From an optimization exercise on the open Yosys and OpenROAD flow, aimed at small area, a short achievable clock period and few clock cycles; shortcuts taken in it are not production practice. Only simulation tests tie the RTL to the original design; equivalence was not proved. Power and IR drop assume default switching activity.

Fig. 1: track usage over the die
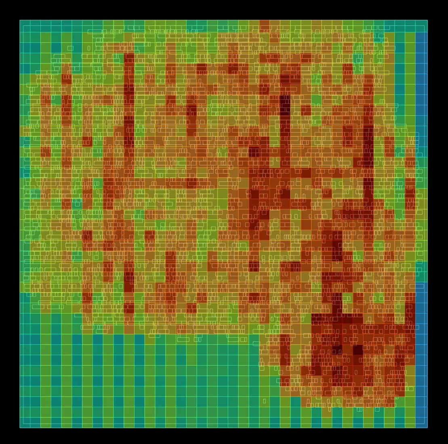
Fig. 2: wiring by layer
Only two layers are drawn.
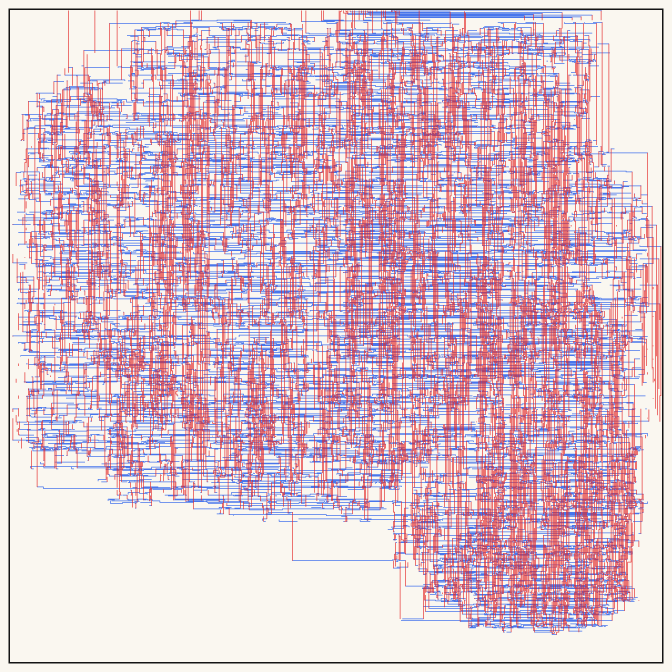
Fig. 3: flops by top-level scope
Other sequential cells in the stronger grey, the rest of the logic in the fainter grey.
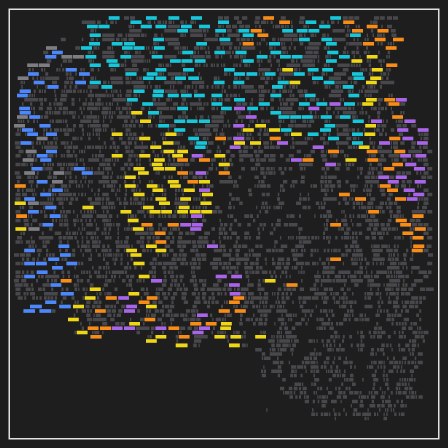
==> design/flow/run.sh <==
#!/bin/bash
# synth_recipe.tcl (not shown) runs the flow's synth.tcl, then flattens the netlist and writes it again
# the make line also repeats each setting of config.mk as NAME=value (left out here)
make -C /OpenROAD-flow-scripts/flow DESIGN_CONFIG=/design/flow/config.mk WORK_HOME=/design/flow/orfs CLKGATE_MAP_FILE= SYNTH_SCRIPT=/design/flow/synth_recipe.tcl finish
==> design/flow/config.mk <==
export PLATFORM = sky130hd
export DESIGN_NAME = proc
export DESIGN_NICKNAME = proc
export VERILOG_FILES = /design/flow/design.v
export SDC_FILE = /design/flow/constraint.sdc
export NUM_CORES = 4
export LEC_CHECK = 0
export CAP_MARGIN = 20
export CORE_MARGIN = 2
export CORE_UTILIZATION = 40
export SLEW_MARGIN = 20
==> design/flow/constraint.sdc <==
create_clock -name core_clock -period 10.0 [get_ports {clk}]
set_input_delay 2.0000 -clock core_clock [delete_from_list [all_inputs] [get_ports {clk}]]
set_output_delay 2.0000 -clock core_clock [all_outputs]
set_load 0.01 [all_outputs]
==> design/flow/design.v <==
module dff (q, d, clk, rst);
    output         q;
    input          d;
    input          clk;
    input          rst;
    reg            state;
    assign q = state;
    always @(posedge clk) begin
      state <= rst? 1'b0 : d;
    end
endmodule
module r1_b(q, d, clk, rst);
    input d;
    input clk, rst;
    output q;
    dff dff0 (.q(q),  .d(d),  .clk(clk), .rst(rst));
endmodule
module r3_b(q, d, clk, rst);
    input [2:0] d;
    input clk, rst;
    output [2:0] q;
    dff dff0 (.q(q[0]),  .d(d[0]),  .clk(clk), .rst(rst)),
        dff1 (.q(q[1]),  .d(d[1]),  .clk(clk), .rst(rst)),
        dff2 (.q(q[2]),  .d(d[2]),  .clk(clk), .rst(rst));
endmodule
module r16_b(q, d, clk, rst);
    input [15:0] d;
    input clk, rst;
    output [15:0] q;
    dff dff0 (.q(q[0]),  .d(d[0]),  .clk(clk), .rst(rst)),
        dff1 (.q(q[1]),  .d(d[1]),  .clk(clk), .rst(rst)),
        dff2 (.q(q[2]),  .d(d[2]),  .clk(clk), .rst(rst)),
        dff3 (.q(q[3]),  .d(d[3]),  .clk(clk), .rst(rst)),
        dff4 (.q(q[4]),  .d(d[4]),  .clk(clk), .rst(rst)),
        dff5 (.q(q[5]),  .d(d[5]),  .clk(clk), .rst(rst)),
        dff6 (.q(q[6]),  .d(d[6]),  .clk(clk), .rst(rst)),
        dff7 (.q(q[7]),  .d(d[7]),  .clk(clk), .rst(rst)),
        dff8 (.q(q[8]),  .d(d[8]),  .clk(clk), .rst(rst)),
        dff9 (.q(q[9]),  .d(d[9]),  .clk(clk), .rst(rst)),
        dff10(.q(q[10]), .d(d[10]), .clk(clk), .rst(rst)),
        dff11(.q(q[11]), .d(d[11]), .clk(clk), .rst(rst)),
        dff12(.q(q[12]), .d(d[12]), .clk(clk), .rst(rst)),
        dff13(.q(q[13]), .d(d[13]), .clk(clk), .rst(rst)),
        dff14(.q(q[14]), .d(d[14]), .clk(clk), .rst(rst)),
        dff15(.q(q[15]), .d(d[15]), .clk(clk), .rst(rst));
endmodule
module fullAdder_1b(A, B, C_in, S); 
    input  A, B;  
    input  C_in;
    output S;  
    assign S = A ^ B ^ C_in;
endmodule
module cla_4b(A, B, C_in, S, P_out, G_out);
    parameter   N = 4;
    input  [N-1:0] A, B;
    input          C_in;
    output [N-1:0] S;
	output         P_out;
	output 		   G_out;
	wire c1,c2,c3;
    fullAdder_1b a1 (.A(A[0]),.B(B[0]),.C_in(C_in),.S(S[0])); 
    fullAdder_1b a2 (.A(A[1]),.B(B[1]),.C_in(c1),.S(S[1])); 
    fullAdder_1b a3 (.A(A[2]),.B(B[2]),.C_in(c2),.S(S[2])); 
    fullAdder_1b a4 (.A(A[3]),.B(B[3]),.C_in(c3),.S(S[3])); 
	assign c1 = (A[0]&B[0]) | ((A[0]|B[0]) & C_in);
	assign c2 = (A[1]&B[1]) | ((A[1]|B[1]) & c1);
	assign c3 = (A[2]&B[2]) | ((A[2]|B[2]) & c2);
	assign C_out = (A[3]&B[3]) | ((A[3]|B[3]) & c3);
	assign P_out = (A[0]|B[0]) & (A[1]|B[1]) & (A[2]|B[2]) & (A[3]|B[3]);
	assign G_out = (A[3]&B[3]) | ((A[2]&B[2])&(A[3]|B[3])) | ((A[1]&B[1])&(A[2]|B[2])&(A[3]|B[3])) | ((A[0]&B[0])&(A[1]|B[1])&(A[2]|B[2])&(A[3]|B[3]));
endmodule
module cla_16b(A, B, C_in, S, C_out);
    parameter   N = 16;
    input [N-1: 0] A, B;
    input          C_in;
    output [N-1:0] S;
    output         C_out;
    wire p0,p1,p2;
	wire g0,g1,g2;
	wire c1,c2,c3;
	wire P_out,G_out;
	cla_4b a1 (.A(A[3:0]),.B(B[3:0]),.C_in(C_in),.S(S[3:0]),.P_out(p0),.G_out(g0));
    cla_4b a2 (.A(A[7:4]),.B(B[7:4]),.C_in(c1),.S(S[7:4]),.P_out(p1),.G_out(g1));
    cla_4b a3 (.A(A[11:8]),.B(B[11:8]),.C_in(c2),.S(S[11:8]),.P_out(p2),.G_out(g2));
    cla_4b a4 (.A(A[15:12]),.B(B[15:12]),.C_in(c3),.S(S[15:12]),.P_out(P_out),.G_out(G_out));
	assign c1 = g0 | (p0 & C_in);
	assign c2 = g1 | (p1 & c1);
	assign c3 = g2 | (p2 & c2);
	assign C_out = G_out | (P_out & c3);
endmodule
module and16(A, B, Out);
    parameter   N = 16;
    input  [N-1:0]  A, B;
    output [N-1:0]  Out;
assign Out = A & B;
endmodule
module or16(A, B, Out);
    parameter N = 16;
    input  [N-1:0] A, B;
    output [N-1:0] Out;
    assign Out = A | B;
endmodule
module xor16(A, B, Out);
    parameter N = 16;
    input  [N-1:0] A, B;
    output [N-1:0] Out;
    assign Out = A ^ B;
endmodule
module lrotate16(src, amt, res);
input [15:0] src;
input [3:0] amt;
output [15:0] res;
wire [15:0] sh0, sh1, sh2;
  assign sh0 = amt[0] ? {src[14:0], src[15]} : src;
  assign sh1 = amt[1] ? {sh0[13:0], sh0[15:14]} : sh0;
  assign sh2 = amt[2] ? {sh1[11:0], sh1[15:12]} : sh1;
  assign res = amt[3] ? {sh2[7:0], sh2[15:8]} : sh2;
endmodule 
module lshift16(src, amt, res);
input [15:0] src;
input [3:0] amt;
output [15:0] res;
wire [15:0] sh0, sh1, sh2;
assign sh0 = amt[0] ? {src[14:0], 1'h0} : src;
assign sh1 = amt[1] ? {sh0[13:0], 2'h0} : sh0;
assign sh2 = amt[2] ? {sh1[11:0], 4'h0} : sh1;
assign res = amt[3] ? {sh2[7:0], 8'h0} : sh2;
endmodule 
module rrotate16(src, amt, res);
input [15:0] src;
input [3:0] amt;
output [15:0] res;
wire [15:0] sh0, sh1, sh2;
  assign sh0 = amt[0] ? {src[0], src[15:1]} : src;
  assign sh1 = amt[1] ? {sh0[1:0], sh0[15:2]} : sh0;
  assign sh2 = amt[2] ? {sh1[3:0], sh1[15:4]} : sh1;
  assign res = amt[3] ? {sh2[7:0], sh2[15:8]} : sh2;
endmodule 
module rshift16(src, amt, res);
input [15:0] src;
input [3:0] amt;
output [15:0] res;
wire [15:0] sh0, sh1, sh2;
assign sh0 = amt[0] ? {1'h0, src[15:1]} : src;
assign sh1 = amt[1] ? {2'h0, sh0[15:2]} : sh0;
assign sh2 = amt[2] ? {4'h0, sh1[15:4]} : sh1;
assign res = amt[3] ? {8'h0, sh2[15:8]} : sh2;
endmodule 
module barrelShifter (In, Cnt, Op, Out);
   parameter   N = 16;
   parameter   C = 4;
   parameter   O = 2;
   input [N-1:0]   In;
   input [C-1:0]   Cnt;
   input [O-1:0]   Op;
   output [N-1:0]  Out;
   wire [N-1:0] n1, n2, n3, n4;
   lrotate16 			b1 (.src(In), .amt(Cnt), .res(n1));  
   lshift16  			b2 (.src(In), .amt(Cnt), .res(n2));
   rrotate16            b3 (.src(In), .amt(Cnt), .res(n3));
   rshift16				b4 (.src(In), .amt(Cnt), .res(n4));
   assign Out = (~Op[0] & ~Op[1]) ? n1 :
				(Op[0] & ~Op[1])  ? n2 : 
				(~Op[0] & Op[1])  ? n3 :
				n4;
endmodule
module mirror(in, out);
    input [15:0] in;
    output [15:0] out;
    assign out[0] = in[15];
    assign out[1] = in[14];
    assign out[2] = in[13];
    assign out[3] = in[12];
    assign out[4] = in[11];
    assign out[5] = in[10];
    assign out[6] = in[9];
    assign out[7] = in[8];
    assign out[8] = in[7];
    assign out[9] = in[6];
    assign out[10] = in[5];
    assign out[11] = in[4];
    assign out[12] = in[3];
    assign out[13] = in[2];
    assign out[14] = in[1];
    assign out[15] = in[0];
endmodule
module alu (A, B, invA, invB, Op, C_in, Out, Zero, Neg, Ofl, Cout);
   input [15:0]  A, B;
   input invA, invB, C_in;
   input [2:0] Op;
   output [15:0]  Out;
   output Ofl, Zero, Neg, Cout;
   wire [15:0] n1,n2,n3,n4,n5,AA,BB;  
   assign AA = (invA) ? ~A : A;  
   assign BB = (invB) ? ~B : B;  
   barrelShifter b1 (.In(AA),.Cnt(BB[3:0]),.Op(Op[1:0]),.Out(n1));  
   cla_16b b2 (.A(AA),.B(BB),.C_in(C_in),.S(n2),.C_out(Cout));  
   and16 b3 (.A(AA),.B(BB),.Out(n3));  
   or16  b4 (.A(AA),.B(BB),.Out(n4));  
   xor16 b5 (.A(AA),.B(BB),.Out(n5));  
   assign Out = (~Op[2])                   ? n1 :
                (~Op[0] & ~Op[1])          ? n2 :
                (Op[0] & ~Op[1])           ? n3 :
                (~Op[0] & Op[1])           ? n4 :
                n5;
   assign Ofl = (AA[15] & BB[15] & ~n2[15])  ? 1'b1 :
                (~AA[15] & ~BB[15] & n2[15]) ? 1'b1 :
                1'b0;
   assign Zero = ~|Out;  
   assign Neg = Out[15];
endmodule
module invalidOpCode ( 
                      invalidOp,
                      err,
                      Op
                      );
   parameter           OP_SIZE = 5, ON = 1'b1, OFF = 1'b0;
   output reg          invalidOp, err;
   input [OP_SIZE-1:0] Op;
   always @* begin
      err = OFF;
      case(Op)  
        5'b00000 : invalidOp = OFF;   
        5'b00001 : invalidOp = OFF;   
        5'b01000 : invalidOp = OFF;   
        5'b01001 : invalidOp = OFF;   
        5'b01010 : invalidOp = OFF;   
        5'b01011 : invalidOp = OFF;   
        5'b10100 : invalidOp = OFF;   
        5'b10101 : invalidOp = OFF;   
        5'b10110 : invalidOp = OFF;   
        5'b10111 : invalidOp = OFF;   
        5'b10000 : invalidOp = OFF;   
        5'b10011 : invalidOp = OFF;   
        5'b10001 : invalidOp = OFF;   
        5'b11001 : invalidOp = OFF;   
        5'b11011 : invalidOp = OFF;   
        5'b11010 : invalidOp = OFF;   
        5'b11100 : invalidOp = OFF;   
        5'b11101 : invalidOp = OFF;   
        5'b11110 : invalidOp = OFF;   
        5'b11111 : invalidOp = OFF;   
        5'b01100 : invalidOp = OFF;   
        5'b01101 : invalidOp = OFF;   
        5'b01110 : invalidOp = OFF;   
        5'b01111 : invalidOp = OFF;   
        5'b11000 : invalidOp = OFF;   
        5'b10010 : invalidOp = OFF;   
        5'b00100 : invalidOp = OFF;   
        5'b00101 : invalidOp = OFF;   
        5'b00110 : invalidOp = OFF;   
        5'b00111 : invalidOp = OFF;   
        5'b00010 : invalidOp = OFF;   
        5'b00011 : invalidOp = OFF;   
        default :     
          begin         
             invalidOp = ON;  
             err = ON;    
          end  
      endcase  
   end
endmodule  
module control ( 
                err, 
                RegDst,
                SESel,
                RegWrite,
                DMemWrite,
                DMemEn,
                ALUSrc2,
                PCSrc,
                MemToReg,
                DMemDump,
                PCImm,
                Jump,
                invA,
                invB,
                C_in,
                Op,
				siic,
				rti,
				invalidOp,
                OpCode,
                Funct
                );
   input [4:0]  OpCode;
   input [1:0]  Funct;
   output       RegWrite, DMemWrite, DMemEn, ALUSrc2, PCSrc, 
                PCImm, MemToReg, DMemDump, Jump, C_in, invA, invB,
                err, siic, rti, invalidOp;
   output [1:0] RegDst;
   output [2:0] SESel, Op;
   wire err_opcheck;
   assign SESel = (OpCode == 5'b10010)                       ? 3'b001 :
                  (OpCode[4:1] == 4'b0100)                   ? 3'b010 :
                  (OpCode[4:1] == 4'b1000)                   ? 3'b010 :
                  (OpCode == 5'b10011)                       ? 3'b010 :
                  (OpCode[4:2] == 3'b011)                    ? 3'b100 :
                  (OpCode[4:2] == 3'b110)                    ? 3'b100 :
                  ((OpCode[4:2] == 3'b001) &  OpCode[0])     ? 3'b100 :
                  ((OpCode[4:2] == 3'b001) & ~OpCode[0])     ? 3'b110 :
                                                               3'b000;
   assign RegDst =  (OpCode[4:2] == 3'b111)      ? 2'b00 :
                    (OpCode[4:2] == 3'b010)      ? 2'b01 :
                    (OpCode[4:2] == 3'b101)      ? 2'b01 :
                    (OpCode[4:1] == 4'b1000)     ? 2'b01 :
                    (OpCode[4:1] == 4'b1001)     ? 2'b10 :
                    (OpCode == 5'b11000)         ? 2'b10 :
                    (OpCode[4:2] == 3'b001)      ? 2'b11 :
                                                   2'b00;
   assign RegWrite =  (OpCode[4:1] == 4'b0010) ? 1'b0 :
                      (OpCode[4:2] == 3'b011)  ? 1'b0 :
                      (OpCode == 5'b10000)     ? 1'b0 :
                      (OpCode[4:2] == 3'b000)  ? 1'b0 :
                                                 1'b1;
   assign DMemWrite = (OpCode[4:2] == 3'b100) & ~(OpCode[0] ^ OpCode[1]);
   assign DMemEn = (OpCode[4:2] == 3'b100) & ~(OpCode[1:0] == 2'b10);
   assign ALUSrc2 = (OpCode[4:1] == 4'b1101) ? 1'b1 :
                    (OpCode[4:2] == 3'b111)  ? 1'b1 :
                                               1'b0;
   assign PCSrc = (OpCode[4:2] == 3'b011)  ? 1'b1 :
                  (OpCode[4:2] == 3'b001)  ? 1'b1 : 1'b0;
   assign MemToReg = (OpCode == 5'b10001)  ? 1'b1 : 1'b0;
   assign DMemDump = (OpCode == 5'b00000)  ? 1'b1 : 1'b0;
   assign PCImm = ((OpCode[4:2] == 3'b001) &  ~OpCode[0]) ? 1'b1 : 1'b0;
   assign Jump = ((OpCode[4:2] == 3'b001)  &   OpCode[0]) ? 1'b1 : 1'b0;
   assign invA = (OpCode == 5'b01000)                 ? 1'b1 :
                 (OpCode == 5'b11011 & Funct == 2'b01) ? 1'b1 :
                                                        1'b0;
   assign invB = (OpCode == 5'b01010) ? 1'b1 :
                 (OpCode == 5'b11011 & Funct == 2'b11) ? 1'b1 :
                 (OpCode[4:2] == 3'b111 & OpCode[1:0] != 2'b11) ? 1'b1 :
                 1'b0;
   assign C_in = (OpCode == 5'b01000) ? 1'b1 :
                 (OpCode == 5'b11011 & Funct == 2'b01) ? 1'b1 :
                 (OpCode[4:2] == 3'b111 & OpCode[1:0] != 2'b11) ? 1'b1 :
                 1'b0;
   assign Op = (OpCode == 5'b10100 | (OpCode == 5'b11010 & Funct == 2'b00)) ? 3'b000 :
               (OpCode == 5'b10101 | (OpCode == 5'b11010 & Funct == 2'b01)) ? 3'b001 :
               (OpCode == 5'b10110 | (OpCode == 5'b11010 & Funct == 2'b10)) ? 3'b010 :
               (OpCode == 5'b10111 | (OpCode == 5'b11010 & Funct == 2'b11)) ? 3'b011 :
               (OpCode[4:2] == 3'b111)                                     ? 3'b100 :
               (OpCode[4:1] == 4'b0100)	                                   ? 3'b100 :
               (OpCode[4:2] == 3'b100 & OpCode[1:0] != 2'b10)              ? 3'b100 :
               (OpCode == 5'b11011 & Funct[1] == 1'b0)                      ? 3'b100 :
			   (OpCode[4:2] == 3'b001)									   ? 3'b100 :
               (OpCode == 5'b01010 | (OpCode == 5'b11011 & Funct == 2'b11)) ? 3'b101 :
               (OpCode == 5'b10010)	                                       ? 3'b110 :
               3'b111;
   assign err = err_opcheck;
   assign siic = (OpCode == 5'b00010);
   assign rti = (OpCode == 5'b00011);
   invalidOpCode invalidOpChecker(.invalidOp(invalidOp),
								  .err(err_opcheck),
								  .Op(OpCode));
endmodule
module rf (
            readData1, readData2, err,
            clk, rst, readReg1Sel, readReg2Sel, writeRegSel, writeData, writeEn
            );
    input        clk, rst;
    input [2:0]  readReg1Sel;
    input [2:0]  readReg2Sel;
    input [2:0]  writeRegSel;
    input [15:0] writeData;
    input        writeEn;
    output [15:0] readData1;
    output [15:0] readData2;
    output        err;
    wire [15:0] q0, q1, q2, q3, q4, q5, q6, q7;
    wire [15:0] d0, d1, d2, d3, d4, d5, d6, d7;
    wire d00, d11, d22, d33, d44, d55, d66, d77; 
    r16_b r0(.q(q0), .d(d0), .clk(clk), .rst(rst)),
          r1(.q(q1), .d(d1), .clk(clk), .rst(rst)),
          r2(.q(q2), .d(d2), .clk(clk), .rst(rst)),
          r3(.q(q3), .d(d3), .clk(clk), .rst(rst)),
          r4(.q(q4), .d(d4), .clk(clk), .rst(rst)),
          r5(.q(q5), .d(d5), .clk(clk), .rst(rst)),
          r6(.q(q6), .d(d6), .clk(clk), .rst(rst)),
          r7(.q(q7), .d(d7), .clk(clk), .rst(rst));
    assign d00 = (writeRegSel == 3'h0) ? 1'b1 : 1'b0;
    assign d11 = (writeRegSel == 3'h1) ? 1'b1 : 1'b0;
    assign d22 = (writeRegSel == 3'h2) ? 1'b1 : 1'b0;
    assign d33 = (writeRegSel == 3'h3) ? 1'b1 : 1'b0;
    assign d44 = (writeRegSel == 3'h4) ? 1'b1 : 1'b0;
    assign d55 = (writeRegSel == 3'h5) ? 1'b1 : 1'b0;
    assign d66 = (writeRegSel == 3'h6) ? 1'b1 : 1'b0;
    assign d77 = (writeRegSel == 3'h7) ? 1'b1 : 1'b0;
    assign d0 = (d00 & writeEn) ? writeData : q0;
    assign d1 = (d11 & writeEn) ? writeData : q1;
    assign d2 = (d22 & writeEn) ? writeData : q2;
    assign d3 = (d33 & writeEn) ? writeData : q3;
    assign d4 = (d44 & writeEn) ? writeData : q4;
    assign d5 = (d55 & writeEn) ? writeData : q5;
    assign d6 = (d66 & writeEn) ? writeData : q6;
    assign d7 = (d77 & writeEn) ? writeData : q7;
    assign readData1 = (readReg1Sel == 3'h0) ? q0 :
                       (readReg1Sel == 3'h1) ? q1 :
                       (readReg1Sel == 3'h2) ? q2 :
                       (readReg1Sel == 3'h3) ? q3 :
                       (readReg1Sel == 3'h4) ? q4 :
                       (readReg1Sel == 3'h5) ? q5 :
                       (readReg1Sel == 3'h6) ? q6 :
                                               q7;
    assign readData2 = (readReg2Sel == 3'h0) ? q0 :
                       (readReg2Sel == 3'h1) ? q1 :
                       (readReg2Sel == 3'h2) ? q2 :
                       (readReg2Sel == 3'h3) ? q3 :
                       (readReg2Sel == 3'h4) ? q4 :
                       (readReg2Sel == 3'h5) ? q5 :
                       (readReg2Sel == 3'h6) ? q6 :
                                               q7;
    assign err = 1'b0;
endmodule
module rf_bypass (
                  readData1, readData2, err,
                  clk, rst, readReg1Sel, readReg2Sel, writeRegSel, writeData, writeEn
                  );
   input        clk, rst;
   input [2:0]  readReg1Sel;
   input [2:0]  readReg2Sel;
   input [2:0]  writeRegSel;
   input [15:0] writeData;
   input        writeEn;
   output [15:0] readData1;
   output [15:0] readData2;
   output        err;
   wire [15:0]   intReadData1, intReadData2;
   rf rf0(
          .readData1                    (intReadData1[15:0]),
          .readData2                    (intReadData2[15:0]),
          .err                          (err),
          .clk                          (clk),
          .rst                          (rst),
          .readReg1Sel                  (readReg1Sel[2:0]),
          .readReg2Sel                  (readReg2Sel[2:0]),
          .writeRegSel                  (writeRegSel[2:0]),
          .writeData                    (writeData[15:0]),
          .writeEn                      (writeEn));
	assign readData1 = ((readReg1Sel == writeRegSel) & writeEn) ? writeData : 
																  intReadData1;
	assign readData2 = ((readReg2Sel == writeRegSel) & writeEn) ? writeData :
																  intReadData2;
endmodule
module controlhazard( 
    stall_s1,
    stall_s2,
	ExForwarding1,
	ExForwarding2,
	MemExForwarding1,
	MemExForwarding2,
    IF_inst,
    ID_Rs,
    ID_Rt,
    ID_inst,
    EX_Rd,
    EX_RegWrite,
    EX_inst,
    MEM_Rd,
    MEM_RegWrite,
    Branch,
    Jump,
    invalidOp,
	q_instruction_out_s1,
	q_instruction_out_s2,
	q_instruction_out_s3,
	q_instruction_out_s4
    );
    input [2:0] ID_Rs, ID_Rt, EX_Rd, MEM_Rd;
    input EX_RegWrite, MEM_RegWrite, Branch, Jump, invalidOp;
    input [4:0] IF_inst, ID_inst, EX_inst;
	input [15:0] q_instruction_out_s1,q_instruction_out_s2,q_instruction_out_s3,q_instruction_out_s4;
    output stall_s1, stall_s2,ExForwarding1,ExForwarding2,MemExForwarding1,MemExForwarding2;
    wire n1, n2, n3, n4, n5, n6, n7;
	wire ExForwarding1Possible,ExForwarding2Possible,MemExForwarding1Possible,MemExForwarding2Possible;
    assign n1 = (ID_inst[4:2] == 3'b010) | (ID_inst[4:2] == 3'b101) |
                (ID_inst[4:0] == 5'b10001) | (ID_inst[4:0] == 5'b10011) |
                (ID_inst[4:0] == 5'b11001);
    assign n2 = (ID_inst[4:0] == 5'b10000) | (ID_inst[4:0] == 5'b10011);
    assign n3 = (ID_inst[4:2] == 3'b110) | (ID_inst[4:2] == 3'b111) | n2;
    assign n4 = ~(ID_inst[4:0] == 5'b00100) & ~(ID_inst[4:0] == 5'b00110) & n6 & n7; 
    assign n5 = n4 & n3 & n6 & n7; 
    assign n6 = ~(ID_inst == 5'b11000); 
    assign n7 = ~(ID_inst == 5'b00000);  
    assign stall_s1 =   Jump;
    assign stall_s2 = ((((ID_Rs == EX_Rd & EX_RegWrite & n4) | (ID_Rt == EX_Rd & EX_RegWrite & n5)) &  ~(ExForwarding1Possible | ExForwarding2Possible)) |
                      (((ID_Rs == MEM_Rd & MEM_RegWrite & n4) | (ID_Rt == MEM_Rd & MEM_RegWrite & n5)) & ~(MemExForwarding1Possible | MemExForwarding2Possible)))
                      & (ID_inst != 5'b00010 & ID_inst != 5'b00011 & ~invalidOp);
   assign ExForwarding1Possible = ((q_instruction_out_s2[15:13] == 3'b010 | q_instruction_out_s2[15] == 1'b1 | q_instruction_out_s2[15:12] == 4'b0011) & ~(q_instruction_out_s2[15:11] == 5'b10000 | q_instruction_out_s2[15:11] == 5'b10001)) &
			   (((q_instruction_out_s2[15:13] == 3'b010 | q_instruction_out_s2[15:13] == 3'b101 | q_instruction_out_s2[15:12] == 4'b1000) & (q_instruction_out_s2[7:5] == q_instruction_out_s1[10:8])) |
			   ((q_instruction_out_s2[15:14] == 2'b11 & ~(q_instruction_out_s2[15:11] == 5'b11000)) & (q_instruction_out_s2[4:2] == q_instruction_out_s1[10:8])) |
			   ((q_instruction_out_s2[15:11] == 5'b11000 | q_instruction_out_s2[15:11] == 5'b10010 | q_instruction_out_s2[15:11] == 5'b10011) & (q_instruction_out_s2[10:8] == q_instruction_out_s1[10:8])) |
			   ((q_instruction_out_s2[15:12] == 4'b0011) & (q_instruction_out_s1[10:8] == 3'b111))) &
			   (q_instruction_out_s1[15:13] == 3'b010 | q_instruction_out_s1[15:13] == 3'b101 | q_instruction_out_s1[15:12] == 4'b1000 | q_instruction_out_s1[15:11] == 5'b10011 | (q_instruction_out_s1[15:14] == 2'b11 & ~(q_instruction_out_s1[15:11] == 5'b11000)) | q_instruction_out_s1[15:11] == 5'b10010);
   assign ExForwarding2Possible = ((q_instruction_out_s2[15:13] == 3'b010 | q_instruction_out_s2[15] == 1'b1 | q_instruction_out_s2[15:12] == 4'b0011) & ~(q_instruction_out_s2[15:11] == 5'b10000 | q_instruction_out_s2[15:11] == 5'b10001)) &
			   (((q_instruction_out_s2[15:13] == 3'b010 | q_instruction_out_s2[15:13] == 3'b101 | q_instruction_out_s2[15:12] == 4'b1000) & (q_instruction_out_s2[7:5] == q_instruction_out_s1[7:5])) |
			   ((q_instruction_out_s2[15:14] == 2'b11 & ~(q_instruction_out_s2[15:11] == 5'b11000)) & (q_instruction_out_s2[4:2] == q_instruction_out_s1[7:5])) |
			   ((q_instruction_out_s2[15:11] == 5'b11000 | q_instruction_out_s2[15:11] == 5'b10010 | q_instruction_out_s2[15:11] == 5'b10011) & (q_instruction_out_s2[10:8] == q_instruction_out_s1[7:5])) |
			   ((q_instruction_out_s2[15:12] == 4'b0011) & (q_instruction_out_s1[7:5] == 3'b111))) &
			   (q_instruction_out_s1[15:11] == 5'b11011 | q_instruction_out_s1[15:11] == 5'b11010 | q_instruction_out_s1[15:13] == 3'b111  | q_instruction_out_s1[15:11] == 5'b10011 | q_instruction_out_s1[15:11] == 5'b10000);
   assign ExForwarding1 = ((q_instruction_out_s3[15:13] == 3'b010 | q_instruction_out_s3[15] == 1'b1 | q_instruction_out_s3[15:12] == 4'b0011) & ~(q_instruction_out_s3[15:11] == 5'b10000 | q_instruction_out_s3[15:11] == 5'b10001)) &
			   (((q_instruction_out_s3[15:13] == 3'b010 | q_instruction_out_s3[15:13] == 3'b101 | q_instruction_out_s3[15:12] == 4'b1000) & (q_instruction_out_s3[7:5] == q_instruction_out_s2[10:8])) |
			   ((q_instruction_out_s3[15:14] == 2'b11 & ~(q_instruction_out_s3[15:11] == 5'b11000)) & (q_instruction_out_s3[4:2] == q_instruction_out_s2[10:8])) |
			   ((q_instruction_out_s3[15:11] == 5'b11000 | q_instruction_out_s3[15:11] == 5'b10010 | q_instruction_out_s3[15:11] == 5'b10011) & (q_instruction_out_s3[10:8] == q_instruction_out_s2[10:8])) |
			   ((q_instruction_out_s3[15:12] == 4'b0011) & (q_instruction_out_s2[10:8] == 3'b111))) &
			   (q_instruction_out_s2[15:13] == 3'b010 | q_instruction_out_s2[15:13] == 3'b101 | q_instruction_out_s2[15:12] == 4'b1000 | q_instruction_out_s2[15:11] == 5'b10011 | (q_instruction_out_s2[15:14] == 2'b11 & ~(q_instruction_out_s2[15:11] == 5'b11000)) | q_instruction_out_s2[15:11] == 5'b10010);
   assign ExForwarding2 = ((q_instruction_out_s3[15:13] == 3'b010 | q_instruction_out_s3[15] == 1'b1 | q_instruction_out_s3[15:12] == 4'b0011) & ~(q_instruction_out_s3[15:11] == 5'b10000 | q_instruction_out_s2[15:11] == 5'b10001)) &
			   (((q_instruction_out_s3[15:13] == 3'b010 | q_instruction_out_s3[15:13] == 3'b101 | q_instruction_out_s3[15:12] == 4'b1000) & (q_instruction_out_s3[7:5] == q_instruction_out_s2[7:5])) |
			   ((q_instruction_out_s3[15:14] == 2'b11 & ~(q_instruction_out_s3[15:11] == 5'b11000)) & (q_instruction_out_s3[4:2] == q_instruction_out_s2[7:5])) |
			   ((q_instruction_out_s3[15:11] == 5'b11000 | q_instruction_out_s3[15:11] == 5'b10010 | q_instruction_out_s3[15:11] == 5'b10011) & (q_instruction_out_s3[10:8] == q_instruction_out_s2[7:5])) |
			   ((q_instruction_out_s3[15:12] == 4'b0011) & (q_instruction_out_s2[7:5] == 3'b111))) &
			   (q_instruction_out_s2[15:11] == 5'b11011 | q_instruction_out_s2[15:11] == 5'b11010 | q_instruction_out_s2[15:13] == 3'b111 | q_instruction_out_s2[15:11] == 5'b10011 | q_instruction_out_s2[15:11] == 5'b10000);   
   assign MemExForwarding1Possible = ((q_instruction_out_s3[15:13] == 3'b010 | q_instruction_out_s3[15] == 1'b1 | q_instruction_out_s3[15:12] == 4'b0011) & ~(q_instruction_out_s3[15:11] == 5'b10000)) &
			   (((q_instruction_out_s3[15:13] == 3'b010 | q_instruction_out_s3[15:13] == 3'b101 | q_instruction_out_s3[15:12] == 4'b1000) & (q_instruction_out_s3[7:5] == q_instruction_out_s1[10:8])) |
			   ((q_instruction_out_s3[15:14] == 2'b11 & ~(q_instruction_out_s3[15:11] == 5'b11000)) & (q_instruction_out_s3[4:2] == q_instruction_out_s1[10:8])) |
			   ((q_instruction_out_s3[15:11] == 5'b11000 | q_instruction_out_s3[15:11] == 5'b10010 | q_instruction_out_s3[15:11] == 5'b10011) & (q_instruction_out_s3[10:8] == q_instruction_out_s1[10:8])) |
			   ((q_instruction_out_s3[15:12] == 4'b0011) & (q_instruction_out_s1[10:8] == 3'b111))) &
			   (q_instruction_out_s1[15:13] == 3'b010 | q_instruction_out_s1[15:13] == 3'b101 | q_instruction_out_s1[15:12] == 4'b1000 | q_instruction_out_s1[15:11] == 5'b10011 | (q_instruction_out_s1[15:14] == 2'b11 & ~(q_instruction_out_s1[15:11] == 5'b11000)) | q_instruction_out_s1[15:11] == 5'b10010);
   assign MemExForwarding2Possible = ((q_instruction_out_s3[15:13] == 3'b010 | q_instruction_out_s3[15] == 1'b1 | q_instruction_out_s3[15:12] == 4'b0011) & ~(q_instruction_out_s3[15:11] == 5'b10000)) &
			   (((q_instruction_out_s3[15:13] == 3'b010 | q_instruction_out_s3[15:13] == 3'b101 | q_instruction_out_s3[15:12] == 4'b1000) & (q_instruction_out_s3[7:5] == q_instruction_out_s1[7:5])) |
			   ((q_instruction_out_s3[15:14] == 2'b11 & ~(q_instruction_out_s3[15:11] == 5'b11000)) & (q_instruction_out_s3[4:2] == q_instruction_out_s1[7:5])) |
			   ((q_instruction_out_s3[15:11] == 5'b11000 | q_instruction_out_s3[15:11] == 5'b10010 | q_instruction_out_s3[15:11] == 5'b10011) & (q_instruction_out_s3[10:8] == q_instruction_out_s1[7:5])) |
			   ((q_instruction_out_s3[15:12] == 4'b0011) & (q_instruction_out_s1[7:5] == 3'b111))) &
			   (q_instruction_out_s1[15:11] == 5'b11011 | q_instruction_out_s1[15:11] == 5'b11010 | q_instruction_out_s1[15:13] == 3'b111  | q_instruction_out_s1[15:11] == 5'b10011 | q_instruction_out_s1[15:11] == 5'b10000);
   assign MemExForwarding1 = ((q_instruction_out_s4[15:13] == 3'b010 | q_instruction_out_s4[15] == 1'b1 | q_instruction_out_s4[15:12] == 4'b0011) & ~(q_instruction_out_s4[15:11] == 5'b10000)) &
			   (((q_instruction_out_s4[15:13] == 3'b010 | q_instruction_out_s4[15:13] == 3'b101 | q_instruction_out_s4[15:12] == 4'b1000) & (q_instruction_out_s4[7:5] == q_instruction_out_s2[10:8])) |
			   ((q_instruction_out_s4[15:14] == 2'b11 & ~(q_instruction_out_s4[15:11] == 5'b11000)) & (q_instruction_out_s4[4:2] == q_instruction_out_s2[10:8])) |
			   ((q_instruction_out_s4[15:11] == 5'b11000 | q_instruction_out_s4[15:11] == 5'b10010 | q_instruction_out_s4[15:11] == 5'b10011) & (q_instruction_out_s4[10:8] == q_instruction_out_s2[10:8])) |
			   ((q_instruction_out_s4[15:12] == 4'b0011) & (q_instruction_out_s2[10:8] == 3'b111))) &
			   (q_instruction_out_s2[15:13] == 3'b010 | q_instruction_out_s2[15:13] == 3'b101 | q_instruction_out_s2[15:12] == 4'b1000 | q_instruction_out_s2[15:11] == 5'b10011 | (q_instruction_out_s2[15:14] == 2'b11 & ~(q_instruction_out_s2[15:11] == 5'b11000)) | q_instruction_out_s2[15:11] == 5'b10010);
   assign MemExForwarding2 = ((q_instruction_out_s4[15:13] == 3'b010 | q_instruction_out_s4[15] == 1'b1 | q_instruction_out_s4[15:12] == 4'b0011) & ~(q_instruction_out_s4[15:11] == 5'b10000)) &
			   (((q_instruction_out_s4[15:13] == 3'b010 | q_instruction_out_s4[15:13] == 3'b101 | q_instruction_out_s4[15:12] == 4'b1000) & (q_instruction_out_s4[7:5] == q_instruction_out_s2[7:5])) |
			   ((q_instruction_out_s4[15:14] == 2'b11 & ~(q_instruction_out_s4[15:11] == 5'b11000)) & (q_instruction_out_s4[4:2] == q_instruction_out_s2[7:5])) |
			   ((q_instruction_out_s4[15:11] == 5'b11000 | q_instruction_out_s4[15:11] == 5'b10010 | q_instruction_out_s4[15:11] == 5'b10011) & (q_instruction_out_s4[10:8] == q_instruction_out_s2[7:5])) |
			   ((q_instruction_out_s4[15:12] == 4'b0011) & (q_instruction_out_s2[7:5] == 3'b111))) &
			   (q_instruction_out_s2[15:11] == 5'b11011 | q_instruction_out_s2[15:11] == 5'b11010 | q_instruction_out_s2[15:13] == 3'b111 | q_instruction_out_s2[15:11] == 5'b10011 | q_instruction_out_s2[15:11] == 5'b10000);    
endmodule
module stage1 ( 
   err,
   pcPlus2_out,
   currPC,
   instruction,
   Done,
   Stall,
   jmp,
   clk, rst,
   jBrAdd,
   pcPlus2_in,
   DMemDump,
   siic,
   rti,
   imem_addr,
   imem_rd,
   imem_rdata,
   imem_stall
   );
   input jmp, clk, rst, DMemDump, siic, rti;
   input [15:0] jBrAdd, pcPlus2_in;
   output err;
   output [15:0] pcPlus2_out, currPC, instruction;
   output Done, Stall;
   output [15:0] imem_addr;
   output imem_rd;
   input [15:0] imem_rdata;
   input imem_stall;
   wire [15:0] readAddress;
   wire [15:0] data_in = 16'h0000;
   wire enable = (~jmp & ~siic & ~rti);
   wire wr = 1'b0;
   wire pcCout, err_align;
   wire [15:0] newPC, nextPC;
    assign nextPC = pcPlus2_in;
    assign newPC = (DMemDump) ? readAddress : nextPC;
   r16_b currPC_reg(.q(readAddress), .d(newPC), .clk(clk), .rst(rst));
   assign imem_addr = readAddress;
   assign imem_rd = enable;
   assign instruction = imem_rdata;
   assign Stall = imem_stall;
   assign Done = enable & ~imem_stall;
   assign err_align = 1'b0;
   assign currPC = readAddress;
   cla_16b pcAdd2(.A(readAddress), .B(16'h0002), .C_in(1'b0), .S(pcPlus2_out), .C_out(pcCout));
   assign err = err_align;
endmodule
module stage2 ( 
   err,
   RegWrite,
   DMemWrite,
   DMemEn,
   ALUSrc2,
   PCSrc,
   PCImm,
   MemToReg,
   DMemDump,
   Jump,
   SESel,
   readData1,
   readData2,
   extImm,
   pcPlus2_out,
   jBrAdd,
   writeReg_out,
   instruction_out,
   C_in,
   Op,
   invA,
   invB,
   branch,
   nop,
   siic,
   rti,
   invalidOp,
   clk, rst,
   instruction,
   pcPlus2,
   pcPlus2_wb,
   data,
   writeReg_in,
   Jump_Br,
   RegWrite_in,
   valid
   );
   input clk, rst, RegWrite_in, Jump_Br, valid;
   input [15:0] instruction, pcPlus2, pcPlus2_wb, data;
   input [2:0] writeReg_in;
   output err, RegWrite, DMemWrite, DMemEn, ALUSrc2, PCSrc,
          PCImm, MemToReg, DMemDump, Jump, invA, invB, C_in,
          branch, nop, siic, rti, invalidOp;	
   output [2:0]  SESel, Op, writeReg_out;	
   output [15:0] readData1, readData2, extImm, pcPlus2_out, jBrAdd, instruction_out;
    wire err1, err2, jBCout;
    wire [2:0]  writeReg_out;  
    wire [1:0] RegDst;
    wire [15:0] dataWrite, jAdd;
    wire Zero, Neg, br, DMemDump_int;
    assign instruction_out = instruction;
    assign pcPlus2_out = pcPlus2;
    assign nop = (instruction[15:11] == 5'b00001);
   control CL(.OpCode(instruction[15:11]),
              .Funct(instruction[1:0]),  
              .err(err1),               
              .RegDst(RegDst),
              .SESel(SESel),
              .RegWrite(RegWrite),
              .DMemWrite(DMemWrite),
              .DMemEn(DMemEn),
              .ALUSrc2(ALUSrc2),
              .PCSrc(PCSrc),
              .PCImm(PCImm),
              .MemToReg(MemToReg),
              .DMemDump(DMemDump_int),
              .Jump(Jump),
              .invA(invA),
              .invB(invB),
              .C_in(C_in),
              .Op(Op),
			  .siic(siic),
			  .rti(rti),
              .invalidOp(invalidOp));			    
   assign DMemDump = DMemDump_int & valid;
	assign writeReg_out = (RegDst == 2'b00) ? instruction[4:2]  :   
                          (RegDst == 2'b01) ? instruction[7:5]  :
                          (RegDst == 2'b10) ? instruction[10:8] :
                                              3'b111;
	assign dataWrite = (Jump_Br) ? pcPlus2_wb : data;  
    rf_bypass RM(.clk(clk),
                .rst(rst),
                .readReg1Sel(instruction[10:8]),
                .readReg2Sel(instruction[7:5]),
                .writeRegSel(writeReg_in),
                .writeData(dataWrite),
                .writeEn(RegWrite_in),				 
                .readData1(readData1),			 
                .readData2(readData2),
                .err(err2)); 					 
	assign extImm = (SESel == 3'b000)  ? {{11{1'b0}},instruction[4:0]}           :
                    (SESel == 3'b001)  ? {{8{1'b0}},instruction[7:0]}            :
                    (SESel[2:1] == 2'b01) ? {{11{instruction[4]}},instruction[4:0]} :
                    (SESel[2:1] == 2'b10) ? {{8{instruction[7]}},instruction[7:0]}  :
                                         {{5{instruction[10]}},instruction[10:0]};
   assign Zero = ~|readData1;
   assign Neg = readData1[15];
   assign br =  (instruction[12:11] == 5'b00) ? ~Zero :
                (instruction[12:11] == 5'b01) ? Zero  :
                (instruction[12:11] == 5'b10) ? Neg   :
                (instruction[12:11] == 5'b11) ? ~Neg  :
                                                1'b0;
   assign branch = br & (instruction[15:13] == 3'b011);
   assign jAdd = (Jump) ? readData1 : pcPlus2;
    cla_16b branchJumpAdd(.A(jAdd),.B(extImm),.C_in(1'b0),.S(jBrAdd),.C_out(jBCout));
    assign err = err1 | err2;
endmodule
module stage3 ( 
   err,
   ALUout,
   RegWrite_out,
   DMemWrite_out,
   DMemEn_out,
   MemToReg_out,
   DMemDump_out,
   Jump_Br, 
   writeData,
   writeReg_out,
   pcPlus2_out,
   keepcurr,
   nop,
   instruction_out_s3,
   clk, rst,
   readData1,
   readData2,
   SESel,
   instruction,
   writeReg,
   RegWrite, 
   DMemWrite,
   DMemEn,
   ALUSrc2,
   PCImm,
   MemToReg,
   DMemDump,
   Jump,
   pcPlus2,
   extImm,
   invA,
   invB,
   Op,
   C_in,
   ExForwarding1,
   ExForwarding2,
   q_ALUout_s3,
   MemExForwarding1,
   MemExForwarding2,
   writeData_s5,
   pcPlus2_s5,
   Jump_Br_s5
   );
   input clk;
   input rst;
   input [15:0] readData1,readData2, extImm, pcPlus2, instruction,q_ALUout_s3,writeData_s5,pcPlus2_s5;
   input [2:0] SESel, writeReg, Op;
   input RegWrite, DMemWrite, DMemEn, ALUSrc2, PCImm, MemToReg,
         DMemDump, Jump, invA, invB, C_in,ExForwarding1,ExForwarding2,MemExForwarding1,MemExForwarding2,Jump_Br_s5;
   output [15:0] ALUout, writeData, pcPlus2_out,instruction_out_s3;
   output [2:0] writeReg_out;
   output RegWrite_out, DMemWrite_out, DMemEn_out,
          MemToReg_out, DMemDump_out, Jump_Br,
          err, keepcurr, nop; 
   wire [15:0] SLBIinput,MemExForwardData;
   assign pcPlus2_out = pcPlus2;
   assign writeReg_out = writeReg;
   assign writeData = (ExForwarding2 & (instruction[15:11] == 5'b10011 | instruction[15:11] == 5'b10000)) ? q_ALUout_s3 : 
					  (MemExForwarding2 & (instruction[15:11] == 5'b10011 | instruction[15:11] == 5'b10000)) ? MemExForwardData : readData2;
   assign RegWrite_out = RegWrite;
   assign DMemWrite_out = DMemWrite;
   assign DMemEn_out = DMemEn;
   assign MemToReg_out = MemToReg;
   assign DMemDump_out = DMemDump;
   assign Jump_Br = Jump | PCImm;
   assign instruction_out_s3 = instruction;
   assign keepcurr = (instruction[15:12] == 4'b0011);
   assign nop = instruction[15:11] == 5'b00001;
   wire [15:0] SLBIshifted, input1, input2, imALUout, m1;
   wire Zero, Neg, Cout, Ofl, lessThan;
   assign MemExForwardData = (Jump_Br_s5) ? pcPlus2_s5 : writeData_s5;
   assign SLBIinput = (ExForwarding1) ? q_ALUout_s3 : 
					  (MemExForwarding1) ? MemExForwardData : readData1; 
   lshift16 SLBIshift(.src(SLBIinput),.amt(4'b1000),.res(SLBIshifted));  
   assign input1 = (ExForwarding1 & (SESel != 3'b001) & ~PCImm) ?  q_ALUout_s3 :
				   (MemExForwarding1 & (SESel != 3'b001) & ~PCImm) ? MemExForwardData :
				   (PCImm)			 ?     pcPlus2 :
				   (SESel == 3'b001) ? SLBIshifted : 
										  readData1;          
   assign input2 = (ExForwarding2 & (ALUSrc2 == 1'b1)) ?  q_ALUout_s3 :
				   (MemExForwarding2 & (ALUSrc2 == 1'b1)) ? MemExForwardData :
				   (ALUSrc2 == 1'b1) ? readData2 : extImm;				 
   alu ALU(.A(input1), 
           .B(input2), 
           .invA(invA), 
           .invB(invB), 
           .C_in(C_in), 
           .Op(Op), 
           .Out(imALUout), 
           .Zero(Zero), 
           .Neg(Neg), 
           .Ofl(Ofl), 
           .Cout(Cout));
   mirror BTR(.in(input1),.out(m1));  
   assign lessThan = (~Neg & Ofl) | (Neg & ~Ofl);
   assign ALUout =  (instruction[15:11] == 5'b11001) ? m1                             :
                    (instruction[15:11] == 5'b11000) ? extImm                         :
                    (instruction[15:11] == 5'b11100) ? {{15{1'b0}}, Zero}             :
                    (instruction[15:11] == 5'b11101) ? {{15{1'b0}}, lessThan}         :
                    (instruction[15:11] == 5'b11110) ? {{15{1'b0}}, lessThan | Zero}  :
                    (instruction[15:11] == 5'b11111) ? {{15{1'b0}},Cout}              :
                                                       imALUout;
   assign err = 1'b0;
endmodule
module stage4 ( 
   err,
   writeData_out,
   Jump_Br,
   RegWrite_out,
   writeReg_out,
   pcPlus2_out,
   DMemDump_out,
   instruction_out,
   Done,
   Stall,
   clk, rst,
   address,
   writeData,
   DMemEn,
   DMemWrite,
   DMemDump_in,
   DMemDump,
   MemToReg,
   Jump_Br_in,
   RegWrite,
   writeReg,
   pcPlus2,
   instruction_in,
   dmem_addr,
   dmem_wdata,
   dmem_rd,
   dmem_wr,
   dmem_rdata,
   dmem_stall
   );
   input clk, rst, DMemEn, DMemWrite, DMemDump, DMemDump_in, 
         MemToReg, Jump_Br_in, RegWrite;
   input [15:0] address, writeData, pcPlus2, instruction_in;
   input [2:0] writeReg;
   output err, Jump_Br, RegWrite_out, DMemDump_out, Done, Stall;
   output [15:0] writeData_out, pcPlus2_out, instruction_out;
   output [2:0] writeReg_out; 
   output [15:0] dmem_addr, dmem_wdata;
   output dmem_rd, dmem_wr;
   input [15:0] dmem_rdata;
   input dmem_stall;
   wire [15:0] readData;
   wire err_align;
   assign pcPlus2_out = pcPlus2;
   assign RegWrite_out = RegWrite;
   assign writeReg_out = writeReg;
   assign Jump_Br = Jump_Br_in;
   assign DMemDump_out = DMemDump;
   assign instruction_out = instruction_in;
   assign dmem_addr = address;
   assign dmem_wdata = writeData;
   assign dmem_wr = DMemWrite & DMemEn;
   assign dmem_rd = DMemEn & ~DMemWrite;
   assign readData = dmem_rdata;
   assign Stall = dmem_stall;
   assign Done = (DMemEn) & ~dmem_stall;
   assign err_align = 1'b0;
   assign writeData_out = (MemToReg) ? readData : address;
   assign err = err_align;
endmodule
module stage5 ( 
   err,
   writeData,
   Jump_Br,
   RegWrite_out,
   writeReg_out,
   pcPlus2_out,
   DMemDump_out,
   clk,
   rst,
   data,
   Jump_Br_in,
   RegWrite,
   writeReg,
   pcPlus2,
   DMemDump,
   instruction
   );
   input clk, rst, Jump_Br_in, RegWrite, DMemDump;
   input [15:0] pcPlus2, data, instruction;
   input [2:0] writeReg;
   output err, RegWrite_out, Jump_Br, DMemDump_out;
   output [15:0] writeData, pcPlus2_out;
   output [2:0] writeReg_out;
   assign Jump_Br = Jump_Br_in;
   assign pcPlus2_out = pcPlus2;
   assign RegWrite_out = RegWrite;
   assign writeReg_out = writeReg;
   assign DMemDump_out = DMemDump;
   assign writeData = data;
   assign err = 1'b0;
endmodule
module pipe1 ( 
   q_pcPlus2_s1,
   q_instruction_s1,
   d_pcPlus2_s1,
   q_valid_s1,
   clk,
   rst,
   stall_s1,
   stall_s2,
   instruction_s1,
   instruction_s2,
   branch_s2,
   jmp,
   brnch,
   q_keepcurr_s3,
   nop_s2,
   currPC_s1,
   pcPlus2_s1,
   jBrAdd_s2,
   d_keepcurr_s3,
   Stall,
   Done,
   Stall4,
   Done4,
   siic,
   rti
   );
   input clk,rst,Stall,Done,Stall4,Done4;
   input stall_s1,stall_s2,jmp,brnch,branch_s2,nop_s2,q_keepcurr_s3,d_keepcurr_s3, siic, rti;
   input [15:0] instruction_s1,instruction_s2,currPC_s1,pcPlus2_s1,jBrAdd_s2;
   output q_valid_s1;
   output [15:0] q_pcPlus2_s1,q_instruction_s1,d_pcPlus2_s1;
   wire [15:0] d_instruction_s1;
   wire valid = 1'b1;
   wire [15:0] q_EPC,d_EPC;
   assign d_EPC = (siic) ? q_pcPlus2_s1 : q_EPC;
    assign d_pcPlus2_s1 = (siic & ~stall_s2) ? 16'h0002 :
						  (rti) ? q_EPC :
						  ((stall_s1 & stall_s2 &  (instruction_s1[15:11] == 5'b11000 | instruction_s1[15:11] == 5'b00000 | instruction_s1[15:11] == 5'b00001 | instruction_s2[15:13] == 3'b011 | instruction_s2[15:11] == 5'b00111 | instruction_s2[15:11] == 5'b00101)) | Stall4 | Stall) ? currPC_s1 :
                          (stall_s1 & stall_s2 & (instruction_s1[15:11] == 5'b00111 | instruction_s1[15:11] == 5'b00101)) ? pcPlus2_s1 :
                          ((((brnch | stall_s1) & branch_s2 & ~stall_s2) | (stall_s1 & jmp)) | q_keepcurr_s3 & (brnch | jmp) & ~nop_s2) ? jBrAdd_s2 :
                          (((stall_s1 | stall_s2) & ~nop_s2) | Stall)         ? currPC_s1 : pcPlus2_s1; 
    assign d_instruction_s1 = (Stall4 | (Stall & branch_s2))                                           ? q_instruction_s1 :
                              ((stall_s1 & ~stall_s2) | (branch_s2 & ~stall_s2)) ? 16'h0800         :
                              ((stall_s2 | d_keepcurr_s3 | (q_valid_s1 & instruction_s2[15:11] == 5'b00000)) & ~nop_s2) ? q_instruction_s1 :
                              (Stall | siic | rti)                                            ? 16'h0800         :    instruction_s1;
	r16_b EPC(.q(q_EPC),.d(d_EPC),.clk(clk),.rst(rst));
    r1_b valid_reg(.q(q_valid_s1), .d(valid), .clk(clk), .rst(rst));
    r16_b pcPlus2_s1_reg(.q(q_pcPlus2_s1), .d(d_pcPlus2_s1), .clk(clk), .rst(rst));
    r16_b instruction_s1_reg(.q(q_instruction_s1), .d(d_instruction_s1), .clk(clk), .rst(rst));
endmodule
module pipe2 ( 
   q_RegWrite_s2,
   q_DMemWrite_s2,
   q_DMemEn_s2,
   q_ALUSrc2_s2,
   q_PCSrc_s2,
   q_PCImm_s2,
   q_MemToReg_s2,
   q_DMemDump_s2,
   q_Jump_s2,
   q_SESel_s2,
   q_readData1_s2,
   q_readData2_s2,
   q_extImm_s2,
   q_jBrAdd_s2,
   q_pcPlus2_out_s2,
   q_writeReg_s2,
   q_instruction_out_s2,
   q_C_in_s2,
   q_Op_s2,
   q_invA_s2,
   q_invB_s2,
   q_branch_s2,
   clk,
   rst,
   stall_s2,
   RegWrite_s2,
   DMemWrite_s2,
   DMemEn_s2,
   ALUSrc2_s2,
   PCSrc_s2,
   PCImm_s2,
   MemToReg_s2,
   DMemDump_s2,
   Jump_s2,
   SESel_s2,
   readData1_s2,
   readData2_s2,
   extImm_s2,
   jBrAdd_s2,
   pcPlus2_s2,
   writeReg_s2,
   instruction_s2,
   C_in_s2,
   Op_s2,
   invA_s2,
   invB_s2,
   branch_s2,
   currPC_s1,
   Stall4,
   Done4
   );
   input clk, rst, stall_s2, Stall4, Done4;
   input RegWrite_s2,DMemWrite_s2,DMemEn_s2,ALUSrc2_s2,PCSrc_s2,PCImm_s2,MemToReg_s2,
		 DMemDump_s2,Jump_s2,C_in_s2,invA_s2,invB_s2,branch_s2;
   input [2:0] SESel_s2,writeReg_s2,Op_s2;
   input [15:0] readData1_s2,readData2_s2,extImm_s2,jBrAdd_s2,instruction_s2,pcPlus2_s2,currPC_s1;
   output q_RegWrite_s2,q_DMemWrite_s2,q_DMemEn_s2,q_ALUSrc2_s2,q_PCSrc_s2,q_PCImm_s2,
		  q_MemToReg_s2,q_DMemDump_s2,q_Jump_s2,q_C_in_s2,q_invA_s2,q_invB_s2,q_branch_s2;
   output [2:0] q_SESel_s2,q_writeReg_s2,q_Op_s2;
   output [15:0] q_readData1_s2,q_readData2_s2,q_extImm_s2,q_jBrAdd_s2,q_pcPlus2_out_s2,q_instruction_out_s2;
   wire  d_RegWrite_s2,
		 d_DMemWrite_s2,
		 d_DMemEn_s2,
		 d_ALUSrc2_s2,
		 d_PCSrc_s2,
		 d_PCImm_s2,
		 d_MemToReg_s2,
		 d_DMemDump_s2,
		 d_Jump_s2,
		 d_invA_s2,
		 d_invB_s2,
		 d_C_in_s2,
		 d_branch_s2; 
    wire [2:0] d_SESel_s2,
			   d_Op_s2,
			   d_writeReg_s2;
    wire [15:0] d_readData1_s2,
				d_readData2_s2,
				d_extImm_s2,
				d_pcPlus2_out_s2,
				d_jBrAdd_s2,
				d_instruction_out_s2;
   assign d_RegWrite_s2 = (Stall4)   ? q_RegWrite_s2 :
                          (stall_s2) ? 1'b0 :  
                                       RegWrite_s2;
   assign d_DMemWrite_s2 = (Stall4)   ? q_DMemWrite_s2 :
                           (stall_s2) ? 1'b0 :  
                                       DMemWrite_s2;
   assign d_DMemEn_s2 = (Stall4)   ? q_DMemEn_s2 :
                        (stall_s2) ? 1'b0 :
                                     DMemEn_s2;
   assign d_ALUSrc2_s2 = (Stall4)   ? q_ALUSrc2_s2 :
                         (stall_s2) ? 1'b0         :
                                      ALUSrc2_s2;
   assign d_PCSrc_s2 =  (Stall4)   ? q_PCSrc_s2 :
                        (stall_s2) ? 1'b0 : PCSrc_s2;
   assign d_PCImm_s2 =  (Stall4)   ? q_PCImm_s2 :
                        (stall_s2) ? 1'b0 : PCImm_s2;
   assign d_MemToReg_s2 =  (Stall4)   ? q_MemToReg_s2 :
                           (stall_s2) ? 1'b0 : MemToReg_s2;
   assign d_DMemDump_s2 = (Stall4)   ?  q_DMemDump_s2 :
                          (stall_s2) ? 1'b0 : DMemDump_s2;
   assign d_Jump_s2 = (Stall4)   ? q_Jump_s2 :
                      (stall_s2) ? 1'b0 : Jump_s2;
   assign d_SESel_s2 =  (Stall4)   ? q_SESel_s2 :
                        (stall_s2) ? 3'b000 : SESel_s2;
   assign d_readData1_s2 =  (Stall4)   ? q_readData1_s2 :
                            (stall_s2) ? 16'h0000 : readData1_s2;
   assign d_readData2_s2 =  (Stall4)   ? q_readData2_s2 :
                            (stall_s2) ? 16'h0000 : readData2_s2;
   assign d_extImm_s2 = (Stall4)   ? q_extImm_s2 :
                        (stall_s2) ? 16'h0000 : extImm_s2;
   assign d_jBrAdd_s2 = (Stall4)   ? q_jBrAdd_s2 :
                        (stall_s2) ? 16'h0000 : jBrAdd_s2;
   assign d_pcPlus2_out_s2 = (Stall4)   ? q_pcPlus2_out_s2 :
                             (stall_s2) ? currPC_s1 : pcPlus2_s2;
   assign d_writeReg_s2 = (Stall4)   ? q_writeReg_s2 :
                          (stall_s2) ? 3'b000 : writeReg_s2;
   assign d_instruction_out_s2 = (Stall4)   ? q_instruction_out_s2 :
                                 (stall_s2) ? 16'h0800 : instruction_s2;
   assign d_C_in_s2 =   (Stall4)   ? q_C_in_s2 :
                        (stall_s2) ? 1'b0 : C_in_s2;
   assign d_Op_s2 = (Stall4)   ? q_Op_s2 :
                    (stall_s2) ? 3'b000 : Op_s2;
   assign d_invA_s2 = (Stall4)   ? q_invA_s2 :
                      (stall_s2) ? 1'b0 : invA_s2;
   assign d_invB_s2 = (Stall4)   ? q_invB_s2 :
                      (stall_s2) ? 1'b0 : invB_s2;
   assign d_branch_s2 = (Stall4)   ? q_branch_s2 :
                        (stall_s2) ? 1'b0 : branch_s2;
   r1_b RegWrite_s2_reg(.q(q_RegWrite_s2), .d(d_RegWrite_s2), .clk(clk), .rst(rst));
   r1_b DMemWrite_s2_reg(.q(q_DMemWrite_s2), .d(d_DMemWrite_s2), .clk(clk), .rst(rst));
   r1_b DMemEn_s2_reg(.q(q_DMemEn_s2), .d(d_DMemEn_s2), .clk(clk), .rst(rst));
   r1_b ALUSrc2_s2_reg(.q(q_ALUSrc2_s2), .d(d_ALUSrc2_s2), .clk(clk), .rst(rst));
   r1_b PCSrc_s2_reg(.q(q_PCSrc_s2), .d(d_PCSrc_s2), .clk(clk), .rst(rst));
   r1_b PCImm_s2_reg(.q(q_PCImm_s2), .d(d_PCImm_s2), .clk(clk), .rst(rst));
   r1_b MemToReg_s2_reg(.q(q_MemToReg_s2), .d(d_MemToReg_s2), .clk(clk), .rst(rst));
   r1_b DMemDump_s2_reg(.q(q_DMemDump_s2), .d(d_DMemDump_s2), .clk(clk), .rst(rst));
   r1_b Jump_s2_reg(.q(q_Jump_s2), .d(d_Jump_s2), .clk(clk), .rst(rst));
   r3_b SESel_s2_reg(.q(q_SESel_s2), .d(d_SESel_s2), .clk(clk), .rst(rst));
   r16_b readData1_s2_reg(.q(q_readData1_s2), .d(d_readData1_s2), .clk(clk), .rst(rst));
   r16_b readData2_s2_reg(.q(q_readData2_s2), .d(d_readData2_s2), .clk(clk), .rst(rst));
   r16_b extImm_s2_reg(.q(q_extImm_s2), .d(d_extImm_s2), .clk(clk), .rst(rst));
   r16_b jBrAdd_s2_reg(.q(q_jBrAdd_s2), .d(d_jBrAdd_s2), .clk(clk), .rst(rst));
   r16_b pcPlus2_s2_reg(.q(q_pcPlus2_out_s2), .d(d_pcPlus2_out_s2), .clk(clk), .rst(rst));
   r3_b writeReg_s2_reg(.q(q_writeReg_s2), .d(d_writeReg_s2), .clk(clk), .rst(rst));
   r16_b instruction_s2_reg(.q(q_instruction_out_s2), .d(d_instruction_out_s2), .clk(clk), .rst(rst));
   r1_b C_in_s2_reg(.q(q_C_in_s2), .d(d_C_in_s2), .clk(clk), .rst(rst));
   r3_b Op_s2_reg(.q(q_Op_s2), .d(d_Op_s2), .clk(clk), .rst(rst));
   r1_b invA_s2_reg(.q(q_invA_s2), .d(d_invA_s2), .clk(clk), .rst(rst));
   r1_b invB_s2_reg(.q(q_invB_s2), .d(d_invB_s2), .clk(clk), .rst(rst));
   r1_b branch_s2_reg(.q(q_branch_s2), .d(d_branch_s2), .clk(clk), .rst(rst));
endmodule
module pipe3 ( 
   q_nop_s3,
   q_keepcurr_s3,
   q_DMemEn_s3,
   q_DMemWrite_s3,
   q_DMemDump_s3,
   q_MemToReg_s3,
   q_Jump_Br_s3,
   q_RegWrite_s3,
   q_writeReg_s3,
   q_pcPlus2_s3,
   q_ALUout_s3,
   q_writeData_s3,
   q_instruction_out_s3,
   clk,
   rst,
   nop_s3,
   keepcurr_s3,
   DMemEn_s3,
   DMemWrite_s3,
   DMemDump_s3,
   MemToReg_s3,
   Jump_Br_s3,
   RegWrite_s3,
   writeReg_s3,
   pcPlus2_s3,
   ALUout_s3,
   writeData_s3,
   instruction_out_s3,
   Stall4,
   Done4
   );
   input clk,rst,Stall4,Done4;
   input nop_s3,keepcurr_s3,DMemEn_s3,DMemWrite_s3,DMemDump_s3,MemToReg_s3,Jump_Br_s3,RegWrite_s3;
   input [2:0] writeReg_s3;
   input [15:0] pcPlus2_s3,ALUout_s3,writeData_s3,instruction_out_s3;
   output q_nop_s3,q_keepcurr_s3,q_DMemEn_s3,q_DMemWrite_s3,q_DMemDump_s3,q_MemToReg_s3,q_Jump_Br_s3,q_RegWrite_s3;
   output [2:0] q_writeReg_s3;
   output [15:0] q_pcPlus2_s3,q_ALUout_s3,q_writeData_s3,q_instruction_out_s3;
   wire d_DMemEn_s3, d_DMemWrite_s3,
        d_DMemDump_s3, d_MemToReg_s3, d_Jump_Br_s3,
        d_RegWrite_s3;		
   wire [2:0] d_writeReg_s3;
   wire [15:0] d_pcPlus2_s3, d_ALUout_s3, d_writeData_s3, d_instruction_out_s3;
   assign d_DMemEn_s3 = (Stall4) ? q_DMemEn_s3 : DMemEn_s3;
   assign d_DMemWrite_s3 = (Stall4) ? q_DMemWrite_s3 : DMemWrite_s3;
   assign d_DMemDump_s3 = (Stall4) ? q_DMemDump_s3 : DMemDump_s3;
   assign d_MemToReg_s3 = (Stall4) ? q_MemToReg_s3 : MemToReg_s3;
   assign d_Jump_Br_s3 = (Stall4) ? q_Jump_Br_s3 : Jump_Br_s3;
   assign d_RegWrite_s3 = (Stall4) ? q_RegWrite_s3 : RegWrite_s3;
   assign d_writeReg_s3 = (Stall4) ? q_writeReg_s3 : writeReg_s3;
   assign d_pcPlus2_s3 = (Stall4) ? q_pcPlus2_s3 : pcPlus2_s3;
   assign d_ALUout_s3 = (Stall4) ? q_ALUout_s3 : ALUout_s3;
   assign d_writeData_s3 = (Stall4) ? q_writeData_s3 : writeData_s3;
   assign d_keepcurr_s3 = (Stall4) ? q_keepcurr_s3 : keepcurr_s3;
   assign d_nop_s3 = (Stall4) ? q_nop_s3 : nop_s3;
   assign d_instruction_out_s3 = (Stall4) ? q_instruction_out_s3 : instruction_out_s3;
   r1_b nop_s3_reg(.q(q_nop_s3), .d(d_nop_s3), .clk(clk), .rst(rst));
   r1_b keepcurr_s3_reg(.q(q_keepcurr_s3), .d(d_keepcurr_s3), .clk(clk), .rst(rst));
   r1_b DMemEn_s3_reg(.q(q_DMemEn_s3), .d(d_DMemEn_s3), .clk(clk), .rst(rst));
   r1_b DMemWrite_s3_reg(.q(q_DMemWrite_s3), .d(d_DMemWrite_s3), .clk(clk), .rst(rst));
   r1_b DMemDump_s3_reg(.q(q_DMemDump_s3), .d(d_DMemDump_s3), .clk(clk), .rst(rst));
   r1_b MemToReg_s3_reg(.q(q_MemToReg_s3), .d(d_MemToReg_s3), .clk(clk), .rst(rst));
   r1_b Jump_Br_s3_reg(.q(q_Jump_Br_s3), .d(d_Jump_Br_s3), .clk(clk), .rst(rst));
   r1_b RegWrite_s3_reg(.q(q_RegWrite_s3), .d(d_RegWrite_s3), .clk(clk), .rst(rst));
   r3_b writeReg_s3_reg(.q(q_writeReg_s3), .d(d_writeReg_s3), .clk(clk), .rst(rst));
   r16_b pcPlus2_s3_reg(.q(q_pcPlus2_s3), .d(d_pcPlus2_s3), .clk(clk), .rst(rst));
   r16_b ALUout_s3_reg(.q(q_ALUout_s3), .d(d_ALUout_s3), .clk(clk), .rst(rst));
   r16_b writeData_s3_reg(.q(q_writeData_s3), .d(d_writeData_s3), .clk(clk), .rst(rst));
   r16_b instruction_out_s3_reg(.q(q_instruction_out_s3), .d(d_instruction_out_s3), .clk(clk), .rst(rst));
endmodule
module pipe4 ( 
   q_DMemDump_s4,
   q_Jump_Br_s4,
   q_RegWrite_s4,
   q_writeReg_s4,
   q_writeData_s4,
   q_pcPlus2_s4,
   q_instruction_out_s4,
   clk,
   rst,
   DMemDump_s4,
   Jump_Br_s4,
   RegWrite_s4,
   writeReg_s4,
   writeData_s4,
   pcPlus2_s4,
   instruction_out_s4,
   Stall4,
   Done4,
   MemExForwarding1,
   MemExForwarding2
   );
   input clk, rst, Stall4, Done4;
   input DMemDump_s4, Jump_Br_s4, RegWrite_s4, MemExForwarding1, MemExForwarding2;
   input [2:0] writeReg_s4;
   input [15:0] writeData_s4,pcPlus2_s4,instruction_out_s4;
   output q_DMemDump_s4,q_Jump_Br_s4,q_RegWrite_s4;
   output [2:0] q_writeReg_s4;
   output [15:0] q_writeData_s4,q_pcPlus2_s4,q_instruction_out_s4;
   wire d_Jump_Br_s4, d_RegWrite_s4, d_DMemDump_s4;
   wire [2:0] d_writeReg_s4;   
   wire [15:0] d_writeData_s4, d_pcPlus2_s4,d_instruction_out_s4;
   wire mem_forward_stall;
   assign mem_forward_stall = ((MemExForwarding1 | MemExForwarding2) & Stall4) ? 1'b1 : 1'b0;
   assign d_DMemDump_s4 = (mem_forward_stall) ? q_DMemDump_s4 :  
						  (Stall4) ? 1'b0 : DMemDump_s4;
   assign d_Jump_Br_s4 = (mem_forward_stall) ? q_Jump_Br_s4 : 
						 (Stall4) ? 1'b0 : Jump_Br_s4;
   assign d_RegWrite_s4 = (mem_forward_stall) ? 1'b0 : 
						  (Stall4) ? 1'b0 : RegWrite_s4;
   assign d_writeReg_s4 = (mem_forward_stall) ? q_writeReg_s4 :
						  (Stall4) ? 3'b000 : writeReg_s4;
   assign d_writeData_s4 = (mem_forward_stall) ? q_writeData_s4 :
						   (Stall4) ? 16'h0000 : writeData_s4;
   assign d_pcPlus2_s4 = (mem_forward_stall) ? q_pcPlus2_s4 :
						 (Stall4) ? 16'h0000 : pcPlus2_s4;
   assign d_instruction_out_s4 = (mem_forward_stall) ? q_instruction_out_s4 :
								 (Stall4) ? 16'h0800 : instruction_out_s4;
   r1_b DMemDump_s4_reg(.q(q_DMemDump_s4), .d(d_DMemDump_s4), .clk(clk), .rst(rst));
   r1_b Jump_Br_s4_reg(.q(q_Jump_Br_s4), .d(d_Jump_Br_s4), .clk(clk), .rst(rst));
   r1_b RegWrite_s4_reg(.q(q_RegWrite_s4), .d(d_RegWrite_s4), .clk(clk), .rst(rst));
   r3_b writeReg_s4_reg(.q(q_writeReg_s4), .d(d_writeReg_s4), .clk(clk), .rst(rst));
   r16_b writeData_s4_reg(.q(q_writeData_s4), .d(d_writeData_s4), .clk(clk), .rst(rst));
   r16_b pcPlus2_s4_reg(.q(q_pcPlus2_s4), .d(d_pcPlus2_s4), .clk(clk), .rst(rst));
   r16_b instruction_out_s4_reg(.q(q_instruction_out_s4), .d(d_instruction_out_s4), .clk(clk), .rst(rst));
endmodule
module proc ( 
   halt,
   imem_addr, imem_rd,
   dmem_addr, dmem_wdata, dmem_rd, dmem_wr,
   clk, rst,
   imem_rdata, imem_stall,
   dmem_rdata, dmem_stall
   );
   input clk;
   input rst;
   output halt;
   output [15:0] imem_addr;
   output imem_rd;
   input [15:0] imem_rdata;
   input imem_stall;
   output [15:0] dmem_addr, dmem_wdata;
   output dmem_rd, dmem_wr;
   input [15:0] dmem_rdata;
   input dmem_stall;
   wire err_s1;
   wire [15:0] pcPlus2_s1;
   wire [15:0] instruction_s1;
   wire [15:0] currPC_s1;
   wire Stall_s1, Done_s1;
   wire err_s2;
   wire branch_s2;
   wire RegWrite_s2;
   wire DMemWrite_s2;
   wire DMemEn_s2;
   wire ALUSrc2_s2;
   wire PCSrc_s2;
   wire PCImm_s2;
   wire MemToReg_s2;
   wire DMemDump_s2;
   wire Jump_s2;
   wire [2:0] SESel_s2;
   wire [15:0] readData1_s2;
   wire [15:0] readData2_s2;
   wire [15:0] extImm_s2;
   wire [15:0] jBrAdd_s2;
   wire [15:0] pcPlus2_s2;
   wire [2:0] writeReg_s2;
   wire [15:0] instruction_s2;
   wire [2:0] Op_s2;
   wire invA_s2;
   wire invB_s2;
   wire C_in_s2;
   wire siic;
   wire rti;
   wire invalidOp;
   wire err_s3;
   wire [15:0] ALUout_s3;
   wire [15:0] writeData_s3;
   wire DMemEn_s3;
   wire DMemWrite_s3;
   wire DMemDump_s3;
   wire MemToReg_s3;
   wire Jump_Br_s3;
   wire RegWrite_s3;
   wire [2:0] writeReg_s3;
   wire [15:0] pcPlus2_s3;
   wire keepcurr_s3;
   wire [15:0] instruction_out_s3;
   wire err_s4;
   wire [15:0] writeData_s4;
   wire Jump_Br_s4;
   wire RegWrite_s4;
   wire [2:0] writeReg_s4;
   wire [15:0] pcPlus2_s4;
   wire DMemDump_s4;
   wire [15:0] instruction_out_s4;
   wire Done_s4, Stall_s4;
   wire err_s5;
   wire [15:0]writeData_s5;
   wire Jump_Br_s5;
   wire RegWrite_s5;
   wire [2:0] writeReg_s5;
   wire [15:0] pcPlus2_s5;
   wire DMemDump_s5;
   wire err;
   assign err = err_s1 | err_s2 | err_s3 | err_s4 | err_s5;
   assign halt = DMemDump_s5;
   wire stall_s1, stall_s2;
   wire ExForwarding1, ExForwarding2, MemExForwarding1, MemExForwarding2;
   wire nop_s2, nop_s3, q_nop_s3, d_nop_s3;
   wire [15:0] q_pcPlus2_s1, q_instruction_s1, d_pcPlus2_s1;
   wire q_valid_s1;
   wire  q_RegWrite_s2,
		 q_DMemWrite_s2,
		 q_DMemEn_s2,
		 q_ALUSrc2_s2,
		 q_PCSrc_s2,
		 q_PCImm_s2,
		 q_MemToReg_s2,
		 q_DMemDump_s2,
		 q_Jump_s2,
		 q_invA_s2,
		 q_invB_s2,
		 q_C_in_s2,
		 q_branch_s2; 
    wire [2:0] q_SESel_s2,
			   q_Op_s2,
			   q_writeReg_s2;
    wire [15:0] q_readData1_s2,
				q_readData2_s2,
				q_extImm_s2,
				q_pcPlus2_out_s2,
				q_jBrAdd_s2,
				q_instruction_out_s2;
   wire q_DMemEn_s3, q_DMemWrite_s3,
        q_DMemDump_s3, q_MemToReg_s3, q_Jump_Br_s3,
        q_RegWrite_s3;
   wire q_keepcurr_s3;
   wire [2:0] q_writeReg_s3;
   wire [15:0] q_pcPlus2_s3, q_ALUout_s3, q_writeData_s3, q_instruction_out_s3;
   wire q_Jump_Br_s4,q_RegWrite_s4,q_DMemDump_s4;
   wire [2:0] q_writeReg_s4;
   wire [15:0] q_writeData_s4,q_pcPlus2_s4, q_instruction_out_s4;
   wire brnch, jmp;
   assign brnch = q_instruction_s1[15:13] == 3'b011;
   assign jmp = q_instruction_s1[15:13] == 3'b001;
   controlhazard CH( 
                        .stall_s1(stall_s1),
                        .stall_s2(stall_s2),
						.ExForwarding1(ExForwarding1),
						.ExForwarding2(ExForwarding2),
						.MemExForwarding1(MemExForwarding1),
						.MemExForwarding2(MemExForwarding2),
                        .IF_inst(instruction_s1[15:11]),
                        .ID_Rs(q_instruction_s1[10:8]),
                        .ID_Rt(q_instruction_s1[7:5]),
                        .ID_inst(q_instruction_s1[15:11]),
                        .EX_Rd(q_writeReg_s2),
                        .EX_RegWrite(q_RegWrite_s2),
                        .EX_inst(q_instruction_out_s2[15:11]),
                        .MEM_Rd(writeReg_s4),
                        .MEM_RegWrite(RegWrite_s4),
                        .Branch(brnch),
                        .Jump(jmp),
                        .invalidOp(invalidOp),
						.q_instruction_out_s1(q_instruction_s1),
						.q_instruction_out_s2(q_instruction_out_s2),
						.q_instruction_out_s3(instruction_out_s4),
						.q_instruction_out_s4(q_instruction_out_s4)
                        ); 
   stage1 s1( 
             .err(err_s1),
             .pcPlus2_out(pcPlus2_s1),
             .currPC(currPC_s1),
             .instruction(instruction_s1),
             .Done(Done_s1),
             .Stall(Stall_s1),
             .jmp(jmp),
             .clk(clk),
             .rst(rst),
             .jBrAdd(q_jBrAdd_s2),  
             .DMemDump(DMemDump_s5),
             .pcPlus2_in(d_pcPlus2_s1),
			 .siic(siic | invalidOp),
			 .rti(rti),
			 .imem_addr(imem_addr),
			 .imem_rd(imem_rd),
			 .imem_rdata(imem_rdata),
			 .imem_stall(imem_stall)
             );
   pipe1 p1( 
			.q_pcPlus2_s1(q_pcPlus2_s1),
			.q_instruction_s1(q_instruction_s1),
			.d_pcPlus2_s1(d_pcPlus2_s1),
            .q_valid_s1(q_valid_s1),
			.clk(clk),
			.rst(rst),
			.stall_s1(stall_s1),
			.stall_s2(stall_s2),
			.instruction_s1(instruction_s1),
			.instruction_s2(instruction_s2),
			.branch_s2(branch_s2),
			.jmp(jmp),
			.brnch(brnch),
			.q_keepcurr_s3(q_keepcurr_s3),
			.nop_s2(nop_s2),
			.currPC_s1(currPC_s1),
			.pcPlus2_s1(pcPlus2_s1),
			.jBrAdd_s2(jBrAdd_s2),
			.d_keepcurr_s3(keepcurr_s3),
            .Stall(Stall_s1),
            .Done(Done_s1),
            .Stall4(Stall_s4),
            .Done4(Done_s4),
			.siic(siic | invalidOp),
			.rti(rti)
            );
   stage2 s2( 
             .err(err_s2),
             .RegWrite(RegWrite_s2),
             .DMemWrite(DMemWrite_s2),
             .DMemEn(DMemEn_s2),
             .ALUSrc2(ALUSrc2_s2),
             .PCSrc(PCSrc_s2),
             .PCImm(PCImm_s2),
             .MemToReg(MemToReg_s2),
             .DMemDump(DMemDump_s2),
             .Jump(Jump_s2),
             .SESel(SESel_s2),
             .readData1(readData1_s2),
             .readData2(readData2_s2),
             .extImm(extImm_s2),
             .jBrAdd(jBrAdd_s2),
             .pcPlus2_out(pcPlus2_s2),
             .writeReg_out(writeReg_s2),
             .instruction_out(instruction_s2),
             .C_in(C_in_s2),
             .Op(Op_s2),
             .invA(invA_s2),
             .invB(invB_s2),
             .branch(branch_s2),
             .nop(nop_s2),
			 .siic(siic),
			 .rti(rti),
             .invalidOp(invalidOp),
             .clk(clk),
             .rst(rst),
             .instruction(q_instruction_s1),
             .pcPlus2(q_pcPlus2_s1),
             .data(writeData_s5),
             .writeReg_in(writeReg_s5),
             .Jump_Br(Jump_Br_s5),
             .pcPlus2_wb(pcPlus2_s5),
             .RegWrite_in(RegWrite_s5),
             .valid(q_valid_s1)
             ); 
   pipe2 p2( 
			.q_RegWrite_s2(q_RegWrite_s2),
			.q_DMemWrite_s2(q_DMemWrite_s2),
			.q_DMemEn_s2(q_DMemEn_s2),
			.q_ALUSrc2_s2(q_ALUSrc2_s2),
			.q_PCSrc_s2(q_PCSrc_s2),
			.q_PCImm_s2(q_PCImm_s2),
			.q_MemToReg_s2(q_MemToReg_s2),
			.q_DMemDump_s2(q_DMemDump_s2),
			.q_Jump_s2(q_Jump_s2),
			.q_SESel_s2(q_SESel_s2),
			.q_readData1_s2(q_readData1_s2),
			.q_readData2_s2(q_readData2_s2),
			.q_extImm_s2(q_extImm_s2),
			.q_jBrAdd_s2(q_jBrAdd_s2),
			.q_pcPlus2_out_s2(q_pcPlus2_out_s2),
			.q_writeReg_s2(q_writeReg_s2),
			.q_instruction_out_s2(q_instruction_out_s2),
			.q_C_in_s2(q_C_in_s2),
			.q_Op_s2(q_Op_s2),
			.q_invA_s2(q_invA_s2),
			.q_invB_s2(q_invB_s2),
			.q_branch_s2(q_branch_s2),
			.clk(clk),
			.rst(rst),
			.stall_s2(stall_s2),
			.RegWrite_s2(RegWrite_s2),
			.DMemWrite_s2(DMemWrite_s2),
			.DMemEn_s2(DMemEn_s2),
			.ALUSrc2_s2(ALUSrc2_s2),
			.PCSrc_s2(PCSrc_s2),
			.PCImm_s2(PCImm_s2),
			.MemToReg_s2(MemToReg_s2),
			.DMemDump_s2(DMemDump_s2),
			.Jump_s2(Jump_s2),
			.SESel_s2(SESel_s2),
			.readData1_s2(readData1_s2),
			.readData2_s2(readData2_s2),
			.extImm_s2(extImm_s2),
			.jBrAdd_s2(jBrAdd_s2),
			.pcPlus2_s2(pcPlus2_s2),
			.writeReg_s2(writeReg_s2),
			.instruction_s2(instruction_s2),
			.C_in_s2(C_in_s2),
			.Op_s2(Op_s2),
			.invA_s2(invA_s2),
			.invB_s2(invB_s2),
			.branch_s2(branch_s2),
			.currPC_s1(currPC_s1),
            .Stall4(Stall_s4),
            .Done4(Done_s4)
			);
   stage3 s3( 
             .err(err_s3),
             .ALUout(ALUout_s3),
             .writeData(writeData_s3),
             .DMemEn_out(DMemEn_s3),
             .DMemWrite_out(DMemWrite_s3),
             .DMemDump_out(DMemDump_s3),
             .MemToReg_out(MemToReg_s3),
             .Jump_Br(Jump_Br_s3),
             .RegWrite_out(RegWrite_s3),
             .writeReg_out(writeReg_s3),
             .pcPlus2_out(pcPlus2_s3),
             .keepcurr(keepcurr_s3), 
             .nop(nop_s3),
			 .instruction_out_s3(instruction_out_s3),
             .clk(clk),
             .rst(rst),
             .readData1(q_readData1_s2),
             .readData2(q_readData2_s2),
             .SESel(q_SESel_s2),
             .ALUSrc2(q_ALUSrc2_s2),
             .instruction(q_instruction_out_s2),
             .RegWrite(q_RegWrite_s2),
             .writeReg(q_writeReg_s2),
             .DMemWrite(q_DMemWrite_s2),
             .PCImm(q_PCImm_s2),
             .Jump(q_Jump_s2),
             .MemToReg(q_MemToReg_s2),
             .DMemDump(q_DMemDump_s2),
             .pcPlus2(q_pcPlus2_out_s2),
             .extImm(q_extImm_s2),
             .DMemEn(q_DMemEn_s2),
             .invA(q_invA_s2),
             .invB(q_invB_s2),
             .Op(q_Op_s2),
             .C_in(q_C_in_s2),
             .ExForwarding1(ExForwarding1),
			 .ExForwarding2(ExForwarding2),
			 .q_ALUout_s3(q_ALUout_s3),
			 .MemExForwarding1(MemExForwarding1),
			 .MemExForwarding2(MemExForwarding2),
			 .writeData_s5(writeData_s5),
			 .Jump_Br_s5(Jump_Br_s5),
			 .pcPlus2_s5(pcPlus2_s5)
             );
   pipe3 p3( 
			.q_nop_s3(q_nop_s3),
			.q_keepcurr_s3(q_keepcurr_s3),
			.q_DMemEn_s3(q_DMemEn_s3),
			.q_DMemWrite_s3(q_DMemWrite_s3),
			.q_DMemDump_s3(q_DMemDump_s3),
			.q_MemToReg_s3(q_MemToReg_s3),
			.q_Jump_Br_s3(q_Jump_Br_s3),
			.q_RegWrite_s3(q_RegWrite_s3),
			.q_writeReg_s3(q_writeReg_s3),
			.q_pcPlus2_s3(q_pcPlus2_s3),
			.q_ALUout_s3(q_ALUout_s3),
			.q_writeData_s3(q_writeData_s3),
			.q_instruction_out_s3(q_instruction_out_s3),
			.clk(clk),
			.rst(rst),
			.nop_s3(nop_s3),
			.keepcurr_s3(keepcurr_s3),
			.DMemEn_s3(DMemEn_s3),
			.DMemWrite_s3(DMemWrite_s3),
			.DMemDump_s3(DMemDump_s3),
			.MemToReg_s3(MemToReg_s3),
			.Jump_Br_s3(Jump_Br_s3),
			.RegWrite_s3(RegWrite_s3),
			.writeReg_s3(writeReg_s3),
			.pcPlus2_s3(pcPlus2_s3),
			.ALUout_s3(ALUout_s3),
			.writeData_s3(writeData_s3),
			.instruction_out_s3(instruction_out_s3),
            .Stall4(Stall_s4),
            .Done4(Done_s4)
			);
   stage4 s4( 
             .err(err_s4),
             .writeData_out(writeData_s4),
             .Jump_Br(Jump_Br_s4),
             .RegWrite_out(RegWrite_s4),
             .writeReg_out(writeReg_s4),
             .pcPlus2_out(pcPlus2_s4),
             .DMemDump_out(DMemDump_s4),
			 .instruction_out(instruction_out_s4),
             .Stall(Stall_s4),
             .Done(Done_s4),
             .clk(clk),
             .rst(rst),
             .address(q_ALUout_s3),
             .writeData(q_writeData_s3),
             .DMemEn(q_DMemEn_s3),
             .DMemWrite(q_DMemWrite_s3),
             .DMemDump_in(DMemDump_s5),
             .DMemDump(q_DMemDump_s3),
             .MemToReg(q_MemToReg_s3),
             .Jump_Br_in(q_Jump_Br_s3),
             .RegWrite(q_RegWrite_s3),
             .writeReg(q_writeReg_s3),
             .pcPlus2(q_pcPlus2_s3),
			 .instruction_in(q_instruction_out_s3),
			 .dmem_addr(dmem_addr),
			 .dmem_wdata(dmem_wdata),
			 .dmem_rd(dmem_rd),
			 .dmem_wr(dmem_wr),
			 .dmem_rdata(dmem_rdata),
			 .dmem_stall(dmem_stall)
             );
   pipe4 p4( 
			.q_DMemDump_s4(q_DMemDump_s4),
			.q_Jump_Br_s4(q_Jump_Br_s4),
			.q_RegWrite_s4(q_RegWrite_s4),
			.q_writeReg_s4(q_writeReg_s4),
			.q_writeData_s4(q_writeData_s4),
			.q_pcPlus2_s4(q_pcPlus2_s4),
			.q_instruction_out_s4(q_instruction_out_s4),
			.clk(clk),
			.rst(rst),
			.DMemDump_s4(DMemDump_s4),
			.Jump_Br_s4(Jump_Br_s4),
			.RegWrite_s4(RegWrite_s4),
			.writeReg_s4(writeReg_s4),
			.writeData_s4(writeData_s4),
			.pcPlus2_s4(pcPlus2_s4),
			.instruction_out_s4(instruction_out_s4),
            .Stall4(Stall_s4),
            .Done4(Done_s4),
			.MemExForwarding1(MemExForwarding1),
			.MemExForwarding2(MemExForwarding2)
			);
   stage5 s5( 
             .err(err_s5),
             .writeData(writeData_s5),
             .Jump_Br(Jump_Br_s5),
             .pcPlus2_out(pcPlus2_s5),
             .RegWrite_out(RegWrite_s5),
             .writeReg_out(writeReg_s5),
             .DMemDump_out(DMemDump_s5),
             .clk(clk),
             .rst(rst),
             .data(q_writeData_s4),
             .Jump_Br_in(q_Jump_Br_s4),
             .RegWrite(q_RegWrite_s4),
             .writeReg(q_writeReg_s4),
             .pcPlus2(q_pcPlus2_s4),
             .DMemDump(q_DMemDump_s4),
             .instruction(q_instruction_out_s4)
             );
endmodule  
==> metrics.log <==
INFO  metric timing.final.crit_share = 0.849
INFO  metric cts-hold-fix-buffers = 0
INFO  metric area.growth.synth_to_final = 8.82%
INFO  metric timing.setup.critical_path_class = reg -> reg
INFO  metric final-max-slew-violation-count = 0
INFO  metric share_of_the_yosys_chip_area_belonging_to_registers = 0.287
INFO  metric yosysWarningCount = 5
INFO  metric slew_headroom = 0.207
INFO  metric cts.sink_count = 407
INFO  metric critPathArrivalTime = 8.99 ns
INFO  metric antennaDiodeCount = 0
INFO  metric dp.cells = 4303
INFO  metric num_rows = 97
INFO  metric dpl-instance-area = 29400 um^2
INFO  metric synth_cell_types = 115
INFO  metric remaining_drc_errors = 0
INFO  metric yosys.cell_count.top_type = nor2_1
INFO  metric fin_util = 0.440
INFO  metric ys_top_cells_by_area = dfxtp_1, nor2_1, a21oi_1, mux2i_1, mux4_2
INFO  metric synth_enable_flop_cells = 0
INFO  metric netlist_area = 28300 um^2
INFO  metric die_area = 73000 um^2
INFO  metric finish.instance_area = 30800 um^2
INFO  metric floorplan.io_pins = 88
INFO  metric clkTransAtPathRegs = 0.06 ns
INFO  metric required_time_of_the_critical_path = 10.50 ns
INFO  metric cts.htree.levels = 2
INFO  metric die_width = 270 um
INFO  metric syn_area_per_cell = 7.94 um^2
INFO  metric status = complete, no violations
INFO  metric hold_path_stages = 2
INFO  metric dpl.hpwl = 79200 um
INFO  metric slowest_delay = 0.68 ns
INFO  metric ir_drop = 0.123 mV
INFO  metric routabilityCongestion = 1.04
INFO  metric first_pass_iters = 7
INFO  metric clock_tree.buffer_depth = 3
INFO  metric syn-instance-count = 3572
INFO  metric pre_cts_slack = 1.73 ns
INFO  metric timing.final.hold_violations = 0
INFO  metric cap_viol_max_count = 0
INFO  metric detail-route-antenna-nets = 0
INFO  metric post_synthesis_sequential_element_count = 407
Testbench counts, summed over its fixed seeds: cycles 10,398.
-- Fig. 1 (at the start) --
busiest grt layer: met2
met2 track demand over resource in global routing: 0.447
global-route usage over all layers: 0.298
met3 Resource Use GR: 0.0537
mean routed wirelength per cell: 25.7 um

-- Fig. 2 (at the start) --
- M1: blue (wire length 50.0 mm)
- M2: red (wire length 48.2 mm)
vias post-DR: 27247
Final Routed Wirelength: 113000 um

-- Fig. 3 (at the start) --
- p1: blue (flops 49)
- p2: yellow (flops 90)
- p3: orange (flops 72; where all over the die)
- s2: cyan (flops 128)
- p4: purple (flops 52)
- not coloured: 16

-- layer usage --
metal	up-vias	routed length, um
li1	12567	-
met1	13115	50000
met2	1352	48200
met3	213	10500
met4	0	3730
met5	-	0
-- cells by family after synthesis --
logic type | Yosys count | synth area share
AO/OA/AOI/OAI | 1072 | 0.257
XOR/XNOR | 122 | 0.0388
adder cells (fa/ha/maj) | 95 | 0.0480
buffers and inverters | 485 | 0.0749
flip-flops | 407 | 0.287
multiplexers | 238 | 0.113
AND/OR/NAND/NOR | 1153 | 0.180
-- placed cells by master, fill, tap and decap left out, drive strengths merged, types with 67 or more instances in the layout --
cell | Yosys | layout
a21oi | 323 | 323
nand2 | 314 | 314
mux2i | 144 | 144
clkbuf | 243 | 67
nor2 | 505 | 505
nor3 | 91 | 91
buf | 131 | 81
dfxtp | 407 | 407
inv | 108 | 110
ha | 72 | 72
o21ai | 170 | 170
a211oi | 187 | 187
clkdlybuf4s50 | 0 | 85
-- path summary, 6_finish.rpt --
kind	start	endpoint	slack, ns
worst max-delay path	p2.instruction_s2_reg.dff12.state$_SDFFE_PP0N_	p3.ALUout_s3_reg.dff0.state$_SDFFE_PP0N_	1.51
worst min-delay path	p1.EPC.dff8.state$_SDFFE_PP0P_	p1.EPC.dff8.state$_SDFFE_PP0P_	0.45
worst max register to register	p2.instruction_s2_reg.dff12.state$_SDFFE_PP0N_	p3.ALUout_s3_reg.dff0.state$_SDFFE_PP0N_	1.51
worst min register to register	p1.EPC.dff8.state$_SDFFE_PP0P_	p1.EPC.dff8.state$_SDFFE_PP0P_	0.45
-- final cells by class --
type / count / area (um^2)
tap: 940 / 1180
clock buffer: 66 / 1330
inverter: 111 / 417
fill: 7137 / 39300
clock inverter: 14 / 98.8
multi-input combinational: 2680 / 18200
timing repair buffer: 167 / 1510
sequential: 407 / 8160
-- worst max-delay path, delay by kind of cell (launching register included) --
kind	cells	cell delay (ns)
flip-flops	1	0.65
AO/OA/AOI/OAI	14	3.45
AND/OR/NAND/NOR	8	2.17
adder cells (fa/ha/maj)	4	1.56
buffers and inverters	3	0.59
-- power by group --
part | total, mW | switching [mW] | internal, mW
sequential | 1.72 | 0.0689 | 1.65
combinational | 0.551 | 0.356 | 0.195
clock | 1.65 | 0.724 | 0.922

==> separate check: timing with driven ports <==
The results above use ideal ports. As a check the final layout listed here was re-extracted and re-timed, cells and wires unchanged. Step 1 sets driving cells, clkbuf_16 on the clock port and buf_2 on the other inputs (assumed; they add their load-dependent delay and slew). Step 2 moves the port delays by t, midway between the first and last clock arrival at a register: inputs arrive t later, outputs are due t later. That takes back most of the time a late clock gives input paths. Slacks: no drivers / after step 1 / after step 2; pairs: no drivers / after step 1.
shift t [ns]: 0.647
setup WS [ns]: 1.506 / 1.506 / 1.506
latest minus earliest clock arrival (ns): 0.028 / 0.027
pins driven straight from the clock port: 1
After both steps setup and hold are still met in this run. The setup slack of this run moves by 0.000 ns with the drivers and by 0.000 ns with both steps.
